Source: an optimization exercise on an open RTL-to-GDS flow (aim: small area and a short achievable clock period). Production flows keep margins and buffers that such runs may drop.
In this exercise RTL edits were held to simulation tests only and were not proved equivalent to the original.
Some runs may be left out. An edit can pass the tests and still lose a function that they never use.
Power is estimated from default activity; no workload was simulated.

[flow/design.v]
`timescale 1ns / 1ps
module alu_ctr(
    input[5:0]        alu_ctr,
    output reg        sub_ctr,
    output reg        sig_ctr,
    output reg [3:0]  op_ctr
    );
always @ (*) begin
    sub_ctr <= (~alu_ctr[3] & ~alu_ctr[2] & alu_ctr[1]) | alu_ctr[3] | alu_ctr[5];
    sig_ctr <= (alu_ctr[1] & ~alu_ctr[0]) |(~alu_ctr[3]&~alu_ctr[0]);
    op_ctr[0] <= (alu_ctr[2] & alu_ctr[1] & ~alu_ctr[0]) | (alu_ctr[2] & ~alu_ctr[1] & ~alu_ctr[0])
                |(~alu_ctr[2] & alu_ctr[1]);
    op_ctr[1] <= (alu_ctr[2] & alu_ctr[1] & alu_ctr[0]) | (~alu_ctr[3] & ~alu_ctr[2] & alu_ctr[1])
                |(alu_ctr[4] & alu_ctr[3] & ~alu_ctr[1]) | (alu_ctr[4] & alu_ctr[3] & alu_ctr[1]);
    op_ctr[2] <= alu_ctr[4];
    op_ctr[3] <= alu_ctr[5];
end
endmodule
`timescale 1ns / 1ps
module alu(
    input [31:0]         regA_i,
    input [31:0]         regB_i,
    input                sub_ctr_i,
    input                sig_ctr_i,
    input [3:0]          op_ctr_i,
    output   zf, 
    output   sf, 
    output   cf,  
    output   of, 
    output reg           cout,
    output reg [31:0]    result_o
    );
reg [31:0] result;
reg [31:0] regB_ii;
always @ (*) begin
    if (sub_ctr_i) begin    
        regB_ii = ~regB_i;
    end       
    else begin
        regB_ii = regB_i;
    end
    {cout, result} = regA_i + regB_ii + sub_ctr_i;
    result_o = result;
    case(op_ctr_i)
        4'b0000: begin
            result_o = result;
        end
        4'b0011: begin
            if (sig_ctr_i) begin     
                result_o = {31'b0, (of ^ sf)};     
            end
            else begin
                if(regA_i < regB_i)
                    result_o = 32'b1;
                else
                    result_o = 32'b0;
            end
        end
        4'b1100: begin
              result_o = {31'b0, ~(of ^ sf)};     
        end
        4'b1110: begin
            if(regA_i >=  regB_i)
                result_o = 32'b1;
            else
                result_o = 32'b0;
        end  
        4'b0001: begin       
            result_o = regA_i | regB_i;
        end
        4'b0101: begin       
            result_o = regA_i & regB_i;
        end
        4'b0100: begin       
            result_o = (~regA_i & regB_i)|(regA_i & ~regB_i);
        end
        4'b0010: begin       
            result_o = regB_i;
        end
        4'b0110: begin       
            result_o = regA_i << regB_i[4:0];
        end
        4'b0111: begin       
            result_o = regA_i >> regB_i[4:0];
        end
        4'b1000: begin       
            result_o = ({32{regA_i[31]}}<<(6'd32-{1'b0,regB_i[4:0]}))|regA_i>>regB_i[4:0];
        end
    endcase
end
assign zf = (result == 32'b0 ? 1'b1 : 1'b0); 
assign sf = result[31];   
assign cf = (sub_ctr_i ? ~cout : cout);  
assign of = ((regA_i[31] == regB_ii[31]) && (regA_i[31] != result[31]) ? 1'b1 : 1'b0 ); 
endmodule
`timescale 1ns / 1ps
module alu_top(
    input[31:0] regA_i,
    input[31:0] regB_i,
    input[5:0]  alu_ctr,
    output[31:0]    res_o,
    output          zero
    );
    wire        sub_ctr;
    wire        sig_ctr;
    wire [3:0]  op_ctr;
    wire   zf; 
    wire   sf; 
    wire   cf;  
    wire   of; 
    wire    cout;
    alu_ctr alu_ctr0(
        .alu_ctr(alu_ctr), 
        .sub_ctr(sub_ctr), 
        .sig_ctr(sig_ctr), 
        .op_ctr(op_ctr)
        );
    alu alu0(
        .regA_i(regA_i), 
        .regB_i(regB_i), 
        .sub_ctr_i(sub_ctr), 
        .sig_ctr_i(sig_ctr), 
        .op_ctr_i(op_ctr), 
        .zf(zf), 
        .sf(sf), 
        .cf(cf), 
        .of(of), 
        .cout(cout), 
        .result_o(res_o)
        );
    assign zero = zf;   
endmodule
`timescale 1ns / 1ps
module id(
    input             rst_n,
    input [31:0]      inst_i,
    output reg [4:0]  reg1_addr_o,
    output reg [4:0]  reg2_addr_o,
    output reg [4:0]  wd_o,
    output reg [1:0]  branch_o,        
    output reg  jump_o,          
    output reg [2:0] memto_reg_o,    
    output reg  reg_wr_o,        
    output reg  mem_wr_o,        
    output reg  alu_asrc_o,      
    output reg muxpc_busa_o,    
    output reg [1:0]  alu_bsrc_o,    
    output reg [2:0]  ext_op_o,      
    output reg [5:0]  alu_ctr_o,      
    output reg [1:0]  mux_store_o   
    );
    wire [6:0] op  = inst_i[6:0];            
    wire [2:0] f3 = inst_i[14:12];          
    wire [6:0] f7 = inst_i[31:25];
    always @ (*) begin
        if(~rst_n) begin    
            wd_o <= 0;
            reg1_addr_o <= 0;
            reg2_addr_o <= 0;
        end
        else begin      
            wd_o <= inst_i[11:7];                     
            reg1_addr_o <= inst_i[19:15];              
            reg2_addr_o <= inst_i[24:20];              
        end
            branch_o[1]<=(op[6]& op[5] & ~op[4] & ~op[3] & ~op[2] & op[1] & op[0] & f3[2])
                          | (op[6] & op[5] & ~op[4] & ~op[3] & ~op[2] & op[1] & op[0] & f3[0]);
            branch_o[0]<=(op[6] & op[5] & ~op[4] & ~op[3] & ~op[2] & op[1] & op[0] & f3[2])
                          | (op[6] & op[5] & ~op[4] & ~op[3] & ~op[2] & op[1] & op[0] & ~f3[0]);     
            jump_o<=(op[6] & op[5] & ~op[4] & op[3] & op[2] & op[1] & op[0])
                     | (op[6] & op[5] & ~op[4] & ~op[3] & op[2] & op[1] & op[0]);             
            memto_reg_o[2]<= ~op[6] & ~op[5] & ~op[4] & ~op[3] & ~op[2] & op[1] & op[0] & f3[2];
            memto_reg_o[1]<= ~op[6] & ~op[5] & ~op[4] & ~op[3] & ~op[2] & op[1] & op[0] & ~f3[2] & ~f3[1];
            memto_reg_o[0]<= (~op[6] & ~op[5] & ~op[4] & ~op[3] & ~op[2] & op[1] & op[0] & f3[1])
                              | (~op[6] & ~op[5] & ~op[4] & ~op[3] & ~op[2] & op[1] & op[0] & f3[0]);     
            reg_wr_o<= (~op[6] & op[5] & op[4] & ~op[3] & ~op[2] & op[1] & op[0])            
                         | (~op[6] & ~op[5] & op[4] & ~op[3] & ~op[2] & op[1] & op[0])       
                         | (~op[6] & op[5] & op[4] & ~op[3] & op[2] & op[1] & op[0])         
                         | (~op[6] & ~op[5] & op[4] & ~op[3] & op[2] & op[1] & op[0])
                         | (~op[6] & ~op[5] & ~op[4] & ~op[3] & ~op[2] & op[1] & op[0])      
                         | (op[6] & op[5] & ~op[4] & op[3] & op[2] & op[1] & op[0]);         
            mem_wr_o<= ~op[6] & op[5] & ~op[4] & ~op[3] & ~op[2] & op[1] & op[0];   
            alu_asrc_o<= (op[6] & op[5] & ~op[4] & op[3] & op[2] & op[1] & op[0])
                          | (~op[6] & ~op[5] & op[4] & ~op[3] & op[2] & op[1] & op[0])
                          | (op[6] & op[5] & ~op[4] & ~op[3] & op[2] & op[1] & op[0]);   
            muxpc_busa_o<= op[6] & op[5] & ~op[4] & ~op[3] & op[2] & op[1] & op[0];
            mux_store_o[1] = ~op[6]&op[5]&~op[4]&~op[3]&~op[2]&op[1]&op[0] & f3[0];
            mux_store_o[0] = ~op[6]&op[5]&~op[4]&~op[3]&~op[2]&op[1]&op[0] & ~f3[1];
            alu_bsrc_o[1]<= (~op[6] & ~op[5] & op[4]&~op[3] & ~op[2] & op[1] & op[0])    
                           | (~op[6]&op[5]&op[4]&~op[3]&op[2]&op[1]&op[0])               
                           | (~op[6]&~op[5]&op[4]&~op[3]&op[2]&op[1]&op[0])              
                           | (~op[6]&~op[5]&~op[4]&~op[3]&~op[2]&op[1]&op[0])            
                           | (~op[6]&op[5]&~op[4]&~op[3]&~op[2]&op[1]&op[0]);            
            alu_bsrc_o[0]<= (op[6] & op[5] & ~op[4] & op[3] & op[2] & op[1] & op[0])    
                           | (op[6] & op[5] & ~op[4] & ~op[3] & op[2] & op[1] & op[0]);  
            ext_op_o[2]<= op[6] & op[5] & ~op[4] & op[3] & op[2] & op[1] & op[0];    
            ext_op_o[1]<= (op[6] & op[5] & ~op[4] & ~op[3] & ~op[2] & op[1] & op[0])         
                           | (~op[6] & op[5] & ~op[4] & ~op[3] & ~op[2] & op[1] & op[0]);    
            ext_op_o[0]<= (~op[6] & op[5] & op[4] & ~op[3] & op[2] & op[1] & op[0])          
                           | (op[6] & op[5] & ~op[4] & ~op[3] & ~op[2] & op[1] & op[0])      
                           | (~op[6] & ~op[5] & op[4] & ~op[3] & op[2] & op[1] & op[0]);
           alu_ctr_o[5]<= (~op[6] & ~op[5] & op[4] & ~op[3] & ~op[2] & op[1] & op[0] & f3[2] & ~f3[1] & f3[0] & f7[5])
                       | (~op[6] & op[5] & op[4] & ~op[3] & ~op[2] & op[1] & op[0] & f3[2] & ~f3[1] & f3[0] & f7[5])
                       | (op[6] & op[5] & ~op[4] & ~op[3] & ~op[2] & op[1] & op[0] & f3[2] & f3[0]);
           alu_ctr_o[4]<= (~op[6] & ~op[5] & op[4] & ~op[3] & ~op[2] & op[1] & op[0] & f3[2] & ~f3[1] & f3[0] & ~f7[5])
                       | (~op[6] & ~op[5] & op[4] & ~op[3] & ~op[2] & op[1] & op[0] & f3[2] & f3[1] & f3[0])
                       | (~op[6] & ~op[5] & op[4] & ~op[3] & ~op[2] & op[1] & op[0] & ~f3[2] & ~f3[1] & f3[0])
                       | (~op[6] & ~op[5] & op[4] & ~op[3] & ~op[2] & op[1] & op[0] & f3[2] & ~f3[1] & ~f3[0])
                       | (op[6] & op[5] & ~op[4] & ~op[3] & ~op[2] & op[1] & op[0] & f3[2] & f3[0])
                       | (~op[6] & op[5] & op[4] & ~op[3] & ~op[2] & op[1] & op[0] & f3[2] & ~f3[1] & f3[0] & ~f7[5])
                       | (~op[6] & op[5] & op[4] & ~op[3] & ~op[2] & op[1] & op[0] & f3[2] & f3[1] & f3[0])
                       | (~op[6] & op[5] & op[4] & ~op[3] & ~op[2] & op[1] & op[0] & ~f3[2] & ~f3[1] & f3[0])
                       | (~op[6] & op[5] & op[4] & ~op[3] & ~op[2] & op[1] & op[0] & f3[2] & ~f3[1] & ~f3[0]);
           alu_ctr_o[3]<= (~op[6] & ~op[5] & op[4] & ~op[3] & ~op[2] & op[1] & op[0] & f3[2] & ~f3[1] & f3[0] & ~f7[5])
                       | (~op[6] & ~op[5] & op[4] & ~op[3] & ~op[2] & op[1] & op[0] & ~f3[2] & ~f3[1] & f3[0])
                       | (~op[6] & op[5] & op[4] & ~op[3] & ~op[2] & op[1] & op[0] & ~f3[2] & ~f3[1] & ~f3[0] & f7[5])
                       | (~op[6] & op[5] & op[4] & ~op[3] & ~op[2] & op[1] & op[0] & f3[2] & ~f3[1] & f3[0] & ~f7[5])
                       | (~op[6] & op[5] & op[4] & ~op[3] & ~op[2] & op[1] & op[0] & ~f3[2] & ~f3[1] & f3[0])
                       | (~op[6] & op[5] & op[4] & ~op[3] & op[2] & op[1] & op[0])
                       | (op[6] & op[5] & ~op[4] & ~op[3] & ~op[2] & op[1] & op[0] & ~f3[2])
                       | (op[6] & op[5] & ~op[4] & ~op[3] & ~op[2] & op[1] & op[0] & f3[1] & f3[0]);
           alu_ctr_o[2]<= (~op[6] & ~op[5] & op[4] & ~op[3] & ~op[2] & op[1] & op[0] & f3[2] & ~f3[1] & f3[0] & ~f7[5])
                       | (~op[6] & ~op[5] & op[4] & ~op[3] & ~op[2] & op[1] & op[0] & f3[2] & f3[1])
                       | (~op[6] & op[5] & op[4] & ~op[3] & ~op[2] & op[1] & op[0] & f3[2] & ~f3[1] & f3[0] & ~f7[5])
                       | (~op[6] & op[5] & op[4] & ~op[3] & ~op[2] & op[1] & op[0] & f3[2] & f3[1])
                       | (~op[6] & op[5] & op[4] & ~op[3] & op[2] & op[1] & op[0]);
           alu_ctr_o[1]<= (~op[6] & ~op[5] & op[4] & ~op[3] & ~op[2] & op[1] & op[0] & ~f3[2] & f3[1])
                       | (~op[6] & ~op[5] & op[4] & ~op[3] & ~op[2] & op[1] & op[0] & f3[2] & f3[1] & ~f3[0])
                       | (~op[6] & op[5] & op[4] & ~op[3] & ~op[2] & op[1] & op[0] & f3[2] & f3[1] & ~f3[0])
                       | (~op[6] & op[5] & op[4] & ~op[3] & ~op[2] & op[1] & op[0] & ~f3[2] & f3[1])
                       | (op[6] & op[5] & ~op[4] & ~op[3] & ~op[2] & op[1] & op[0] & f3[2] & ~f3[0])
                       | (~op[6] & op[5] & op[4] & ~op[3] & op[2] & op[1] & op[0]);
           alu_ctr_o[0]<= (~op[6] & ~op[5] & op[4] & ~op[3] & ~op[2] & op[1] & op[0] & ~f3[2] & f3[1] & f3[0])
                       | (~op[6] & op[5] & op[4] & ~op[3] & ~op[2] & op[1] & op[0] & ~f3[2] & f3[1] & f3[0])
                       | (op[6] & op[5] & ~op[4] & ~op[3] & ~op[2] & op[1] & op[0] & f3[2] & f3[1] & ~f3[0])
                       | (~op[6] & op[5] & op[4] & ~op[3] & op[2] & op[1] & op[0]);
    end
endmodule
`timescale 1ns / 1ps
module ie(
    input [31:0]             instr,
    input [2:0]              ext_op,
    output reg [31:0]        imm
    ); 
always @ (*) begin
    case(ext_op)
        3'b000: begin  
            imm <= {{20{instr[31]}} , instr[31:20]};
        end
        3'b001: begin  
            imm <= {instr[31:12], 12'b0};
        end
        3'b010: begin  
            imm <= {{20{instr[31]}}, instr[31:25], instr[11:7]};
        end
        3'b011: begin  
            imm <= {{20{instr[31]}}, instr[7], instr[30:25], instr[11:8], 1'b0};
        end
        3'b100: begin  
            imm <= {{12{instr[31]}}, instr[19:12], instr[20], instr[30:21], 1'b0};
        end
        default: begin
            imm <= 32'b0;
        end
    endcase
end
endmodule
`timescale 1ns / 1ps
module mux_PcOrBusA(
	input [31:0]	bus_a,
	input [31:0]    pc,
	input			mux_pcBusa,
	output reg[31:0]bus_a_o
    );
	always @ (*) begin
	    if(mux_pcBusa)begin        
            bus_a_o <= bus_a;
	    end
        else begin                   
            bus_a_o <= pc;
        end
	end
endmodule
`timescale 1ns / 1ps
module mux_alu_asrc(
    input           alu_asrc,
    input [31:0]    bus_a,
    input [31:0]    pc,
    output reg[31:0]    bus_ao
    );
    always @ (*) begin
        case(alu_asrc)
            1'b0 : begin    
                bus_ao <= bus_a;
            end
            1'b1 : begin    
                bus_ao <= pc;
            end
        endcase
    end
endmodule
`timescale 1ns / 1ps
module mux_alu_bsrc(
    input [1:0]     alu_bsrc,
    input [31:0]    bus_b,
    input [31:0]    imm,
    output reg[31:0]    bus_bo
    );
    always @ (*) begin
        case(alu_bsrc)
            2'b00 : begin    
                bus_bo <= bus_b;
            end
            2'b01 : begin    
                bus_bo <= 4'h4;
            end
            2'b10 : begin    
                bus_bo <= imm;
            end
            default : begin
                bus_bo <= bus_b;
            end
        endcase
    end
endmodule
`timescale 1ns / 1ps
module mux_memto_reg(
    input [31:0]	result,
	input [31:0]	mem_data,
	input [2:0]		memto_reg,
	input [31:0]       addr,      
	output reg[31:0]	bus_w_o
    );
	always @ (*) begin
		case(memto_reg)
			3'b000: begin   
				bus_w_o <= result;
			end
			3'b001: begin   
				bus_w_o <= mem_data;
			end
			3'b010: begin   
				if(addr[1:0] == 0)
					bus_w_o <= {{24{mem_data[7]}}, mem_data[7:0]};
				else if(addr[1:0] == 1)
					bus_w_o <= {{24{mem_data[15]}}, mem_data[15:8]};
				else  if(addr[1:0] == 2)
					bus_w_o <= {{24{mem_data[23]}}, mem_data[23:16]};
				else
					bus_w_o <= {{24{mem_data[31]}}, mem_data[31:24]};
			end
			3'b011: begin   
					if(addr[1:0] == 2'b10)
						bus_w_o <= {{16{mem_data[31]}}, mem_data[31:16]};
					else
						bus_w_o <= {{16{mem_data[15]}}, mem_data[15:0]};
			end
			3'b100: begin   
				begin
				if(addr[1:0] == 0)
					bus_w_o <= {24'b0, mem_data[7:0]};
				else if(addr[1:0] == 1)
					bus_w_o <= {24'b0, mem_data[15:8]};
				else  if(addr[1:0] == 2)
					bus_w_o <= {24'b0, mem_data[23:16]};
				else
					bus_w_o <= {24'b0, mem_data[31:24]};
				end
			end
			3'b101: begin   
				if(addr[1:0] == 2'b10)
					bus_w_o <= {16'b0, mem_data[31:16]};
				else
					bus_w_o <= {16'b0, mem_data[15:0]};
			end
			default: begin
				bus_w_o <= result;
			end
		endcase
	end
endmodule
`timescale 1ns / 1ps
module mux_store(
    input [31:0]	bus_b,
	input [1:0]		mux_store,
	output reg[31:0]	bus_b_o
    );
	always @ (*) begin
		case(mux_store)
			2'b00: begin  
				bus_b_o <= bus_b;
			end
			2'b01: begin   
				bus_b_o <= {{24{bus_b[7]}}, bus_b[7:0]};
			end
			2'b11: begin   
				bus_b_o <= {{16{bus_b[15]}}, bus_b[15:0]};
			end
			default: begin
				bus_b_o <= bus_b;
			end
		endcase
	end
endmodule
`timescale 1ns / 1ps
module next_pc(
    input           ce,
    input [31:0]    pcOrbusa,
    input [31:0]    imm,
    input [1:0]     branch,
    input           result_o,  
    input           zero,
    input           jump,
    output reg[31:0]    next_pc
    );
always @ (*) begin
    if(~ce)
        next_pc <= 0;
    else begin
        if(branch == 2'b01)  
            if(zero || jump)
                next_pc <= pcOrbusa + imm;
            else
                next_pc <= pcOrbusa + 4'h4;
        else if(branch == 2'b10)  
            if(~zero || jump)
                next_pc <= pcOrbusa + imm;
            else
                next_pc <= pcOrbusa + 4'h4;
        else if(branch == 2'b11)
            if(result_o == 1)
                next_pc <= pcOrbusa + imm;
            else
                next_pc <= pcOrbusa + 4'h4;
        else                        
            if(jump)
                next_pc <= pcOrbusa + imm;
            else
                next_pc <= pcOrbusa + 4'h4;
    end 
end
endmodule
`timescale 1ns / 1ps
module pc_reg(
    input              clk,
    input              rst_n,
    input [31:0]       next_pc,
    output reg [31:0]  cur_pc,
    output reg         ce
    );
    always @ (posedge clk or negedge rst_n) begin
        if(~rst_n)
            ce <= 1'b0;
        else
            ce <= 1'b1;      
    end
    always @ (posedge clk) begin
        if(~ce)
            cur_pc <= 32'b0;
        else
            cur_pc <= next_pc;
    end    
endmodule
`timescale 1ns / 1ps
module reg_file(
    input              rst_n,
    input              clk,
    input [4:0]        rw,      
    input [31:0]       bus_w,   
    input              reg_wr,  
    input [4:0]        ra,      
    output reg [31:0] bus_a,   
    input [4:0]        rb,      
    output reg [31:0] bus_b    
);
    reg [31:0] mem_r [0:31];
always @ (posedge clk) begin      
    if(rst_n) begin
        if((rw != 5'b0) && (reg_wr))
            mem_r[rw] <= bus_w;
    end
end
always @ (*) begin                                  
    if(~rst_n)
        bus_a <= 32'b0;
    else if(ra == 5'b0)
        bus_a <= 32'b0;
    else
        bus_a <= mem_r[ra];
    end
always @ (*) begin                                  
    if(~rst_n)
        bus_b <= 32'b0;
    else if(rb == 5'b0)
        bus_b <= 32'b0;
    else
        bus_b <= mem_r[rb];
    end
endmodule
module sc_cpu(
    input             clk,
    input             rst_n,
    output [31:0]     imem_addr,
    input  [31:0]     imem_rdata,
    output [31:0]     dmem_addr,
    output            dmem_re,
    output [3:0]      dmem_wstrb,
    output [31:0]     dmem_wdata,
    input  [31:0]     dmem_rdata
);
    wire [31:0]    inst;
    wire [31:0]    cur_pc;
    wire [31:0]    next_pc;
    wire [4:0]  rw_addr;
    wire [4:0]  ra_addr;
    wire [4:0]  rb_addr;
    wire [31:0]      imm;
    wire             zero;
    wire             ce;
    wire [31:0]      bus_w;
    wire [31:0]      bus_a;
    wire [31:0]      bus_b;
    wire [31:0]      bus_b_o;
    wire [31:0]      bus_a_o;
    wire [31:0]      bus_bi;
    wire [31:0]      bus_ai;
    wire [31:0]      bus_wo;
    wire  jump;
    wire  reg_wr;
    wire  mem_wr;
    wire  alu_asrc;
    wire  muxpc_busa;
    wire [1:0] alu_bsrc;
    wire [2:0] ext_op;
    wire [5:0] alu_ctr;
    wire [1:0] mux_store_o;
    wire [1:0] branch;
    wire [2:0] mem_to_reg;
    assign imem_addr = cur_pc;
    assign inst      = ce ? imem_rdata : 32'b0;
    reg_file reg_file0(
        .rst_n(rst_n),
        .clk(clk),
        .rw(rw_addr),
        .bus_w(bus_wo),
        .reg_wr(reg_wr),
        .ra(ra_addr),
        .bus_a(bus_a),
        .rb(rb_addr),
        .bus_b(bus_b)
        );
    alu_top alu_top0(
        .regA_i(bus_ai),
        .regB_i(bus_bi),
        .alu_ctr(alu_ctr),
        .res_o(bus_w),
        .zero(zero)
        );
    ie ie0(
        .instr(inst),
        .ext_op(ext_op),
        .imm(imm)
        );
    next_pc next_pc0(
        .ce(ce),
        .pcOrbusa(bus_a_o),
        .imm(imm),
        .branch(branch),
        .result_o(bus_w[0]),
        .zero(zero),
        .jump(jump),
        .next_pc(next_pc)
        );
    pc_reg pc_reg0(
        .clk(clk),
        .rst_n(rst_n),
        .next_pc(next_pc),
        .cur_pc(cur_pc),
        .ce(ce)
        );
    mux_alu_bsrc mux_alu_bsrc0(
        .alu_bsrc(alu_bsrc),
        .bus_b(bus_b),
        .imm(imm),
        .bus_bo(bus_bi)
        );
    mux_alu_asrc mux_alu_asrc0(
        .alu_asrc(alu_asrc),
        .bus_a(bus_a),
        .pc(cur_pc),
        .bus_ao(bus_ai)
        );
    id id0(
        .rst_n(rst_n),
        .inst_i(inst),
        .reg1_addr_o(ra_addr),
        .reg2_addr_o(rb_addr),
        .wd_o(rw_addr),
        .branch_o(branch),
        .jump_o(jump),
        .memto_reg_o(mem_to_reg),
        .reg_wr_o(reg_wr),
        .mem_wr_o(mem_wr),
        .alu_asrc_o(alu_asrc),
        .muxpc_busa_o(muxpc_busa),
        .alu_bsrc_o(alu_bsrc),
        .ext_op_o(ext_op),
        .alu_ctr_o(alu_ctr),
        .mux_store_o(mux_store_o)
        );
    mux_store mux_store0(
        .bus_b(bus_b),
        .mux_store(mux_store_o),
        .bus_b_o(bus_b_o)
        );
    mux_memto_reg mux_memto_reg0(
        .result(bus_w),
        .mem_data(dmem_rdata),
        .memto_reg(mem_to_reg),
        .addr(bus_w),
        .bus_w_o(bus_wo)
        );
    mux_PcOrBusA mux_PcOrBusA0(
        .bus_a(bus_a),
        .pc(cur_pc),
        .mux_pcBusa(muxpc_busa),
        .bus_a_o(bus_a_o)
        );
    reg [3:0]  wstrb;
    reg [31:0] wdata;
    always @ (*) begin
        if (mux_store_o == 2'b11) begin
            wdata = {bus_b_o[15:0], bus_b_o[15:0]};
            wstrb = (bus_w[1:0] == 2'b10) ? 4'b1100 : 4'b0011;
        end
        else if (mux_store_o == 2'b01) begin
            wdata = {4{bus_b_o[7:0]}};
            wstrb = 4'b0001 << bus_w[1:0];
        end
        else begin
            wdata = bus_b_o;
            wstrb = 4'b1111;
        end
    end
    assign dmem_addr  = bus_w;
    assign dmem_re    = |mem_to_reg;
    assign dmem_wstrb = (mem_wr && rst_n) ? wstrb : 4'b0000;
    assign dmem_wdata = wdata;
endmodule
[flow/run.sh]
#!/bin/bash
# synth_recipe.tcl (not shown) runs the flow's synth.tcl, then flattens the netlist and writes it again
# the make line also repeats each setting of config.mk as NAME=value (left out here)
make -C /OpenROAD-flow-scripts/flow DESIGN_CONFIG=/design/flow/config.mk WORK_HOME=/design/flow/orfs CLKGATE_MAP_FILE= SYNTH_SCRIPT=/design/flow/synth_recipe.tcl finish
[flow/config.mk]
export PLATFORM = sky130hd
export DESIGN_NAME = sc_cpu
export DESIGN_NICKNAME = sc_cpu
export VERILOG_FILES = /design/flow/design.v
export SDC_FILE = /design/flow/constraint.sdc
export NUM_CORES = 4
export LEC_CHECK = 0
export CAP_MARGIN = 40
export CORE_MARGIN = 2
export CORE_UTILIZATION = 40
export SLEW_MARGIN = 20
[flow/constraint.sdc]
create_clock -name core_clock -period 18.0 [get_ports {clk}]
set_input_delay 3.6000 -clock core_clock [delete_from_list [all_inputs] [get_ports {clk}]]
set_output_delay 3.6000 -clock core_clock [all_outputs]
set_load 0.01 [all_outputs]
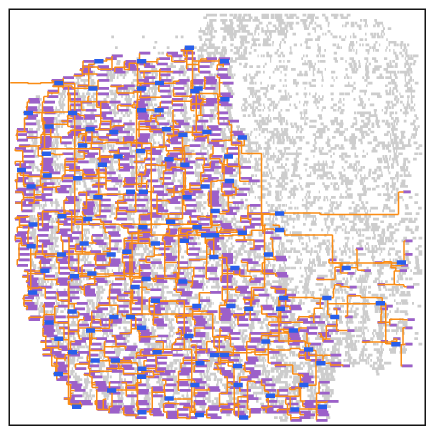
(run_1/clk_routes.png)
Scale: 1 px per um.
[purple] flip-flops | count: 1057
[blue] clock drivers | count: 116
[orange] clock wires | length: 14000 um
routed clock nets: 117

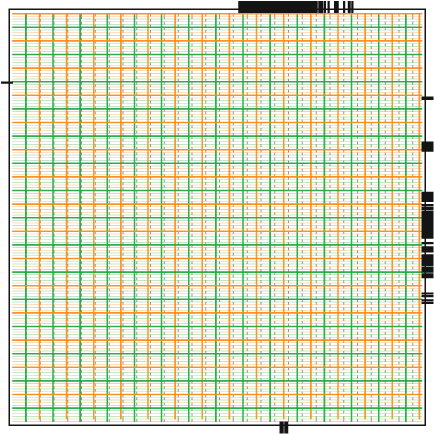
(run_1/power_grid.png)
Scale: 1 px per um. Pins as bars on the die edge. Tap cells in gray.
[orange] VDD
[green] VSS
met4 straps: 30
met1 rails: 151
signal pins: 167

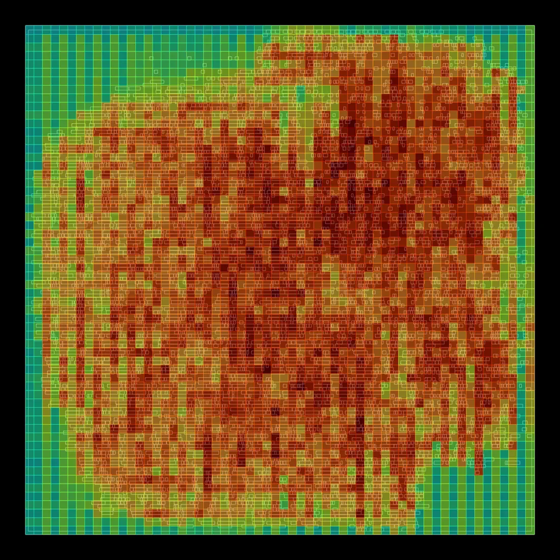
(run_1/congestion.png)
met3 Track Usage GR: 0.120
busiest grt layer: met2
met2 Resource Use GR: 0.582
met1 usage: 0.480

==> run 1: cells in the final DEF, fill, tap and decap left out, types with 139 or more instances in the layout <==
cell             instances
edfxtp_1              1024
nor2_1                 477
a221oi_1               139
inv_1                  139
mux2_2                 171
o21ai_0                427
a21oi_1                444
nand3_1                229
o22ai_1                191
clkdlybuf4s50_1        160
buf_4                  272
ha_1                   162
mux2i_1                369
nand2_1                550
==> run 1: per-stage QoR <==
stage	instance area, sq um	power (mW)	utilization	hold WS [ps]
4_1_cts	76700	6.39	0.459	685
3_5_place_dp	73000	4.07	0.437	674
5_1_grt	76900	6.56	0.460	715
2_1_floorplan	67500	3.50	-	665
3_3_place_gp	72100	4.05	0.431	686
6_report	77000	6.44	0.460	700
==> run 1: per-layer routing <==
| metal | share of wire | vias to the layer above | routed length, um |
|---|---|---|---|
| met4 | 0.082 | 10 | 28600 |
| met2 | 0.43 | 5200 | 150000 |
| met3 | 0.13 | 1218 | 44900 |
| met1 | 0.36 | 31520 | 126000 |
| li1 | - | 25820 | - |
| met5 | 0.00021 | - | 75 |
==> run 1: worst max-delay path by stage <==
stage	from	to	depth (start not counted)	slack, ps
after floorplan	imem_rdata[3]	dmem_addr[30]	28	4180
after global placement	rst_n	dmem_addr[30]	26	2400
after detailed placement	rst_n	dmem_addr[30]	27	2640
after CTS	rst_n	dmem_addr[30]	27	2620
after global routing	imem_rdata[5]	dmem_addr[30]	29	2040
final	rst_n	dmem_wstrb[3]	29	2190
==> run 1: worst max-delay path: cells and delay by family <==
| kind | cells | cell delay, ps |
|---|---|---|
| adder cells (fa/ha/maj) | 1 | 380 |
| AO/OA/AOI/OAI | 12 | 3500 |
| AND/OR/NAND/NOR | 8 | 1650 |
| buffers and inverters | 8 | 2820 |
==> run 1: kinds of logic after synthesis <==
logic type / Yosys count
compound gates: 2089
xor+xnor: 112
fa+ha+maj: 164
buf+inv: 692
flops: 1057
mux: 572
other cells: 2
simple gates: 1916
==> run 1: state kept, by name, summed over array words and instances (netlist names) <==
signal and flops:
reg_file0.mem_r 1024, pc_reg0.ce 1, pc_reg0.cur_pc 32
==> run 1: power by group <==
part	internal, mW	switching, mW
clock network	1.29	1.07
logic	0.365	0.911
registers	2.79	0.00965
total	4.45	1.99
==> run 1: layout make-up <==
| type | instances | area, sq um | share of cell area |
|---|---|---|---|
| inverters | 149 | 559 | 0.00727 |
| flip-flops and latches | 1057 | 31400 | 0.408 |
| repair buffers | 526 | 4930 | 0.0640 |
| clock inverters | 75 | 682 | 0.00886 |
| well taps | 2204 | 2760 | 0.0358 |
| diodes | 16 | 40.0 | 0.000520 |
| clock buffers | 147 | 3020 | 0.0392 |
| multi-input cells | 4886 | 33500 | 0.436 |
==> impl_metrics.ini, run 1 <==
[outcome]
status = timing/DRC/antenna clean

[yosys]
yosys_register_bits = 1057
postSynthCellCount = 6604
synth-adder-area-share = 0.0307
synth-compound-area-share = 0.209
async_flop_share = 0.000946
synth_top_cell_area_share = 0.456
yosys_warnings = 13
syn_avg_cell_area_sq_um = 10.2
synthTopCellsByCount = edfxtp_1, nand2_1, nor2_1
yosys.area.top_type = edfxtp_1
ys.flop_type = edfxtp_1
synth-xor-area-share = 0.0147
yosysSeqAreaShare = 0.466
synth_most_common_cell = edfxtp_1
synth_top_family_by_area = compound AO/OA/AOI/OAI gates
synthTopCellsByArea = edfxtp_1, mux2i_1, a21oi_1
synth-simple-area-share = 0.139
syn-cell-area_sq_um = 67400
synth_edf_count = 1024
ys_types = 125
synthMuxAreaShare = 0.0934

[clock_network]
clock-sinks = 1057
holdBufCountCts = 0
cts.htree.levels = 3
root_buffer = clkbuf_16
clockBufferDepth = 3
cts_resized = 0
cts_tree = yes
clk-insertion-delay-late_ps = 810
cts_buffers = 116
cts_setup_buffers = 0
cts.clk_slew.worst_paths_ps = 60

[hold_path]
hold_path.class = reg2reg
hold_end = pc_reg0.cur_pc[18]$_SDFF_PN0_
min_delay_path_depth = 3
hold_path_startpoint = pc_reg0.cur_pc[18]$_SDFF_PN0_

[worst_setup_path]
cpMostUsedCell = nand3_1
reg2reg_slack_ps = 7510
start_kind = input port
critPathMaxStageDelay_ps = 660
required_ps = 14400
worst_ep_arrival_time_ps = 12210
r2r_start = pc_reg0.ce$_DFF_PN0_
crit_type = in2out
worstSetupEndpointType = output port
path_max_fanout = 61
crit_slowest_cell = a22oi_1
r2r.worst_path.cells = 30
r2r_end = pc_reg0.cur_pc[22]$_SDFF_PN0_

[timing]
finClkSkew_ps = 96.3
fmax_mhz = 63.3
max_slew_margin = 0.277
fin_crit_ps = 15810
hold_viol = 0
drv_slew = 0
worst_slack_ps = 2190
post-route-period-util = 0.878
rsz0062_at_grt = no
tightest_slew_ps = 1080
finalSetupViolations = 0
setup_tns_ps = 0

[job]
cap_violations = 0

[placed_design]
place_congestion = 1.06
hpwl_mm = 241
port_buffers = 166
preCtsSetupSlack_ps = 2640
place_inst = 8805

[floorplan]
die_h_um = 414
num_rows = 150
ioPinCount = 167
dieArea_sq_um = 172000
coreArea_sq_um = 167000
die_w_um = 414
start_util = 0.403

[route]
drc_errors = 0
avgRoutedWirePerCell_um = 38.5
drtAntennaViolNets = 0
drtIter0Drc = 10449
first_pass_iters = 7
vias_per_cell = 7.04
drt-total-wl_mm = 349
num_vias = 63768

[grt]
grt_max_degree = 146
grtUsageTotal = 0.390
grt.overflow.total = 0
antenna_found_initial = 17
grt_pass1_wl_mm = 475
grt_pass1_vias = 59017

[finish]
synthToLayoutAreaGrowth_pct = 14.2
nFillCells = 15500
final-instance-count-excl-fill = 9060
nets = 6966
drive_above_1_share = 0.145

[pwr]
power_leakage_nw = 27.1
peakVddDrop_uv = 101
powerDensity_nw_per_um2 = 83.7
## Run 2: files that changed since run 1, shown whole
removed: flow/run.sh
==> flow/design.v <==
`timescale 1ns / 1ps
module sc_cpu(
    input             clk,
    input             rst_n,
    output [31:0]     imem_addr,
    input  [31:0]     imem_rdata,
    output [31:0]     dmem_addr,
    output            dmem_re,
    output [3:0]      dmem_wstrb,
    output [31:0]     dmem_wdata,
    input  [31:0]     dmem_rdata
);
    reg        ce;           
    reg [31:0] pc;
    always @(posedge clk or negedge rst_n) begin
        if (~rst_n)
            ce <= 1'b0;
        else
            ce <= 1'b1;
    end
    wire [31:0] inst = imem_rdata;
    wire [4:0]  op   = inst[6:2];        
    wire [2:0]  f3   = inst[14:12];
    wire [4:0]  rd   = inst[11:7];
    wire [4:0]  rs1  = inst[19:15];
    wire [4:0]  rs2  = inst[24:20];
    wire c_hi     = op[4];
    wire c_branch = op[4] & ~op[0];
    wire c_jalr   = op[4] & op[0] & ~op[1];
    wire c_jal    = op[4] & op[1];
    wire c_mem    = ~op[4] & ~op[2];
    wire c_load   = c_mem & ~op[3];
    wire c_store  = c_mem & op[3];
    wire c_upper  = ~op[4] & op[2] & op[0];      
    wire c_lui    = c_upper & op[3];
    wire c_alu    = ~op[4] & op[2] & ~op[0];     
    wire c_rr     = op[3];                       
    wire reg_wr   = ce & ((~c_hi & ~c_store) | c_jal);
    wire [31:0] imm_i = {{20{inst[31]}}, inst[31:20]};
    wire [31:0] imm_s = {{20{inst[31]}}, inst[31:25], inst[11:7]};
    wire [31:0] imm_b = {{20{inst[31]}}, inst[7], inst[30:25], inst[11:8], 1'b0};
    wire [31:0] imm_u = {inst[31:12], 12'b0};
    wire [31:0] imm_j = {{12{inst[31]}}, inst[19:12], inst[20], inst[30:21], 1'b0};
    wire [31:0] wb;
    wire [31:0] rf_q [0:31];
    wire [32*31-1:0] rf_flat;           
    assign rf_q[0] = 32'b0;
    genvar g;
    generate
        for (g = 1; g < 32; g = g + 1) begin : rf
            reg [31:0] q;
            always @(posedge clk) begin
                if (reg_wr && rd == g)
                    q <= wb;
            end
            assign rf_q[g] = q;
            assign rf_flat[32*g-1 -: 32] = q;
        end
    endgenerate
    wire [31:0] sel_a = 32'b1 << rs1;
    wire [31:0] sel_b = 32'b1 << rs2;
    wire [31:0] rs1_v, rs2_v;
    rf_read rd_a (.sel(sel_a[31:1]), .q(rf_flat), .y(rs1_v));
    rf_read rd_b (.sel(sel_b[31:1]), .q(rf_flat), .y(rs2_v));
    integer i;
    wire [31:0] imm_ls = c_store ? imm_s : imm_i;
    wire [31:0] agu    = rs1_v + imm_ls;
    wire [31:0] alu_b   = c_rr ? rs2_v : imm_i;
    wire        do_sub  = c_branch | (f3[1] & ~f3[2]) | (f3 == 3'b000 & c_rr & inst[30]);
    wire [32:0] sum     = {1'b0, rs1_v} + {1'b0, alu_b ^ {32{do_sub}}} + {32'b0, do_sub};
    wire        ltu     = ~sum[32];
    wire        lt      = (rs1_v[31] ^ alu_b[31]) ? rs1_v[31] : ltu;
    wire        eq      = (rs1_v == rs2_v);
    wire [4:0]  shamt   = c_rr ? rs2_v[4:0] : inst[24:20];
    wire        sh_left = ~f3[2];
    reg  [31:0] sh_in, sh_out;
    always @(*) begin
        for (i = 0; i < 32; i = i + 1)
            sh_in[i] = sh_left ? rs1_v[31 - i] : rs1_v[i];
    end
    wire        sh_fill = inst[30] & rs1_v[31] & ~sh_left;
    wire [31:0] sh_1    = shamt[0] ? {{1{sh_fill}},  sh_in[31:1]}  : sh_in;
    wire [31:0] sh_2    = shamt[1] ? {{2{sh_fill}},  sh_1[31:2]}   : sh_1;
    wire [31:0] sh_4    = shamt[2] ? {{4{sh_fill}},  sh_2[31:4]}   : sh_2;
    wire [31:0] sh_8    = shamt[3] ? {{8{sh_fill}},  sh_4[31:8]}   : sh_4;
    wire [31:0] sh_r    = shamt[4] ? {{16{sh_fill}}, sh_8[31:16]}  : sh_8;
    always @(*) begin
        for (i = 0; i < 32; i = i + 1)
            sh_out[i] = sh_r[31 - i];        
    end
    reg [31:0] alu_r;
    always @(*) begin
        case (f3)
            3'b000: alu_r = sum[31:0];
            3'b001: alu_r = sh_out;
            3'b010: alu_r = {31'b0, lt};
            3'b011: alu_r = {31'b0, ltu};
            3'b100: alu_r = rs1_v ^ alu_b;
            3'b101: alu_r = sh_r;
            3'b110: alu_r = rs1_v | alu_b;
            default: alu_r = rs1_v & alu_b;
        endcase
    end
    wire [31:0] pc4     = pc + 32'd4;
    wire [31:0] imm_pc  = c_hi ? (op[1] ? imm_j : imm_b) : imm_u;
    wire [31:0] pc_imm  = pc + imm_pc;
    reg taken;
    always @(*) begin
        case (f3)
            3'b000: taken = eq;
            3'b001: taken = ~eq;
            3'b100: taken = lt;
            3'b101: taken = ~lt;
            3'b110: taken = ltu;
            3'b111: taken = ~ltu;
            default: taken = 1'b0;
        endcase
    end
    wire [31:0] next_pc = ~ce      ? 32'b0 :
                          c_jalr   ? agu :
                          (c_jal | (c_branch & taken)) ? pc_imm : pc4;
    always @(posedge clk) begin
        pc <= next_pc;
    end
    wire [1:0]  la = agu[1:0];
    wire [7:0]  ld_byte = la == 2'd0 ? dmem_rdata[7:0] :
                          la == 2'd1 ? dmem_rdata[15:8] :
                          la == 2'd2 ? dmem_rdata[23:16] : dmem_rdata[31:24];
    wire [15:0] ld_half = (la == 2'd2) ? dmem_rdata[31:16] : dmem_rdata[15:0];
    wire        ld_sx   = ~f3[2];
    reg  [31:0] ld_v;
    always @(*) begin
        if (f3[1])
            ld_v = dmem_rdata;
        else if (f3[0])
            ld_v = {{16{ld_sx & ld_half[15]}}, ld_half};
        else
            ld_v = {{24{ld_sx & ld_byte[7]}}, ld_byte};
    end
    assign wb = c_load  ? ld_v :
                c_jal   ? pc4 :
                c_upper ? (c_lui ? imm_u : pc_imm) :
                alu_r;
    wire st_word = f3[1];
    wire st_half = f3[0] & ~f3[1];
    reg [3:0] wstrb;
    always @(*) begin
        if (st_word)
            wstrb = 4'b1111;
        else if (st_half)
            wstrb = (agu[1:0] == 2'b10) ? 4'b1100 : 4'b0011;
        else
            wstrb = 4'b0001 << agu[1:0];
    end
    assign imem_addr  = pc;
    assign dmem_addr  = agu;
    assign dmem_re    = ce & c_load;
    assign dmem_wstrb = (ce & c_store) ? wstrb : 4'b0000;
    assign dmem_wdata = {st_word ? rs2_v[31:24] : st_half ? rs2_v[15:8] : rs2_v[7:0],
                         st_word ? rs2_v[23:16] : rs2_v[7:0],
                         (st_word | st_half) ? rs2_v[15:8] : rs2_v[7:0],
                         rs2_v[7:0]};
endmodule
module rf_read(
    input  [30:0]     sel,       
    input  [32*31-1:0] q,
    output [31:0]     y
);
    genvar b, k;
    generate
        for (b = 0; b < 32; b = b + 1) begin : bt
            wire [30:0] d;
            for (k = 0; k < 31; k = k + 1) begin : word
                assign d[k] = q[32*k + b];
            end
            rf_read_bit rb (.sel(sel), .d(d), .y(y[b]));
        end
    endgenerate
endmodule
module rf_read_bit(
    input  [30:0] sel,
    input  [30:0] d,
    output        y
);
    wire [10:0] n;
    genvar k;
    generate
        for (k = 0; k < 10; k = k + 1) begin : grp
            rf_aoi222 g (.s(sel[3*k+2:3*k]), .d(d[3*k+2:3*k]), .y(n[k]));
        end
    endgenerate
    assign n[10] = ~(sel[30] & d[30]);
    assign y = ~&n;
endmodule
module rf_aoi222(
    input  [2:0] s,
    input  [2:0] d,
    output       y
);
    assign y = ~((s[0] & d[0]) | (s[1] & d[1]) | (s[2] & d[2]));
endmodule
==> flow/flow/run.sh <==
#!/bin/bash
# Layout flow: the standard ORFS flow (standard.sh), with
#  * plain buffers on the ports,
#  * gate sizing not limited to cells of the same footprint,
#  * a clock tree of clkbuf_8 with larger sink clusters and no dummy loads.
set -euo pipefail
bash standard.sh \
  SETUP_SLACK_MARGIN=8 \
  MATCH_CELL_FOOTPRINT=0 \
  "BUFFER_PORTS_ARGS=-buffer_cell sky130_fd_sc_hd__buf_2" \
  "CTS_ARGS=-sink_clustering_enable -repair_clock_nets -buf_list sky130_fd_sc_hd__clkbuf_8 -sink_clustering_size 16 -sink_clustering_max_diameter 60 -dont_use_dummy_load" \
  finish > standard_flow.log 2>&1
==> flow/standard.sh <==
#!/bin/bash
# synth_recipe.tcl (not shown) runs the flow's synth.tcl, then flattens the netlist and writes it again
# the make line also repeats each setting of config.mk as NAME=value (left out here)
make -C /OpenROAD-flow-scripts/flow DESIGN_CONFIG=/design/flow/config.mk WORK_HOME=/design/flow/orfs CLKGATE_MAP_FILE= SYNTH_SCRIPT=/design/flow/synth_recipe.tcl "${@:-finish}"
==> flow/config.mk <==
export PLATFORM = sky130hd
export DESIGN_NAME = sc_cpu
export DESIGN_NICKNAME = sc_cpu
export VERILOG_FILES = /design/flow/design.v
export SDC_FILE = /design/flow/constraint.sdc
export NUM_CORES = 4
export LEC_CHECK = 0
export CAP_MARGIN = 20
export CORE_MARGIN = 2
export CORE_UTILIZATION = 40
export SLEW_MARGIN = 20
export SYNTH_HIERARCHICAL = 1
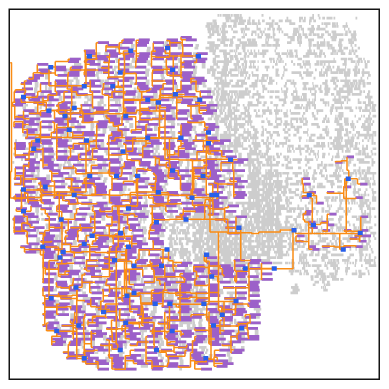
(run_2/clk_routes.png)
Scale: 1 px per um.
[orange] clock wires | length: 11300 um
[purple] flip-flops | count: 1025
[blue] clock drivers | count: 87
routed clock nets: 88
Fin Clk Skew: 160 ps
clock network power share: 0.194
Clk power: 1.18 mW
clock latency at the later pin of the worst-skew pair: 870 ps

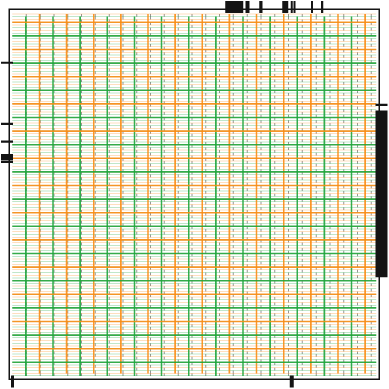
(run_2/power_grid.png)
Scale: 1 px per um. Pins as bars on the die edge. Tap cells in gray.
[orange] VDD
[green] VSS
met4 straps: 26
signal pins: 167
rows: 133
met5 straps: 26

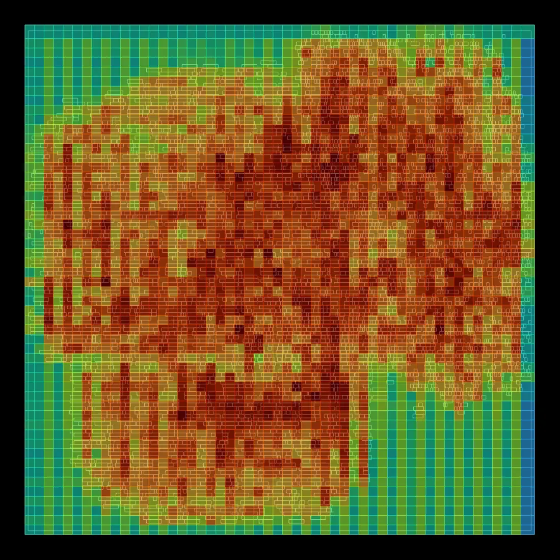
(run_2/congestion.png)
met1 usage: 0.457
total global-route track usage: 0.358
Final Core Density: 0.487
wire length per cell: 39.9 um

==> impl_metrics.ini, run 2 <==
[worst_setup_path]
crit_type = in2out
cpMostUsedCell = buf_12
required_ps = 14400
crit_chain = buf_12 > nand2b_4 > buf_12 > nor2_4 > buf_12 > a222oi_1 > nand4_1 > a2111o_1 > buf_12 > ha_4 > nand4_1 > nor4_2 > nand4_1 > a31oi_4 > buf_4 > nor2_4 > o21ai_1 > xor2_1 > buf_2
crit_family = simple AND/OR/NAND/NOR gates
crit_slowest_cell = nand4_1
critPathMaxStageDelay_ps = 750
worstSetupEndpointType = output port
worst_ep_arrival_time_ps = 8370
start_kind = input port
path_max_fanout = 7
critical_path_buf_inv_count = 6

[finish]
regMostFlops = rf.q
synthToLayoutAreaGrowth_pct = 20.6
drive_above_1_share = 0.227
final_common_cell = edfxtp_1
reg_top3 = rf.q: 992 flops, pc: 32 flops, ce: 1 flops
largest_reg_flops = 992
layout_common_cells = edfxtp_1, a222oi_1, nand2_1, buf_4, a21oi_1
nets = 4945

[job]
cap_violations = 0

[timing]
fmax_mhz = 83.5
fin_crit_ps = 11970
max_slew_margin = 0.179
tightest_slew_ps = 1230
drv_slew = 0
post-route-period-util = 0.665
finalSetupViolations = 0
rsz0062_at_grt = yes
setup_tns_ps = 0
hold_viol = 0

[floorplan]
start_util = 0.404
num_rows = 133
dieArea_sq_um = 136000
coreArea_sq_um = 132000
die_h_um = 369
ioPinCount = 167
die_w_um = 369

[yosys]
yosysSeqAreaShare = 0.573
yosys_register_bits = 1025
synth_most_common_cell = edfxtp_1
ys_types = 90
synthTopCellsByCount = edfxtp_1, a222oi_1, nand2_1
syn-cell-area_sq_um = 53200
syn_avg_cell_area_sq_um = 12.8
ys.flop_type = edfxtp_1
postSynthCellCount = 4163
yosys_warnings = 7
synth_edf_count = 992
async_flop_share = 0.000976
synth_top_cell_area_share = 0.560
yosys.area.top_type = edfxtp_1
synthTopCellsByArea = edfxtp_1, a222oi_1, ha_1

[pwr]
peakVddDrop_uv = 60.8
intPower_mw = 3.90
power_leakage_nw = 22.4
powerDensity_nw_per_um2 = 94.6
p_sw_frac = 0.357
seq_power_share = 0.462
total_power_mw = 6.07
switchingPower_mw = 2.17
pwr-share-comb = 0.344

[clock_network]
root_buffer = clkbuf_8
cts_tree = yes
cts.clk_slew.worst_paths_ps = 70
holdBufCountCts = 0
cts_buffers = 87
cts.htree.levels = 3
clock-sinks = 1025
clockBufferDepth = 3

[route]
drt-total-wl_mm = 258
first_pass_iters = 14
drtIter0Drc = 11829
drc_errors = 0
num_vias = 48010
vias_per_cell = 7.41
drtAntennaViolNets = 0

[grt]
grt.overflow.total = 0
grt_pass1_vias = 44025
grt_pass1_wl_mm = 343
antenna_found_initial = 14
grt_max_degree = 51

[placed_design]
hpwl_mm = 156
port_buffers = 164
place_congestion = 1.03

[hold_path]
hold_path.class = reg2reg

[outcome]
status = timing/DRC/antenna clean
==> run 2: through the flow <==
step | area [sq um] | hold slack (ps) | instances | setup WS (ps)
final | 64100 | 497 | 6476 | 6030
after detailed placement | 58300 | 486 | 6132 | 5110
after CTS | 62500 | 494 | 6367 | 6460
after floorplan | 53900 | 493 | 4163 | 7430
after global placement | 58300 | 475 | 6132 | 5120
after global routing | 64100 | 526 | 6473 | 6170
==> run 2: path summary, 6_finish.rpt <==
kind | start | endpoint | slack (ps) | depth (start not counted)
setup / recovery | imem_rdata[18] | dmem_addr[25] | 6030 | 19
hold / removal | pc[0]$_SDFFE_PN0P_ | pc[0]$_SDFFE_PN0P_ | 500 | 2
setup reg to reg | rf[22].q[3]$_DFFE_PP_ | rf[14].q[16]$_DFFE_PP_ | 11400 | 22
hold reg to reg | pc[0]$_SDFFE_PN0P_ | pc[0]$_SDFFE_PN0P_ | 500 | 2
max in group asynchronous | rst_n | ce$_DFF_PN0_ | 15290 | 1
min in group asynchronous | rst_n | ce$_DFF_PN0_ | 2630 | 1
==> run 2: tightest hold or removal path: stages, from the launching register on <==
cell     delay (ps)
dfxtp_1         340
nand2_1          60
a21oi_1          50
==> run 2: power groups by stage <==
stage | Sequential [mW] | Clock (mW) | Combinational [mW]
4_1_cts | 2.80 | 1.18 | 1.92
3_3_place_gp | 2.85 | 0 | 1.74
2_1_floorplan | 2.85 | 0 | 0.994
3_5_place_dp | 2.85 | 0 | 1.75
5_1_grt | 2.80 | 1.26 | 2.14
6_report | 2.80 | 1.18 | 2.09
==> run 2: layout make-up <==
| cell class | instances | area, sq um |
|---|---|---|
| Tap cell | 1755 | 2200 |
| Fill cell | 11462 | 67500 |
| Inverter | 103 | 408 |
| Sequential cell | 1025 | 30500 |
| Antenna cell | 5 | 12.5 |
| Multi-Input combinational cell | 2895 | 24100 |
| Clock buffer | 87 | 1200 |
| Timing Repair Buffer | 606 | 5760 |
==> run 2: per-module statistics from Yosys, one instance, submodules excluded, excerpt <==
module / flops+latches / area [sq um] / times used / cells inside
sc_cpu: 1025 / 45000 / 1 / 3267
rf_read_bit: 0 / 27.5 / 64 / 4
rf_aoi222: 0 / 10.0 / 640 / 1
==> run 2: cell families (layout without fill, tap and decap cells) <==
family | count (synthesis) | in the layout | share of synthesized area
and+or+nand+nor | 937 | 937 | 0.0825
xor gates and xnor gates | 174 | 174 | 0.0287
AOI/OAI and AO/OA | 1461 | 1461 | 0.224
adders and majority gates | 161 | 161 | 0.0383
other | 1 | 6 | 0.0000705
muxes | 160 | 161 | 0.0353
buffers and inverters | 244 | 796 | 0.0179
DFF | 1025 | 1025 | 0.573
==> run 2: layer usage <==
layer,vias to the layer above,global-route usage,share of wire
met3,905,0.106,0.16
met5,-,0,0.00021
li1,19139,-,-
met2,4447,0.524,0.42
met4,8,0.245,0.083
met1,23511,0.457,0.34
==> run 2: what timing repair did <==
item                                    in CTS  in global routing
endpoints found under the hold margin        0                  0
endpoints found under the setup margin     979                127
gates resized for setup                    352                137
gates cloned                                18                 14
buffers inserted                           130                 90
pin swaps                                  167                156
==> inputs of run 3 (changes only) <==
--- a/flow/flow/run.sh
+++ b/flow/flow/run.sh
@@ -6,5 +6,5 @@
 set -euo pipefail
 bash standard.sh \
-  SETUP_SLACK_MARGIN=8 \
+  SETUP_SLACK_MARGIN=10 \
   MATCH_CELL_FOOTPRINT=0 \
   "BUFFER_PORTS_ARGS=-buffer_cell sky130_fd_sc_hd__buf_2" \
--- a/flow/config.mk
+++ b/flow/config.mk
@@ -11,2 +11,3 @@
 export SLEW_MARGIN = 20
 export SYNTH_HIERARCHICAL = 1
+export TNS_END_PERCENT = 0
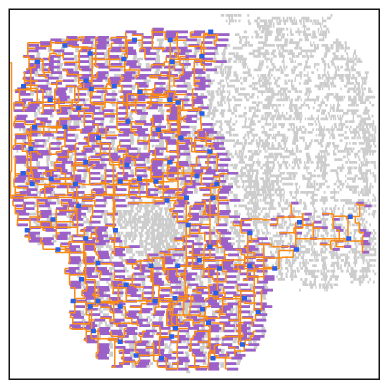
(run_3/clk_routes.png)
Scale: 1 px per um.
[orange] clock wires | length: 11500 um
[blue] clock drivers | count: 83
[purple] flip-flops | count: 1025
routed clock nets: 84
clock network power share: 0.197
Fin Clk Skew: 119 ps
clock latency at the later pin of the worst-skew pair: 840 ps
Clk power: 1.16 mW

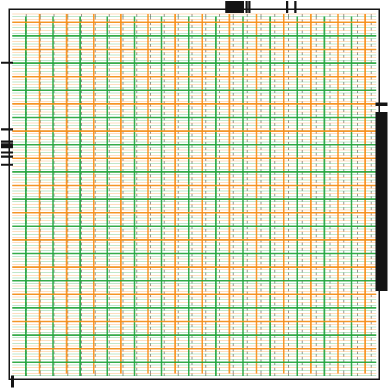
(run_3/power_grid.png)
Scale: 1 px per um. Pins as bars on the die edge. Tap cells in gray.
[green] VSS
[orange] VDD
met4 straps: 26
signal pins: 167
Die Span Y: 369 um
Peak VDD IR: 66.4 uV

==> impl_metrics.ini, run 3 <==
[yosys]
synth_most_common_cell = edfxtp_1
synthTopCellsByArea = edfxtp_1, a222oi_1, ha_1
async_flop_share = 0.000976
yosys.area.top_type = edfxtp_1
ys.flop_type = edfxtp_1
ys_types = 90
syn-cell-area_sq_um = 53200
synthTopCellsByCount = edfxtp_1, a222oi_1, nand2_1
synth_top_cell_area_share = 0.560
postSynthCellCount = 4163
yosys_register_bits = 1025
yosysSeqAreaShare = 0.573
yosys_warnings = 7
synth_edf_count = 992
syn_avg_cell_area_sq_um = 12.8

[finish]
nets = 4792
synthToLayoutAreaGrowth_pct = 14.7
post-route-util = 0.464
largest_reg_flops = 992
drive_above_1_share = 0.176
nFillCells = 11899
regMostFlops = rf.q
layout_common_cells = edfxtp_1, a222oi_1, nand2_1, buf_4, a21oi_1
final_common_cell = edfxtp_1
reg_top3 = rf.q: 992 flops, pc: 32 flops, ce: 1 flops

[floorplan]
dieArea_sq_um = 136000
die_w_um = 369
num_rows = 133
start_util = 0.404
ioPinCount = 167
coreArea_sq_um = 132000

[timing]
tightest_slew_ps = 1270
fin_crit_ps = 11880
finalSetupViolations = 0
drv_slew = 0
rsz0062_at_grt = yes
max_slew_margin = 0.153
setup_tns_ps = 0
fmax_mhz = 84.2
hold_viol = 0
post-route-period-util = 0.660

[route]
drtIter0Drc = 11256
vias_per_cell = 7.43
drtAntennaViolNets = 0
avgRoutedWirePerCell_um = 38.8
drt-total-wl_mm = 245
num_vias = 46994
drc_errors = 0
first_pass_iters = 13

[worst_setup_path]
r2r.worst_path.cells = 19
r2r_start = rf[28].q[1]$_DFFE_PP_
worstSetupEndpointType = output port
r2r_end = pc[29]$_SDFF_PN0_
crit_type = in2out
start_kind = input port
reg2reg_slack_ps = 10670
required_ps = 14400
path_max_fanout = 32
worst_ep_arrival_time_ps = 8280

[clock_network]
cts.clk_slew.worst_paths_ps = 70
cts.htree.levels = 3
cts_buffers = 83
cts_tree = yes
clockBufferDepth = 3
clock-sinks = 1025
root_buffer = clkbuf_8

[job]
cap_violations = 0

[placed_design]
hpwl_mm = 154
port_buffers = 164
place_congestion = 1.02

[hold_path]
hold_end = pc[0]$_SDFFE_PN0P_
min_delay_path_depth = 2
hold_path.class = reg2reg
hold_path_startpoint = pc[0]$_SDFFE_PN0P_

[pwr]
seq_power_share = 0.477
pwr-share-comb = 0.326
powerDensity_nw_per_um2 = 96.3
intPower_mw = 3.77
switchingPower_mw = 2.11
p_sw_frac = 0.359
power_leakage_nw = 21.1

[grt]
antenna_found_initial = 16
grt_pass1_wl_mm = 333
grt_pass1_vias = 42854
grt.overflow.total = 0
grt_max_degree = 62
grtUsageTotal = 0.346

[outcome]
status = timing/DRC/antenna clean
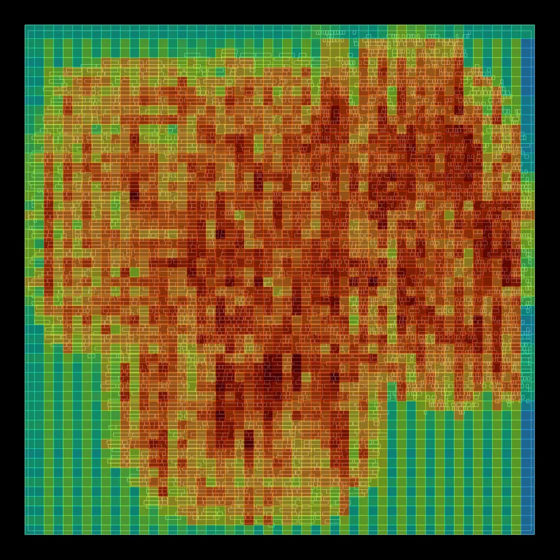
(run_3/congestion.png)
met3 Track Usage GR: 0.0974
met2 Resource Use GR: 0.515

[run 3: worst max path at each step]
stage	from	to	slack (ps)	depth (start not counted)
finish	imem_rdata[15]	dmem_addr[24]	6120	18
detailed placement	imem_rdata[19]	dmem_addr[29]	4820	17
floorplan	imem_rdata[16]	dmem_addr[30]	7380	17
global route	imem_rdata[17]	dmem_addr[28]	6150	19
CTS	imem_rdata[17]	dmem_addr[28]	6490	20
global placement	imem_rdata[19]	dmem_addr[29]	4860	17
[run 3: layer usage]
| layer | track usage | part of all wire |
|---|---|---|
| met5 | 0 | 0.00041 |
| met4 | 0.205 | 0.070 |
| met3 | 0.0974 | 0.15 |
| met2 | 0.515 | 0.43 |
| met1 | 0.450 | 0.35 |
[run 3: power by group through the flow]
stage               clock network, mW  registers [mW]  logic, mW
finish                           1.16            2.80       1.92
floorplan                           0            2.85      0.963
global route                     1.25            2.80       1.97
global placement                    0            2.85       1.72
detailed placement                  0            2.85       1.73
CTS                              1.16            2.80       1.82
[run 3: metrics by stage]
| stage | power, mW | hold slack, ps | instance area (sq um) | std cells | worst slack (ps) |
|---|---|---|---|---|---|
| final | 5.88 | 578 | 61000 | 6324 | 6120 |
| after global routing | 6.02 | 629 | 61000 | 6321 | 6150 |
| after CTS | 5.78 | 571 | 60800 | 6298 | 6490 |
| after detailed placement | 4.59 | 559 | 58000 | 6126 | 4820 |
| after global placement | 4.58 | 554 | 58000 | 6126 | 4860 |
| after floorplan | 3.82 | 493 | 53500 | 4163 | 7380 |
[run 3: Yosys stat by module, one instance, submodules excluded, a selection]
module       cells  times used  flip-flops and latches  area (sq um)
rf_read_bit      4          64                       0          27.5
sc_cpu        3267           1                    1025         45000
rf_aoi222        1         640                       0          10.0
[run 3: layout make-up]
class,count,area (sq um),area share
multi-input combinational,2894,23200,0.380
tap,1755,2200,0.0360
timing repair buffer,458,3620,0.0594
clock buffer,83,1140,0.0187
inverter,103,390,0.00640
sequential,1025,30500,0.499
antenna,6,15.0,0.000246
[run 3: repair_timing]
| item | 4_1_cts | 5_1_grt |
|---|---|---|
| hold endpoints to repair | 0 | 0 |
| setup buffers | 78 | 19 |
| pin swaps | 85 | 28 |
| cloned | 11 | 0 |
| hold buffers | 0 | 0 |
| gates resized for setup | 168 | 13 |
| setup endpoints to repair | 1092 | 1092 |
[run 3: critical path: stages]
cell and delay [ps]:
buf_12 130, nand3b_1 160, buf_4 130, nor2_4 30, buf_12 190, a222oi_1 550
nand4_1 620, a2111o_1 560, buf_6 150, ha_4 270, nand4_1 170, buf_4 200
nor2_1 180, o2111ai_4 190, nand2_1 190, a31oi_1 130, xnor2_1 520, buf_2 250
[run 3: kinds of logic (layout without fill, tap and decap cells)]
logic type / count (synthesis) / count (layout) / synth area share
AOI/OAI and AO/OA: 1461 / 1461 / 0.224
xor gates and xnor gates: 174 / 174 / 0.0287
adders and majority gates: 161 / 161 / 0.0383
buffers and inverters: 244 / 644 / 0.0179
DFF: 1025 / 1025 / 0.573
muxes: 160 / 160 / 0.0353
other: 1 / 7 / 0.0000705
and+or+nand+nor: 937 / 937 / 0.0825
==> inputs of run 4 (changes only) <==
--- a/flow/config.mk
+++ b/flow/config.mk
@@ -6,8 +6,8 @@
 export NUM_CORES = 4
 export LEC_CHECK = 0
-export CAP_MARGIN = 20
+export CAP_MARGIN = 5
 export CORE_MARGIN = 2
 export CORE_UTILIZATION = 40
-export SLEW_MARGIN = 20
+export SLEW_MARGIN = 5
 export SYNTH_HIERARCHICAL = 1
 export TNS_END_PERCENT = 0
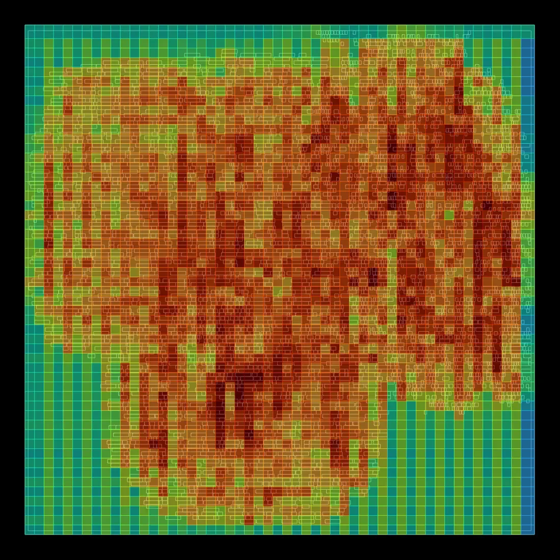
(run_4/congestion.png)
wire length per cell: 38.8 um
Final Core Density: 0.463
met3 Track Usage GR: 0.0909

==> impl_metrics.ini, run 4 <==
[grt]
grt.overflow.total = 0
grtUsageTotal = 0.345
grt_pass1_wl_mm = 332
grt_pass1_vias = 42628
antenna_found_initial = 20
grt_max_degree = 62

[timing]
hold_viol = 0
tightest_slew_ps = 1380
max_slew_margin = 0.0749
fin_crit_ps = 12070
worst_slack_ps = 5930
worst_hold_slack_ps = 581
post-route-period-util = 0.671
setup_tns_ps = 0
fmax_mhz = 82.9
rsz0062_at_grt = yes
finClkSkew_ps = 106
drv_slew = 0

[yosys]
yosys_register_bits = 1025
synthTopCellsByArea = edfxtp_1, a222oi_1, ha_1
yosysSeqAreaShare = 0.573
ys.flop_type = edfxtp_1
yosys.area.top_type = edfxtp_1
syn-cell-area_sq_um = 53200
synthTopCellsByCount = edfxtp_1, a222oi_1, nand2_1
postSynthCellCount = 4163
synth_top_cell_area_share = 0.560
syn_avg_cell_area_sq_um = 12.8
yosys_warnings = 7
ys_types = 90
synth_most_common_cell = edfxtp_1
async_flop_share = 0.000976

[worst_setup_path]
worstSetupStartpoint = imem_rdata[16]
worst_ep_arrival_time_ps = 8470
critical_path_buf_inv_count = 5
worstSetupEndpointType = output port
r2r_end = rf[21].q[16]$_DFFE_PP_
crit_type = in2out
crit_family = compound AO/OA/AOI/OAI gates
start_kind = input port
required_ps = 14400
critPathMaxStageDelay_ps = 840
crit_slowest_cell = a2111o_2
r2r_start = rf[25].q[2]$_DFFE_PP_
cp-endpoint = dmem_addr[28]
path_max_fanout = 16
crit_chain = buf_12 > nand3b_1 > buf_6 > nor2_4 > buf_12 > a222oi_1 > nand4_1 > a2111o_2 > ha_4 > a21oi_4 > o21ai_2 > a221o_1 > a41oi_2 > a21oi_2 > nand3b_1 > buf_4 > o211ai_1 > buf_2
reg2reg_slack_ps = 10540
r2r.worst_path.cells = 19

[pwr]
total_power_mw = 5.85
p_clk_frac = 0.198
peakVddDrop_uv = 66.2
pwr-share-comb = 0.324
intPower_mw = 3.76
power_leakage_nw = 21.1

[placed_design]
hpwl_mm = 154
place_inst = 6126
place_congestion = 1.02
preCtsSetupSlack_ps = 4820
placed_area_sq_um = 58000
port_buffers = 164

[hold_path]
hold_path.class = reg2reg

[floorplan]
ioPinCount = 167
start_util = 0.404
die_w_um = 369
num_rows = 133
dieArea_sq_um = 136000
die_h_um = 369
coreArea_sq_um = 132000

[clock_network]
cts_tree = yes
holdBufCountCts = 0
clockBufferDepth = 3
root_buffer = clkbuf_8
cts.htree.levels = 3
cts.clk_slew.worst_paths_ps = 70
cts_buffers = 83
clk-insertion-delay-late_ps = 820

[finish]
drive_above_1_share = 0.172
largest_reg_flops = 992
final-instance-count-excl-fill = 6319
nets = 4787
regMostFlops = rf.q
synthToLayoutAreaGrowth_pct = 14.6
design_area_sq_um = 60900
final_common_cell = edfxtp_1
layout_common_cells = edfxtp_1, a222oi_1, nand2_1, buf_4, a21oi_1
reg_top3 = rf.q: 992 flops, pc: 32 flops, ce: 1 flops

[outcome]
status = timing/DRC/antenna clean

[route]
num_vias = 46847
first_pass_iters = 13
drtAntennaViolNets = 0
drt-total-wl_mm = 245

[job]
cap_violations = 0
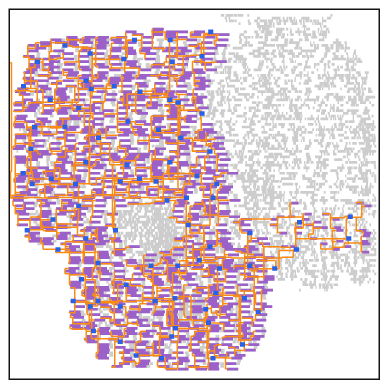
(run_4/clk_routes.png)
Scale: 1 px per um.
[blue] clock drivers | count: 83
[orange] clock wires | length: 11400 um
[purple] flip-flops | count: 1025
routed clock nets: 84

[run 4: cell counts after synthesis]
No cell type changed its count.
[run 4: power by group through the flow]
| stage | clock network (mW) | logic (mW) | registers (mW) |
|---|---|---|---|
| floorplan | 0 | 0.963 | 2.85 |
| global placement | 0 | 1.72 | 2.85 |
| detailed placement | 0 | 1.73 | 2.85 |
| global route | 1.24 | 1.95 | 2.80 |
| finish | 1.16 | 1.89 | 2.80 |
| CTS | 1.16 | 1.81 | 2.80 |
[run 4: area by class of cell]
| class | count | area, sq um | area share |
|---|---|---|---|
| clock buffer | 83 | 1140 | 0.0187 |
| multi-input combinational | 2894 | 23100 | 0.380 |
| tap | 1755 | 2200 | 0.0360 |
| antenna | 6 | 15.0 | 0.000246 |
| timing repair buffer | 453 | 3600 | 0.0591 |
| inverter | 103 | 390 | 0.00641 |
| sequential | 1025 | 30500 | 0.500 |
[run 4: kinds of logic after synthesis]
logic type / after synthesis / share of synthesized area
AOI/OAI and AO/OA: 1461 / 0.224
DFF: 1025 / 0.573
and+or+nand+nor: 937 / 0.0825
buffers and inverters: 244 / 0.0179
xor gates and xnor gates: 174 / 0.0287
adders and majority gates: 161 / 0.0383
muxes: 160 / 0.0353
other: 1 / 0.0000705
[run 4: repair_timing]
action | in CTS | in global routing
setup endpoints to repair | 1092 | 1092
gates cloned | 9 | 3
gates resized for setup | 144 | 10
pin swaps | 67 | 15
buffers inserted | 62 | 30
[run 4: worst min path at each step]
stage | startpoint | to | slack [ps] | depth (start not counted)
floorplan | pc[0]$_SDFFE_PN0P_ | pc[0]$_SDFFE_PN0P_ | 490 | 2
global placement | pc[0]$_SDFFE_PN0P_ | pc[0]$_SDFFE_PN0P_ | 550 | 2
detailed placement | pc[0]$_SDFFE_PN0P_ | pc[0]$_SDFFE_PN0P_ | 560 | 2
CTS | pc[0]$_SDFFE_PN0P_ | pc[0]$_SDFFE_PN0P_ | 570 | 2
global route | pc[0]$_SDFFE_PN0P_ | pc[0]$_SDFFE_PN0P_ | 630 | 2
finish | pc[0]$_SDFFE_PN0P_ | pc[0]$_SDFFE_PN0P_ | 580 | 2
[run 4: worst register-to-register path, stage by stage, from the launching register on]
cell and delay, ps:
edfxtp_1 410, a222oi_1 480, nand4_1 390, a2111o_1 620, mux2i_4 190, buf_4 380
clkinv_1 160, buf_4 300, xnor2_1 250, ha_1 380, nand3_1 130, a211oi_1 610
and2_1 270, o2111ai_1 140, nand3b_1 130, a21oi_1 210, xor2_1 240, o221ai_1 480
o2111ai_1 200, nand2_1 1030
[run 4: routing by layer]
metal | up-vias | global-route usage | wire length (um)
li1 | 18814 | - | -
met1 | 23170 | 0.453 | 87100
met2 | 4096 | 0.512 | 105000
met3 | 749 | 0.0909 | 35300
met4 | 18 | 0.201 | 17800
met5 | - | 0 | 115
[run 4: modules after synthesis (local to each module, per instance), a selection]
module | cell area, sq um | flops+latches | cells
rf_read_bit | 27.5 | 0 | 4
rf_aoi222 | 10.0 | 0 | 1
sc_cpu | 45000 | 1025 | 3267
==> inputs of run 5 (changes only) <==
--- a/flow/config.mk
+++ b/flow/config.mk
@@ -6,8 +6,8 @@
 export NUM_CORES = 4
 export LEC_CHECK = 0
-export CAP_MARGIN = 5
+export CAP_MARGIN = 20
 export CORE_MARGIN = 2
-export CORE_UTILIZATION = 40
-export SLEW_MARGIN = 5
+export CORE_UTILIZATION = 46
+export SLEW_MARGIN = 20
 export SYNTH_HIERARCHICAL = 1
 export TNS_END_PERCENT = 0
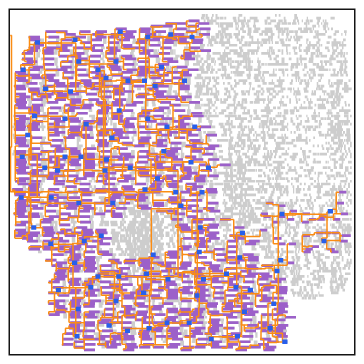
(run_5/clk_routes.png)
Scale: 1 px per um.
[orange] clock wires | length: 11000 um
[purple] flip-flops | count: 1025
[blue] clock drivers | count: 88
routed clock nets: 89

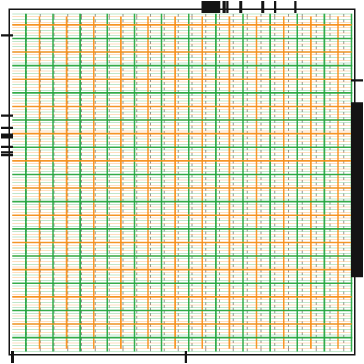
(run_5/power_grid.png)
Scale: 1 px per um. Pins as bars on the die edge. Tap cells in gray.
[orange] VDD
[green] VSS
met1 rails: 125
rows: 124

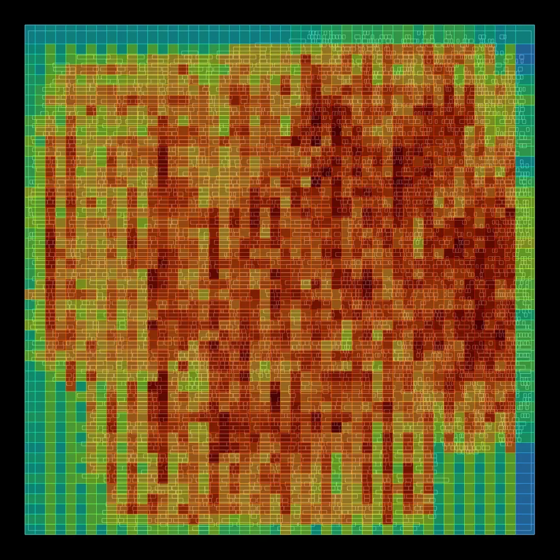
(run_5/congestion.png)
met2 Resource Use GR: 0.579
met1 usage: 0.521
total global-route track usage: 0.394
Final Core Density: 0.529
wire length per cell: 39.9 um

==> impl_metrics.ini, run 5 <==
[floorplan]
die_w_um = 344
num_rows = 124
start_util = 0.464
ioPinCount = 167
dieArea_sq_um = 118000
coreArea_sq_um = 115000
die_h_um = 344

[yosys]
synthTopCellsByCount = edfxtp_1, a222oi_1, nand2_1
yosys_register_bits = 1025
ys.flop_type = edfxtp_1
synth_most_common_cell = edfxtp_1
yosysSeqAreaShare = 0.573
yosys.area.top_type = edfxtp_1
synthTopCellsByArea = edfxtp_1, a222oi_1, ha_1
syn_avg_cell_area_sq_um = 12.8
synth_top_cell_area_share = 0.560
synth_edf_count = 992
syn-cell-area_sq_um = 53200
yosys_warnings = 7
async_flop_share = 0.000976
ys_types = 90
postSynthCellCount = 4163

[grt]
grt_pass1_wl_mm = 327
grt.overflow.total = 0
grt_max_degree = 60
grt_pass1_vias = 42381
antenna_found_initial = 6

[clock_network]
clock-sinks = 1025
cts.htree.levels = 3
cts_buffers = 88
root_buffer = clkbuf_8
clk-insertion-delay-late_ps = 790
cts_tree = yes
cts.clk_slew.worst_paths_ps = 60
holdBufCountCts = 0
clockBufferDepth = 3

[route]
drtIter0Drc = 10821
num_vias = 46463
drt-total-wl_mm = 242
vias_per_cell = 7.67
first_pass_iters = 13
drtAntennaViolNets = 0
drc_errors = 0

[finish]
layout_common_cells = edfxtp_1, a222oi_1, nand2_1, a21oi_1, buf_4
largest_reg_flops = 992
final_common_cell = edfxtp_1
drive_above_1_share = 0.173
reg_top3 = rf.q: 992 flops, pc: 32 flops, ce: 1 flops
regMostFlops = rf.q
final-instance-count-excl-fill = 6057
multiInputGateArea_sq_um = 23300
nFillCells = 9875
nets = 4765
regArea_sq_um = 30500
synthToLayoutAreaGrowth_pct = 14.0

[worst_setup_path]
crit_type = in2out
start_kind = input port
worstSetupEndpointType = output port
required_ps = 14400
critical_path_buf_inv_count = 4
crit_slowest_cell = a2111o_2
worst_ep_arrival_time_ps = 8040
r2r_end = pc[14]$_SDFF_PN0_
r2r.worst_path.cells = 19
crit_family = compound AO/OA/AOI/OAI gates
path_max_fanout = 32
critical_path_depth = 18
reg2reg_slack_ps = 10510
crit_chain = buf_12 > or3b_4 > nor2_4 > buf_12 > a222oi_1 > nand4_1 > a2111o_2 > ha_4 > nand4_1 > buf_6 > nor3_4 > a22oi_2 > a31oi_4 > o2111ai_4 > nand3b_1 > a41oi_2 > xnor2_2 > buf_2
worstSetupStartpoint = imem_rdata[16]
r2r_start = rf[25].q[2]$_DFFE_PP_
critPathMaxStageDelay_ps = 650

[pwr]
power_leakage_nw = 21.0
powerDensity_nw_per_um2 = 97.1
peakVddDrop_uv = 74.1
total_power_mw = 5.89

[timing]
post-route-period-util = 0.647
rsz0062_at_grt = yes
fmax_mhz = 85.9
finalSetupViolations = 0
finClkSkew_ps = 95.8
worst_slack_ps = 6360
setup_tns_ps = 0
tightest_slew_ps = 1240
hold_viol = 0
fin_crit_ps = 11640
max_slew_margin = 0.170
drv_slew = 0

[outcome]
status = timing/DRC/antenna clean

[placed_design]
preCtsSetupSlack_ps = 4770
port_buffers = 164
place_congestion = 1.06
place_inst = 5871
hpwl_mm = 154

[hold_path]
min_delay_path_depth = 2
hold_path.class = reg2reg
hold_path_startpoint = pc[0]$_SDFFE_PN0P_
hold_end = pc[0]$_SDFFE_PN0P_

[job]
cap_violations = 0
==> run 5: cells by family (layout without fill, tap and decap cells) <==
group | count (synthesis) | after routing | synth area share
xor+xnor | 174 | 174 | 0.0287
compound gates | 1461 | 1461 | 0.224
simple gates | 937 | 937 | 0.0825
fa+ha+maj | 161 | 161 | 0.0383
other cells | 1 | 10 | 0.0000705
flops | 1025 | 1025 | 0.573
buf+inv | 244 | 617 | 0.0179
mux | 160 | 160 | 0.0353
==> run 5: cell type report <==
| class | instances | share of cell area |
|---|---|---|
| well taps | 1512 | 0.0312 |
| inverters | 103 | 0.00644 |
| diodes | 9 | 0.000372 |
| flip-flops and latches | 1025 | 0.502 |
| clock buffers | 88 | 0.0200 |
| multi-input cells | 2894 | 0.384 |
| repair buffers | 426 | 0.0553 |
==> run 5: worst max-delay path by stage <==
stage,endpoint,slack [ps]
after floorplan,dmem_addr[30],7380
after global placement,dmem_addr[29],4750
after detailed placement,dmem_addr[29],4770
after CTS,dmem_addr[30],6530
after global routing,dmem_addr[29],6340
final,dmem_addr[29],6360
==> run 5: per-stage QoR <==
step / area, sq um / hold WS, ps
6_report: 60600 / 542
3_5_place_dp: 57600 / 523
2_1_floorplan: 53500 / 493
3_3_place_gp: 57600 / 520
5_1_grt: 60600 / 568
4_1_cts: 60300 / 534
==> run 5: per-module statistics from Yosys (local to each module, per instance), a selection <==
module,cells,area [sq um]
rf_aoi222,1,10.0
sc_cpu,3267,45000
rf_read_bit,4,27.5
==> run 5: worst reg2reg max path, delay by kind of cell (launching register included) <==
kind | cells | cell delay (ps)
fa+ha+maj | 1 | 360
simple gates | 3 | 570
buf+inv | 3 | 870
xor+xnor | 1 | 230
mux | 1 | 270
compound gates | 10 | 4560
flops | 1 | 400
==> run 5: timing repair <==
item / in CTS / in global routing
cloned: 5 / 2
buffers inserted: 67 / 13
gates resized for setup: 168 / 40
pin swaps: 96 / 65
endpoints found under the hold margin: 0 / 0
endpoints found under the setup margin: 1092 / 1092
==> run 5: power breakdown <==
group          internal [mW]  total (mW)  switching, mW
sequential              2.77        2.80         0.0358
clock                  0.436        1.17          0.732
combinational          0.588        1.92           1.33
total                   3.79        5.89           2.10
==> run 5: layer usage <==
| layer | routed length (um) | track usage | vias up |
|---|---|---|---|
| met2 | 102000 | 0.579 | 4150 |
| li1 | - | - | 18790 |
| met1 | 85800 | 0.521 | 22784 |
| met5 | 14 | 0 | - |
| met4 | 19100 | 0.253 | 2 |
| met3 | 34700 | 0.0990 | 737 |
==> inputs of run 6 (changes only) <==
--- a/flow/config.mk
+++ b/flow/config.mk
@@ -8,5 +8,5 @@
 export CAP_MARGIN = 20
 export CORE_MARGIN = 2
-export CORE_UTILIZATION = 46
+export CORE_UTILIZATION = 52
 export SLEW_MARGIN = 20
 export SYNTH_HIERARCHICAL = 1
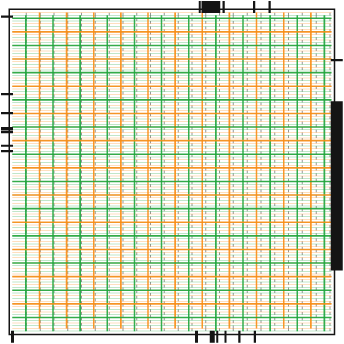
(run_6/power_grid.png)
Scale: 1 px per um. Pins as bars on the die edge. Tap cells in gray.
[orange] VDD
[green] VSS
rows: 117
met1 rails: 118
met4 straps: 23
met5 straps: 23

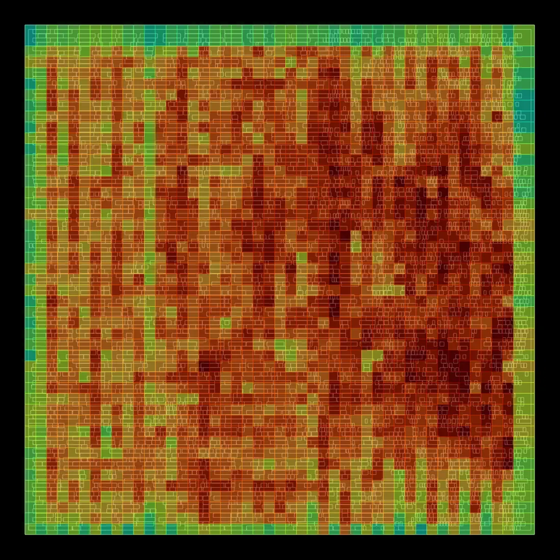
(run_6/congestion.png)
met2 Resource Use GR: 0.666
met1 usage: 0.570
Final Core Density: 0.592

==> impl_metrics.ini, run 6 <==
[yosys]
synthTopCellsByCount = edfxtp_1, a222oi_1, nand2_1
ys.flop_type = edfxtp_1
async_flop_share = 0.000976
synth_edf_count = 992
yosysSeqAreaShare = 0.573
postSynthCellCount = 4163
syn-cell-area_sq_um = 53200
yosys_register_bits = 1025
synthTopCellsByArea = edfxtp_1, a222oi_1, ha_1
yosys_warnings = 7
ys_types = 90
yosys.area.top_type = edfxtp_1
syn_avg_cell_area_sq_um = 12.8

[worst_setup_path]
crit_slowest_cell = a2111o_1
crit_family = compound AO/OA/AOI/OAI gates
cpMostUsedCell = buf_12
worstSetupEndpointType = output port
worst_ep_arrival_time_ps = 8130
reg2reg_slack_ps = 10600
crit_chain = buf_12 > nand2b_4 > buf_12 > nor2_4 > buf_12 > a222oi_1 > nand4_1 > a2111o_1 > buf_8 > ha_4 > nand4_1 > buf_4 > nor3_2 > a22oi_2 > a31oi_4 > o2111ai_2 > buf_4 > a31oi_1 > o22ai_1 > xnor2_2 > buf_2
critical_path_buf_inv_count = 7
path_max_fanout = 16

[route]
avgRoutedWirePerCell_um = 41.3
first_pass_iters = 13
drc_errors = 0
drt-total-wl_mm = 243

[finish]
nets = 4750
regMostFlops = rf.q
synthToLayoutAreaGrowth_pct = 13.1
layout_common_cells = edfxtp_1, a222oi_1, nand2_1, a21oi_1, buf_4

[floorplan]
start_util = 0.523
die_w_um = 324
die_h_um = 324
ioPinCount = 167

[timing]
rsz0062_at_grt = yes
finClkSkew_ps = 99.0
hold_viol = 0
worst_hold_slack_ps = 534
fmax_mhz = 85.2
finalSetupViolations = 0

[grt]
grtUsageTotal = 0.451
grt_use_met3 = 0.147
busiest_layer = met2
grt_pass1_wl_mm = 330

[placed_design]
placed_area_sq_um = 57500
port_buffers = 164
preCtsSetupSlack_ps = 4990
place_inst = 5737

[outcome]
status = timing/DRC/antenna clean

[clock_network]
cts_buffers = 87
clockBufferDepth = 3
clock-sinks = 1025

[hold_path]
min_delay_path_depth = 2
hold_path.class = reg2reg
hold_path_startpoint = pc[0]$_SDFFE_PN0P_
hold_end = pc[0]$_SDFFE_PN0P_

[pwr]
p_sw_frac = 0.356
p_clk_frac = 0.199
powerDensity_nw_per_um2 = 97.7
intPower_mw = 3.78
seq_power_share = 0.477
peakVddDrop_uv = 78.9
pwr-share-comb = 0.324
switchingPower_mw = 2.09
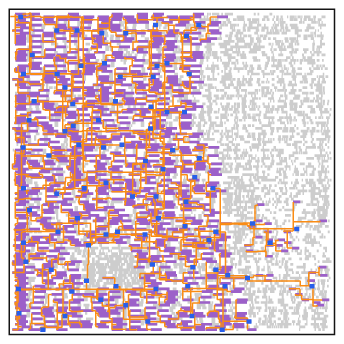
(run_6/clk_routes.png)
Scale: 1 px per um.
[blue] clock drivers | count: 87
[purple] flip-flops | count: 1025
[orange] clock wires | length: 11100 um
routed clock nets: 88

## run 6: cell types whose count changed in the layout (fill, tap and decap cells not counted), sizes merged
| cell | previous run | this run |
|---|---|---|
| clkinv | 3 | 4 |
| diode | 9 | 6 |
| clkinvlp | 1 | 0 |
| clkbuf | 95 | 90 |
| buf | 419 | 409 |
## run 6: kinds of logic after synthesis
logic type                 Yosys count  share of synthesized area
AOI/OAI and AO/OA                 1461                      0.224
buffers and inverters              244                     0.0179
other                                1                  0.0000705
adders and majority gates          161                     0.0383
muxes                              160                     0.0353
xor gates and xnor gates           174                     0.0287
and+or+nand+nor                    937                     0.0825
DFF                               1025                      0.573
## run 6: tightest hold or removal path, delay by kind of cell (launching register included)
| family | cells | cell delay, ps |
|---|---|---|
| flops | 1 | 360 |
| simple gates | 1 | 70 |
| compound gates | 1 | 60 |
## run 6: worst max path at each step
stage	start	end	slack [ps]	cells after the start
global route	imem_rdata[16]	dmem_addr[29]	6250	19
floorplan	imem_rdata[16]	dmem_addr[30]	7380	17
finish	imem_rdata[18]	dmem_addr[31]	6270	21
global placement	imem_rdata[19]	dmem_addr[29]	5040	17
CTS	imem_rdata[16]	dmem_addr[28]	6610	20
detailed placement	imem_rdata[18]	dmem_addr[28]	4990	17
## run 6: repair_timing
item                                    4_1_cts  5_1_grt
buffers inserted                             43       18
hold buffers                                  0        0
endpoints found under the setup margin     1092     1092
pin swaps                                    69       57
cloned                                        0        3
resized for setup                           145       40
## run 6: layout make-up
class | instances | area (sq um)
fillers | 8375 | 41500
flip-flops and latches | 1025 | 30500
multi-input cells | 2894 | 23300
repair buffers | 412 | 3110
well taps | 1368 | 1710
clock buffers | 87 | 1200
inverters | 103 | 389
diodes | 6 | 15.0
## run 6: routing by layer
layer | share of wire | wire, um | up-vias
met5 | 0.00023 | 55 | -
met4 | 0.081 | 19800 | 6
met3 | 0.15 | 36400 | 910
met2 | 0.43 | 104000 | 4275
met1 | 0.34 | 83400 | 22958
li1 | - | - | 18754
## run 6: modules after synthesis, one instance, submodules excluded, excerpt
module / flip-flops and latches / cells inside / times used / cell area [sq um]
rf_read_bit: 0 / 4 / 64 / 27.5
sc_cpu: 1025 / 3267 / 1 / 45000
rf_aoi222: 0 / 1 / 640 / 10.0
## run 6: power by group through the flow
| stage | registers (mW) | logic [mW] | clock network, mW |
|---|---|---|---|
| floorplan | 2.85 | 0.963 | 0 |
| global placement | 2.85 | 1.70 | 0 |
| CTS | 2.80 | 1.77 | 1.17 |
| detailed placement | 2.86 | 1.71 | 0 |
| global route | 2.80 | 1.95 | 1.26 |
| finish | 2.80 | 1.90 | 1.17 |
==> inputs of run 7 (changes only) <==
==> flow/run.sh (new file) <==
#!/bin/bash
# synth_recipe.tcl (not shown) runs the flow's synth.tcl, then flattens the netlist and writes it again
# the make line also repeats each setting of config.mk as NAME=value (left out here)
make -C /OpenROAD-flow-scripts/flow DESIGN_CONFIG=/design/flow/config.mk WORK_HOME=/design/flow/orfs CLKGATE_MAP_FILE= SYNTH_SCRIPT=/design/flow/synth_recipe.tcl finish
--- a/flow/config.mk
+++ b/flow/config.mk
@@ -8,6 +8,9 @@
 export CAP_MARGIN = 20
 export CORE_MARGIN = 2
-export CORE_UTILIZATION = 52
+export CORE_UTILIZATION = 40
+export CTS_BUF_LIST = sky130_fd_sc_hd__clkbuf_8
+export CTS_CLUSTER_DIAMETER = 60
+export CTS_CLUSTER_SIZE = 16
+export SETUP_SLACK_MARGIN = 5
 export SLEW_MARGIN = 20
 export SYNTH_HIERARCHICAL = 1
-export TNS_END_PERCENT = 0
removed: flow/flow/run.sh
removed: flow/standard.sh
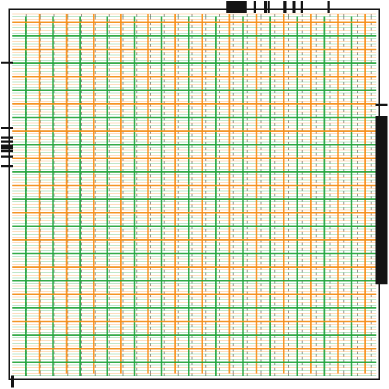
(run_7/power_grid.png)
Scale: 1 px per um. Pins as bars on the die edge. Tap cells in gray.
[orange] VDD
[green] VSS
tap cells: 1755
rows: 133
met5 straps: 26
met1 rails: 134

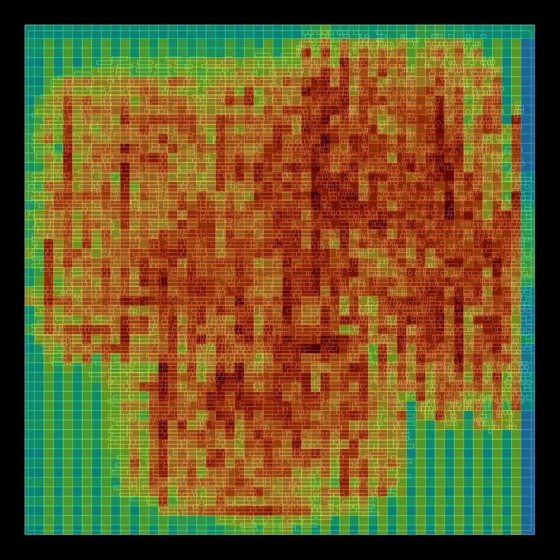
(run_7/congestion.png)
met1 usage: 0.454
Final Core Density: 0.462
total global-route track usage: 0.346
met3 Track Usage GR: 0.0863
met2 Resource Use GR: 0.513

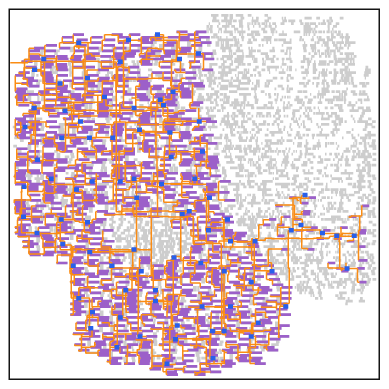
(run_7/clk_routes.png)
Scale: 1 px per um.
[blue] clock drivers | count: 86
[orange] clock wires | length: 11800 um
[purple] flip-flops | count: 1025
routed clock nets: 87
Clk power: 1.38 mW
clock network power share: 0.227
Fin Clk Skew: 122 ps
clock latency at the later pin of the worst-skew pair: 880 ps

==> impl_metrics.ini, run 7 <==
[timing]
post-route-period-util = 0.722
tightest_slew_ps = 1140
max_slew_margin = 0.241
fmax_mhz = 76.9
worst_hold_slack_ps = 555
rsz0062_at_grt = no
drv_slew = 0
worst_slack_ps = 5000
setup_tns_ps = 0
fin_crit_ps = 13000
finalSetupViolations = 0
hold_viol = 0

[finish]
drive_above_1_share = 0.124
reg_top3 = rf.q: 992 flops, pc: 32 flops, ce: 1 flops
design_area_sq_um = 60900
regMostFlops = rf.q
final-instance-count-excl-fill = 6312
synthToLayoutAreaGrowth_pct = 14.5
nets = 4724
largest_reg_flops = 992
layout_common_cells = edfxtp_1, a222oi_1, nand2_1, a21oi_1, buf_4
final_common_cell = edfxtp_1

[pwr]
total_power_mw = 6.09
power_leakage_nw = 20.7
powerDensity_nw_per_um2 = 100
peakVddDrop_uv = 64.6

[hold_path]
hold_path.class = reg2reg
min_delay_path_depth = 2
hold_path_startpoint = pc[0]$_SDFFE_PN0P_
hold_end = pc[0]$_SDFFE_PN0P_

[yosys]
synthTopCellsByCount = edfxtp_1, a222oi_1, nand2_1
synth_top_cell_area_share = 0.560
yosys_warnings = 7
synthTopCellsByArea = edfxtp_1, a222oi_1, ha_1
ys_types = 90
yosys.area.top_type = edfxtp_1
syn_avg_cell_area_sq_um = 12.8
synth_most_common_cell = edfxtp_1
async_flop_share = 0.000976
yosys_register_bits = 1025
synth_edf_count = 992
yosysSeqAreaShare = 0.573
postSynthCellCount = 4163
ys.flop_type = edfxtp_1
syn-cell-area_sq_um = 53200

[clock_network]
clock-sinks = 1025
root_buffer = clkbuf_8
cts.clk_slew.worst_paths_ps = 90
clockBufferDepth = 3
cts.htree.levels = 3
cts_tree = yes
cts_buffers = 86
holdBufCountCts = 0

[floorplan]
start_util = 0.404
ioPinCount = 167
dieArea_sq_um = 136000
num_rows = 133
die_w_um = 369
die_h_um = 369
coreArea_sq_um = 132000

[worst_setup_path]
path_max_fanout = 32
r2r.worst_path.cells = 20
required_ps = 14400
crit_type = in2out
worstSetupStartpoint = imem_rdata[18]
r2r_end = rf[19].q[31]$_DFFE_PP_
worstSetupEndpointType = output port
r2r_start = rf[19].q[2]$_DFFE_PP_
start_kind = input port
reg2reg_slack_ps = 10420
worst_ep_arrival_time_ps = 9400

[placed_design]
place_congestion = 1.02
preCtsSetupSlack_ps = 3440
hpwl_mm = 160
placed_area_sq_um = 58800
place_inst = 6140
port_buffers = 164

[grt]
grt_pass1_vias = 42342
grt_max_degree = 49
antenna_found_initial = 21
grt.overflow.total = 0
grt_pass1_wl_mm = 333

[route]
vias_per_cell = 7.34
drc_errors = 0
drtIter0Drc = 11755
drtAntennaViolNets = 0
avgRoutedWirePerCell_um = 38.9
drt-total-wl_mm = 246
num_vias = 46332
first_pass_iters = 13

[job]
cap_violations = 0

[outcome]
status = timing/DRC/antenna clean
[run 7: cell types whose count changed in the layout (fill, tap and decap cells not counted), moves of 6 or more]
cell             before  now
buf_6                17    8
buf_2               158    4
buf_8                11    0
clkdlybuf4s50_1       0  154
buf_4               206  215
ha_4                 16    0
clkinv_1              4   17
buf_12               17    0
inv_1                97  104
ha_1                142  157
diode_2               6   12
[run 7: Yosys stat by module, one instance, submodules excluded, a selection]
module | copies in the design | flops+latches | area, sq um | cells inside
sc_cpu | 1 | 1025 | 45000 | 3267
rf_aoi222 | 640 | 0 | 10.0 | 1
rf_read_bit | 64 | 0 | 27.5 | 4
[run 7: cell type report]
class,count,area [sq um]
fillers,11914,70800
flip-flops and latches,1025,30500
multi-input cells,2895,22800
repair buffers,386,3300
well taps,1755,2200
clock buffers,87,1200
clock inverters,49,472
inverters,103,387
diodes,12,30.0
[run 7: power breakdown]
part	internal, mW	leakage, nW	total [mW]	switching, mW
logic	0.601	10.6	1.90	1.30
registers	2.77	9.27	2.81	0.0411
clock network	0.541	0.853	1.38	0.838
total	3.91	20.7	6.09	2.18
[run 7: routing by layer]
metal,up-vias,global-route usage,wire (um)
met4,22,0.217,18700
met2,3925,0.513,104000
li1,18743,-,-
met3,666,0.0863,34500
met5,-,0.00142,136
met1,22976,0.454,87800
[run 7: timing repair]
item / 4_1_cts / 5_1_grt
gates resized for setup: 42 / 31
setup buffers: 15 / 8
pin swaps: 9 / 10
gates cloned: 0 / 1
endpoints found under the setup margin: 28 / 18
[run 7: cells by family after synthesis]
logic type	Yosys count	share of synthesized area
other cells	1	0.0000705
compound gates	1461	0.224
buf+inv	244	0.0179
mux	160	0.0353
simple gates	937	0.0825
flops	1025	0.573
xor+xnor	174	0.0287
fa+ha+maj	161	0.0383
[run 7: critical path, cell delays in order]
cell,delay (ps)
clkbuf_4,290
nand2b_4,290
buf_4,220
buf_4,140
nor2_4,30
buf_4,290
a222oi_1,400
nand4_1,350
a2111o_1,400
buf_4,230
ha_1,420
nor3_1,420
nor3_1,120
a22oi_1,290
a31oi_4,180
o2111ai_2,350
nand3b_1,190
a41oi_1,340
xnor2_2,190
clkdlybuf4s50_1,580
[run 7: worst max-delay path by stage]
stage	endpoint	slack, ps
after floorplan	dmem_addr[30]	6510
after global placement	dmem_addr[29]	3430
after detailed placement	dmem_addr[29]	3440
after CTS	dmem_addr[29]	4980
after global routing	dmem_addr[28]	5000
final	dmem_addr[29]	5000
==> inputs of run 8 (changes only) <==
--- a/flow/design.v
+++ b/flow/design.v
@@ -60,7 +60,9 @@
     wire [31:0] sel_a = 32'b1 << rs1;
     wire [31:0] sel_b = 32'b1 << rs2;
-    wire [31:0] rs1_v, rs2_v;
-    rf_read rd_a (.sel(sel_a[31:1]), .q(rf_flat), .y(rs1_v));
-    rf_read rd_b (.sel(sel_b[31:1]), .q(rf_flat), .y(rs2_v));
+    wire [31:0] rs1_v, rs2_v, rs1_n, rs2_n;
+    rf_read rd_a (.sel(sel_a[31:1]), .q(rf_flat), .y_n(rs1_n));
+    rf_read rd_b (.sel(sel_b[31:1]), .q(rf_flat), .y_n(rs2_n));
+    assign rs1_v = ~rs1_n;
+    assign rs2_v = ~rs2_n;
     integer i;
     wire [31:0] imm_ls = c_store ? imm_s : imm_i;
@@ -165,5 +167,5 @@
     input  [30:0]     sel,       
     input  [32*31-1:0] q,
-    output [31:0]     y
+    output [31:0]     y_n        
 );
     genvar b, k;
@@ -174,5 +176,5 @@
                 assign d[k] = q[32*k + b];
             end
-            rf_read_bit rb (.sel(sel), .d(d), .y(y[b]));
+            rf_read_bit rb (.sel(sel), .d(d), .y_n(y_n[b]));
         end
     endgenerate
@@ -181,7 +183,8 @@
     input  [30:0] sel,
     input  [30:0] d,
-    output        y
+    output        y_n
 );
     wire [10:0] n;
+    wire [2:0]  h;
     genvar k;
     generate
@@ -191,5 +194,14 @@
     endgenerate
     assign n[10] = ~(sel[30] & d[30]);
-    assign y = ~&n;
+    rf_nand4 c0 (.a(n[3:0]), .y(h[0]));
+    rf_nand4 c1 (.a(n[7:4]), .y(h[1]));
+    rf_nand3 c2 (.a(n[10:8]), .y(h[2]));
+    assign y_n = ~|h;
+endmodule
+module rf_nand4(input [3:0] a, output y);
+    assign y = ~&a;
+endmodule
+module rf_nand3(input [2:0] a, output y);
+    assign y = ~&a;
 endmodule
 module rf_aoi222(
==> flow/flow/run.sh (new file) <==
#!/bin/bash
# Layout flow: the standard ORFS flow (standard.sh), with
#  * plain buffers on the ports,
#  * gate sizing not limited to cells of the same footprint,
#  * a clock tree of clkbuf_8 with larger sink clusters and no dummy loads.
set -euo pipefail
bash standard.sh \
  SETUP_SLACK_MARGIN=10 \
  MATCH_CELL_FOOTPRINT=0 \
  "BUFFER_PORTS_ARGS=-buffer_cell sky130_fd_sc_hd__buf_2" \
  "CTS_ARGS=-sink_clustering_enable -repair_clock_nets -buf_list sky130_fd_sc_hd__clkbuf_8 -sink_clustering_size 16 -sink_clustering_max_diameter 60 -dont_use_dummy_load" \
  finish > standard_flow.log 2>&1
==> flow/standard.sh (new file) <==
#!/bin/bash
# synth_recipe.tcl (not shown) runs the flow's synth.tcl, then flattens the netlist and writes it again
# the make line also repeats each setting of config.mk as NAME=value (left out here)
make -C /OpenROAD-flow-scripts/flow DESIGN_CONFIG=/design/flow/config.mk WORK_HOME=/design/flow/orfs CLKGATE_MAP_FILE= SYNTH_SCRIPT=/design/flow/synth_recipe.tcl "${@:-finish}"
--- a/flow/config.mk
+++ b/flow/config.mk
@@ -9,8 +9,5 @@
 export CORE_MARGIN = 2
 export CORE_UTILIZATION = 40
-export CTS_BUF_LIST = sky130_fd_sc_hd__clkbuf_8
-export CTS_CLUSTER_DIAMETER = 60
-export CTS_CLUSTER_SIZE = 16
-export SETUP_SLACK_MARGIN = 5
 export SLEW_MARGIN = 20
 export SYNTH_HIERARCHICAL = 1
+export TNS_END_PERCENT = 0
removed: flow/run.sh
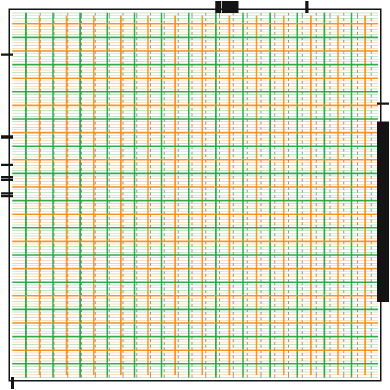
(run_8/power_grid.png)
Scale: 1 px per um. Pins as bars on the die edge. Tap cells in gray.
[orange] VDD
[green] VSS
met1 rails: 135
signal pins: 167
met4 straps: 26
tap cells: 1768
met5 straps: 26
die width: 370 um
Die Span Y: 370 um
Peak VDD IR: 66.1 uV
core area: 133000 sq um

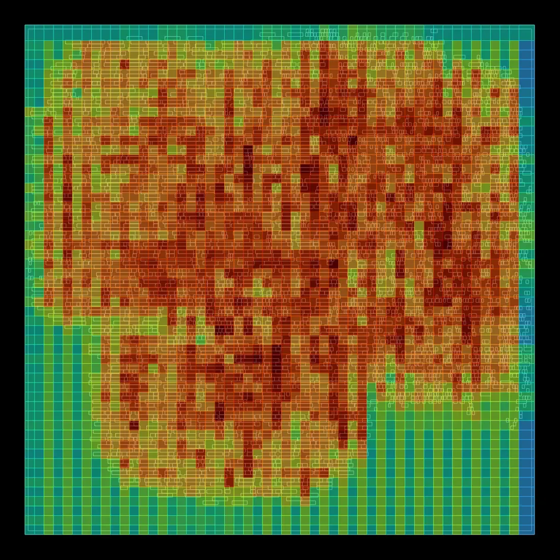
(run_8/congestion.png)
met1 usage: 0.439
total global-route track usage: 0.339
Final Core Density: 0.459
met3 Track Usage GR: 0.0945

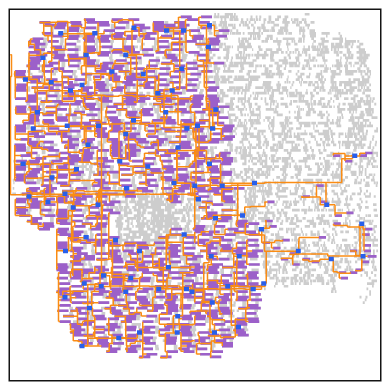
(run_8/clk_routes.png)
Scale: 1 px per um.
[orange] clock wires | length: 11500 um
[blue] clock drivers | count: 87
[purple] flip-flops | count: 1025
routed clock nets: 88

==> impl_metrics.ini, run 8 <==
[grt]
grt_pass1_wl_mm = 329
grt.overflow.total = 0
grt_pass1_vias = 43073
antenna_found_initial = 9
grt_max_degree = 56

[timing]
post-route-period-util = 0.666
finClkSkew_ps = 154
worst_slack_ps = 6010
rsz0062_at_grt = yes
fin_crit_ps = 11990
hold_viol = 0
max_slew_margin = 0.207
setup_tns_ps = 0
tightest_slew_ps = 1180
fmax_mhz = 83.4
drv_slew = 0
finalSetupViolations = 0

[worst_setup_path]
crit_type = in2out
path_max_fanout = 16
critPathMaxStageDelay_ps = 740
worstSetupEndpointType = output port
start_kind = input port
required_ps = 14400
crit_slowest_cell = nor3_2
crit_chain = buf_8 > or3b_4 > nor2_4 > buf_4 > clkbuf_16 > a222oi_1 > nand4_1 > nor3_2 > inv_1 > ha_1 > nand4_1 > or3_1 > a21oi_1 > o22ai_1 > xnor2_2 > buf_2
worst_ep_arrival_time_ps = 8390
cpMostUsedCell = nand4_1

[route]
drc_errors = 0
first_pass_iters = 13
drtAntennaViolNets = 0
num_vias = 46783
vias_per_cell = 7.30
drtIter0Drc = 10661
avgRoutedWirePerCell_um = 37.9
drt-total-wl_mm = 243

[finish]
largest_reg_flops = 992
regMostFlops = rf.q
nets = 4868
reg_top3 = rf.q: 992 flops, pc: 32 flops, ce: 1 flops
synthToLayoutAreaGrowth_pct = 14.2
layout_common_cells = edfxtp_1, a222oi_1, nand2_1, buf_4, o21ai_0
final_common_cell = edfxtp_1
drive_above_1_share = 0.176

[pwr]
power_leakage_nw = 20.7
total_power_mw = 5.77
powerDensity_nw_per_um2 = 94.2

[yosys]
synth_edf_count = 992
postSynthCellCount = 4259
synthTopCellsByArea = edfxtp_1, a222oi_1, ha_1
ys.flop_type = edfxtp_1
yosysSeqAreaShare = 0.568
yosys_register_bits = 1025
yosys_warnings = 7
synth_top_cell_area_share = 0.556
ys_types = 86
syn-cell-area_sq_um = 53600
synthTopCellsByCount = edfxtp_1, a222oi_1, nand2_1
syn_avg_cell_area_sq_um = 12.6
yosys.area.top_type = edfxtp_1
async_flop_share = 0.000976
synth_most_common_cell = edfxtp_1

[clock_network]
clk-insertion-delay-late_ps = 850
cts_buffers = 87
cts_tree = yes
cts.htree.levels = 3
holdBufCountCts = 0
root_buffer = clkbuf_8
cts.clk_slew.worst_paths_ps = 60
clockBufferDepth = 3
clock-sinks = 1025

[placed_design]
place_congestion = 1.03
hpwl_mm = 155
preCtsSetupSlack_ps = 4390
port_buffers = 164

[floorplan]
dieArea_sq_um = 137000
ioPinCount = 167
start_util = 0.402
num_rows = 134

[job]
cap_violations = 0

[hold_path]
hold_path.class = reg2reg

[outcome]
status = timing/DRC/antenna clean
## run 8: changes by cell type after synthesis, sizes merged, moves of 23 or more
cell and change:
nor2 +24, a2111o -62, inv +27, nand2 -34, a21oi -50, nor3 +73, nand3 +70, mux2i -23
xor2 -23
## run 8: path summary, 6_finish.rpt
path,from,to,slack (ps),cells after the start
min in group asynchronous,rst_n,ce$_DFF_PN0_,2610,1
hold reg to reg,pc[0]$_SDFFE_PN0P_,pc[0]$_SDFFE_PN0P_,490,2
hold / removal,pc[0]$_SDFFE_PN0P_,pc[0]$_SDFFE_PN0P_,490,2
setup / recovery,imem_rdata[17],dmem_addr[31],6010,16
max in group asynchronous,rst_n,ce$_DFF_PN0_,15310,1
setup reg to reg,rf[1].q[2]$_DFFE_PP_,rf[28].q[29]$_DFFE_PP_,10330,21
## run 8: per-layer routing
layer | vias to the layer above | wire [um] | GRT usage
li1 | 19043 | - | -
met1 | 23007 | 86400 | 0.439
met2 | 4047 | 102000 | 0.503
met3 | 680 | 35400 | 0.0945
met4 | 6 | 18600 | 0.213
met5 | - | 41 | 0
## run 8: layout make-up
type	instances	area, sq um
Antenna cell	5	12.5
Clock buffer	87	1200
Fill cell	12138	72000
Inverter	128	487
Multi-Input combinational cell	2962	23300
Sequential cell	1025	30500
Tap cell	1768	2210
Timing Repair Buffer	438	3610
## run 8: worst max-delay path, delay by kind of cell
family          cells  cell delay [ps]
simple gates        6             2200
buf+inv             5             1070
compound gates      3              660
fa+ha+maj           1              530
xor+xnor            1              290
## run 8: repair_timing
item                       4_1_cts  5_1_grt
pin swaps                       35       62
buffers inserted                46       23
setup endpoints to repair     1092     1092
gates cloned                     7        6
hold endpoints to repair         0        0
resized for setup              101       65
## run 8: modules after synthesis (local to each module, per instance), excerpt
module       flops+latches  cell area, sq um  cells
rf_nand3                 0              5.00      1
rf_nand4                 0              6.26      1
sc_cpu                1025             45200   3299
rf_read_bit              0              13.8      2
rf_aoi222                0              10.0      1
## run 8: per-stage QoR
stage	std cells	util	hold slack, ps	area, sq um
floorplan	4259	-	489	53900
global placement	6239	0.438	472	58400
detailed placement	6239	0.438	480	58400
CTS	6379	0.455	488	60600
global route	6410	0.459	538	61200
finish	6413	0.459	491	61200
## run 8: power by group
part	leakage [nW]	internal [mW]	switching, mW
Sequential	9.28	2.76	0.0388
Clock	0.626	0.430	0.750
Combinational	10.8	0.554	1.24
## run 8: cells by family (layout without fill, tap and decap cells)
logic type | count (synthesis) | after routing | synth area share
xor+xnor | 169 | 169 | 0.0276
simple gates | 1094 | 1094 | 0.103
buf+inv | 272 | 653 | 0.0196
mux | 142 | 142 | 0.0326
fa+ha+maj | 161 | 161 | 0.0379
flops | 1025 | 1025 | 0.568
other cells | 1 | 6 | 0.0000699
compound gates | 1395 | 1395 | 0.211
==> inputs of run 9 (changes only) <==
--- a/flow/design.v
+++ b/flow/design.v
@@ -60,17 +60,18 @@
     wire [31:0] sel_a = 32'b1 << rs1;
     wire [31:0] sel_b = 32'b1 << rs2;
-    wire [31:0] rs1_v, rs2_v, rs1_n, rs2_n;
-    rf_read rd_a (.sel(sel_a[31:1]), .q(rf_flat), .y_n(rs1_n));
-    rf_read rd_b (.sel(sel_b[31:1]), .q(rf_flat), .y_n(rs2_n));
-    assign rs1_v = ~rs1_n;
-    assign rs2_v = ~rs2_n;
+    wire [31:0] rs1_v, rs2_v;
+    rf_read rd_a (.sel(sel_a[31:1]), .q(rf_flat), .y(rs1_v));
+    rf_read rd_b (.sel(sel_b[31:1]), .q(rf_flat), .y(rs2_v));
     integer i;
     wire [31:0] imm_ls = c_store ? imm_s : imm_i;
     wire [31:0] agu    = rs1_v + imm_ls;
     wire [31:0] alu_b   = c_rr ? rs2_v : imm_i;
-    wire        do_sub  = c_branch | (f3[1] & ~f3[2]) | (f3 == 3'b000 & c_rr & inst[30]);
+    wire        do_sub  = (f3[1] & ~f3[2]) | (f3 == 3'b000 & c_rr & inst[30]);
     wire [32:0] sum     = {1'b0, rs1_v} + {1'b0, alu_b ^ {32{do_sub}}} + {32'b0, do_sub};
     wire        ltu     = ~sum[32];
     wire        lt      = (rs1_v[31] ^ alu_b[31]) ? rs1_v[31] : ltu;
+    wire [32:0] bdiff   = {1'b0, rs1_v} - {1'b0, rs2_v};
+    wire        b_ltu   = bdiff[32];
+    wire        b_lt    = (rs1_v[31] ^ rs2_v[31]) ? rs1_v[31] : b_ltu;
     wire        eq      = (rs1_v == rs2_v);
     wire [4:0]  shamt   = c_rr ? rs2_v[4:0] : inst[24:20];
@@ -112,8 +113,8 @@
             3'b000: taken = eq;
             3'b001: taken = ~eq;
-            3'b100: taken = lt;
-            3'b101: taken = ~lt;
-            3'b110: taken = ltu;
-            3'b111: taken = ~ltu;
+            3'b100: taken = b_lt;
+            3'b101: taken = ~b_lt;
+            3'b110: taken = b_ltu;
+            3'b111: taken = ~b_ltu;
             default: taken = 1'b0;
         endcase
@@ -167,5 +168,5 @@
     input  [30:0]     sel,       
     input  [32*31-1:0] q,
-    output [31:0]     y_n        
+    output [31:0]     y
 );
     genvar b, k;
@@ -176,5 +177,5 @@
                 assign d[k] = q[32*k + b];
             end
-            rf_read_bit rb (.sel(sel), .d(d), .y_n(y_n[b]));
+            rf_read_bit rb (.sel(sel), .d(d), .y(y[b]));
         end
     endgenerate
@@ -183,8 +184,7 @@
     input  [30:0] sel,
     input  [30:0] d,
-    output        y_n
+    output        y
 );
     wire [10:0] n;
-    wire [2:0]  h;
     genvar k;
     generate
@@ -194,14 +194,5 @@
     endgenerate
     assign n[10] = ~(sel[30] & d[30]);
-    rf_nand4 c0 (.a(n[3:0]), .y(h[0]));
-    rf_nand4 c1 (.a(n[7:4]), .y(h[1]));
-    rf_nand3 c2 (.a(n[10:8]), .y(h[2]));
-    assign y_n = ~|h;
-endmodule
-module rf_nand4(input [3:0] a, output y);
-    assign y = ~&a;
-endmodule
-module rf_nand3(input [2:0] a, output y);
-    assign y = ~&a;
+    assign y = ~&n;
 endmodule
 module rf_aoi222(
--- a/flow/config.mk
+++ b/flow/config.mk
@@ -8,5 +8,5 @@
 export CAP_MARGIN = 20
 export CORE_MARGIN = 2
-export CORE_UTILIZATION = 40
+export CORE_UTILIZATION = 46
 export SLEW_MARGIN = 20
 export SYNTH_HIERARCHICAL = 1
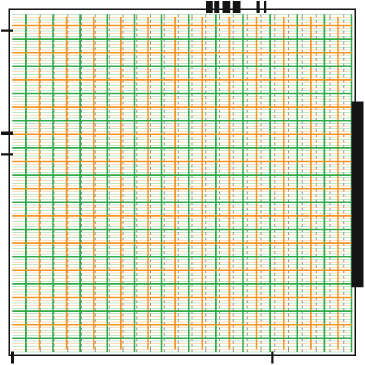
(run_9/power_grid.png)
Scale: 1 px per um. Pins as bars on the die edge. Tap cells in gray.
[green] VSS
[orange] VDD
signal pins: 167
met5 straps: 24
rows: 124
met4 straps: 25
Peak VDD IR: 57.0 uV
die width: 345 um
core area: 115000 sq um

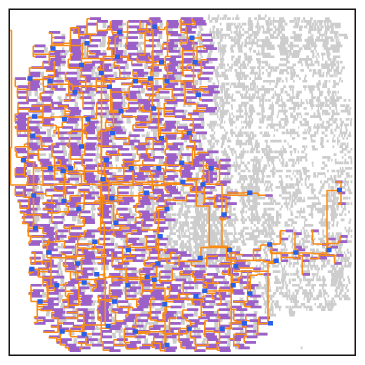
(run_9/clk_routes.png)
Scale: 1 px per um.
[orange] clock wires | length: 11200 um
[purple] flip-flops | count: 1025
[blue] clock drivers | count: 87
routed clock nets: 88
Clk power: 1.17 mW
clock network power share: 0.203
Fin Clk Skew: 109 ps
clock latency at the later pin of the worst-skew pair: 810 ps

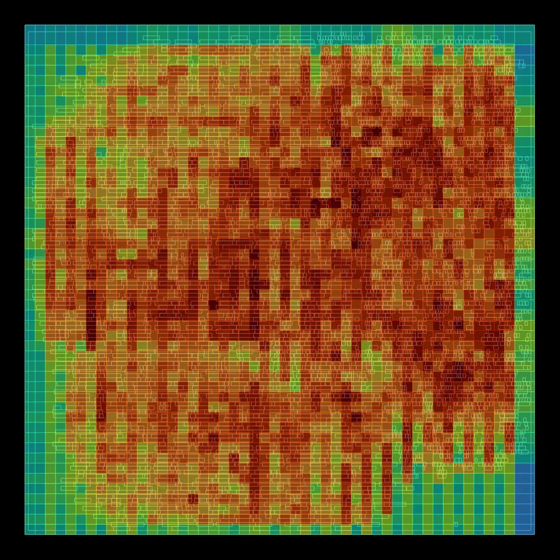
(run_9/congestion.png)
total global-route track usage: 0.402
met3 Track Usage GR: 0.106
wire length per cell: 41.0 um

==> impl_metrics.ini, run 9 <==
[finish]
nets = 4842
largest_reg_flops = 992
reg_top3 = rf.q: 992 flops, pc: 32 flops, ce: 1 flops
design_area_sq_um = 61100
synthToLayoutAreaGrowth_pct = 14.5
layout_common_cells = edfxtp_1, a222oi_1, nand2_1, a21oi_1, buf_4
final_common_cell = edfxtp_1
final-instance-count-excl-fill = 6103
regMostFlops = rf.q
drive_above_1_share = 0.171

[placed_design]
place_inst = 5899
hpwl_mm = 152
place_congestion = 1.04
placed_area_sq_um = 57800
port_buffers = 164

[worst_setup_path]
start_kind = input port
crit_slowest_cell = a2111o_2
worstSetupEndpointType = output port
crit_type = in2out
critPathMaxStageDelay_ps = 650
crit_chain = buf_12 > nand2b_4 > nor2_4 > buf_12 > buf_4 > a222oi_1 > nand4_1 > a2111o_2 > ha_4 > and4_1 > o211ai_1 > a21oi_2 > buf_4 > o21ai_0 > a21boi_0 > xnor2_1 > buf_2
crit_family = compound AO/OA/AOI/OAI gates
critical_path_buf_inv_count = 5
path_max_fanout = 15
required_ps = 14400
worst_ep_arrival_time_ps = 8080

[floorplan]
start_util = 0.465
dieArea_sq_um = 119000
ioPinCount = 167
num_rows = 124

[pwr]
power_leakage_nw = 21.1
pwr-share-comb = 0.314
p_sw_frac = 0.350
total_power_mw = 5.78
seq_power_share = 0.483
switchingPower_mw = 2.02
intPower_mw = 3.75
powerDensity_nw_per_um2 = 94.5

[yosys]
ys.flop_type = edfxtp_1
syn-cell-area_sq_um = 53400
syn_avg_cell_area_sq_um = 12.8
synth_edf_count = 992
ys_types = 91
async_flop_share = 0.000976
yosys_register_bits = 1025
yosysSeqAreaShare = 0.571
yosys.area.top_type = edfxtp_1
postSynthCellCount = 4180
synthTopCellsByCount = edfxtp_1, a222oi_1, nand2_1
synth_top_cell_area_share = 0.558
synth_most_common_cell = edfxtp_1
synthTopCellsByArea = edfxtp_1, a222oi_1, ha_1
yosys_warnings = 7

[timing]
finalSetupViolations = 0
hold_viol = 0
rsz0062_at_grt = yes
setup_tns_ps = 0
drv_slew = 0
max_slew_margin = 0.183
fin_crit_ps = 11680
fmax_mhz = 85.6
tightest_slew_ps = 1220
post-route-period-util = 0.649
worst_hold_slack_ps = 468

[clock_network]
cts_tree = yes
clockBufferDepth = 3
cts.htree.levels = 3
cts.clk_slew.worst_paths_ps = 40
cts_buffers = 87
root_buffer = clkbuf_8
holdBufCountCts = 0
clock-sinks = 1025

[grt]
grt_max_degree = 66
grt.overflow.total = 0
grt_pass1_wl_mm = 333
antenna_found_initial = 7
grt_pass1_vias = 43459

[route]
drt-total-wl_mm = 250
num_vias = 47507
drtIter0Drc = 11465
drc_errors = 0
drtAntennaViolNets = 0
first_pass_iters = 12
vias_per_cell = 7.78

[outcome]
status = timing/DRC/antenna clean

[hold_path]
hold_path.class = reg2reg

[job]
cap_violations = 0
[run 9: changes by cell type in the layout (fill, tap and decap cells not counted), sizes merged, moves of 21 or more]
cell | previous run | this run
a21oi | 181 | 219
a2111o | 2 | 65
ha | 157 | 190
nor3 | 101 | 41
xor2 | 75 | 41
nand3 | 147 | 66
nor2 | 261 | 282
[run 9: power groups by stage]
stage / Clock (mW) / Combinational (mW) / Sequential [mW]
after global routing: 1.26 / 1.87 / 2.79
after floorplan: 0 / 0.919 / 2.84
final: 1.17 / 1.81 / 2.79
after global placement: 0 / 1.62 / 2.84
after CTS: 1.17 / 1.68 / 2.79
after detailed placement: 0 / 1.63 / 2.84
[run 9: worst register-to-register path: cells and delay by family (launching register included)]
| family | cells | cell delay, ps |
|---|---|---|
| muxes | 1 | 720 |
| and+or+nand+nor | 3 | 1030 |
| AOI/OAI and AO/OA | 8 | 3070 |
| buffers and inverters | 1 | 280 |
| adders and majority gates | 1 | 380 |
| DFF | 1 | 400 |
| xor gates and xnor gates | 2 | 340 |
[run 9: area by class of cell]
| type | instances | area, sq um |
|---|---|---|
| Tap cell | 1512 | 1890 |
| Fill cell | 9765 | 53600 |
| Inverter | 142 | 539 |
| Clock buffer | 87 | 1200 |
| Timing Repair Buffer | 444 | 3790 |
| Multi-Input combinational cell | 2883 | 23200 |
| Sequential cell | 1025 | 30500 |
| Antenna cell | 10 | 25.0 |
[run 9: path summary, 6_finish.rpt]
path / startpoint / to / slack, ps / cells past startpoint
max in group asynchronous: rst_n / ce$_DFF_PN0_ / 15310 / 1
setup / recovery: imem_rdata[18] / dmem_addr[22] / 6320 / 17
hold / removal: pc[0]$_SDFFE_PN0P_ / pc[0]$_SDFFE_PN0P_ / 470 / 2
setup reg to reg: rf[16].q[6]$_DFFE_PP_ / rf[7].q[20]$_DFFE_PP_ / 11400 / 16
hold reg to reg: pc[0]$_SDFFE_PN0P_ / pc[0]$_SDFFE_PN0P_ / 470 / 2
min in group asynchronous: rst_n / ce$_DFF_PN0_ / 2610 / 1
[run 9: per-layer routing]
layer  up-vias  share of wire  GRT usage  wire length [um]
li1      18920              -          -                 -
met1     23264           0.34      0.512             84800
met2      4416           0.42      0.591            105000
met3       907           0.15      0.106             37800
met4         0          0.089      0.296             22400
met5         -              0          0                 0
[run 9: Yosys stat by module (local to each module, per instance), a selection]
module,flip-flops and latches,copies in the design,area [sq um],cells
rf_read_bit,0,64,27.5,4
sc_cpu,1025,1,45200,3284
rf_aoi222,0,640,10.0,1
[run 9: what timing repair did]
action                                  4_1_cts  5_1_grt
pin swaps                                    55       90
cloned                                        5        9
buffers inserted                             48       45
gates resized for setup                     128       87
endpoints found under the setup margin     1092     1092
[run 9: cell families (layout without fill, tap and decap cells)]
family,after synthesis,count (layout),synth area share
other,1,11,0.0000703
buffers and inverters,272,673,0.0202
AO/OA/AOI/OAI,1477,1477,0.228
flip-flops,1025,1025,0.571
XOR/XNOR,133,133,0.0218
adder cells (fa/ha/maj),193,193,0.0457
AND/OR/NAND/NOR,961,961,0.0841
multiplexers,118,118,0.0295
[run 9: metrics by stage]
stage | worst slack, ps | util
2_1_floorplan | 7270 | -
3_3_place_gp | 5070 | 0.504
3_5_place_dp | 5040 | 0.504
4_1_cts | 6390 | 0.524
5_1_grt | 6300 | 0.533
6_report | 6320 | 0.533

-- separate check: timing with driven ports --
No port has a modelled driver above. Below, the same layouts with a new extraction and two added sets of constraints. Step 1, drivers: a clkbuf_16 drives clk and a buf_2 each remaining input, both assumed. Step 2 adds t to the input delays and takes it off the output delays; t is the mean of the earliest and latest rising clock arrival at the registers after step 1. Input paths then give back, and output paths get back, about the clock's delay inside the block. Slacks: ideal / step 1 / step 2; pairs: ideal / step 1.
| run | shift t [ns] | slack for setup (ns) | slew at the worst register clock pin (ns) |
|---|---|---|---|
| run 1 | 0.849 | 2.192 / 2.145 / 2.145 | 0.08 / 0.08 |
| run 2 | 0.861 | 6.028 / 5.894 / 5.894 | 0.11 / 0.11 |
| run 3 | 0.851 | 6.119 / 5.972 / 5.557 | 0.11 / 0.11 |
| run 4 | 0.838 | 5.930 / 5.854 / 5.438 | 0.11 / 0.11 |
| run 5 | 0.812 | 6.362 / 6.146 / 5.547 | 0.10 / 0.10 |
| run 6 | 0.819 | 6.269 / 6.200 / 5.570 | 0.10 / 0.10 |
| run 7 | 0.900 | 4.999 / 4.968 / 4.719 | 0.11 / 0.11 |
| run 8 | 0.846 | 6.012 / 5.874 / 5.442 | 0.10 / 0.10 |
| run 9 | 0.826 | 6.322 / 6.114 / 6.114 | 0.10 / 0.10 |
After both steps every run listed still meets setup and hold. For run 5, which loses most, drivers alone change the setup slack by -0.216 ns; drivers and shift together by -0.815 ns.
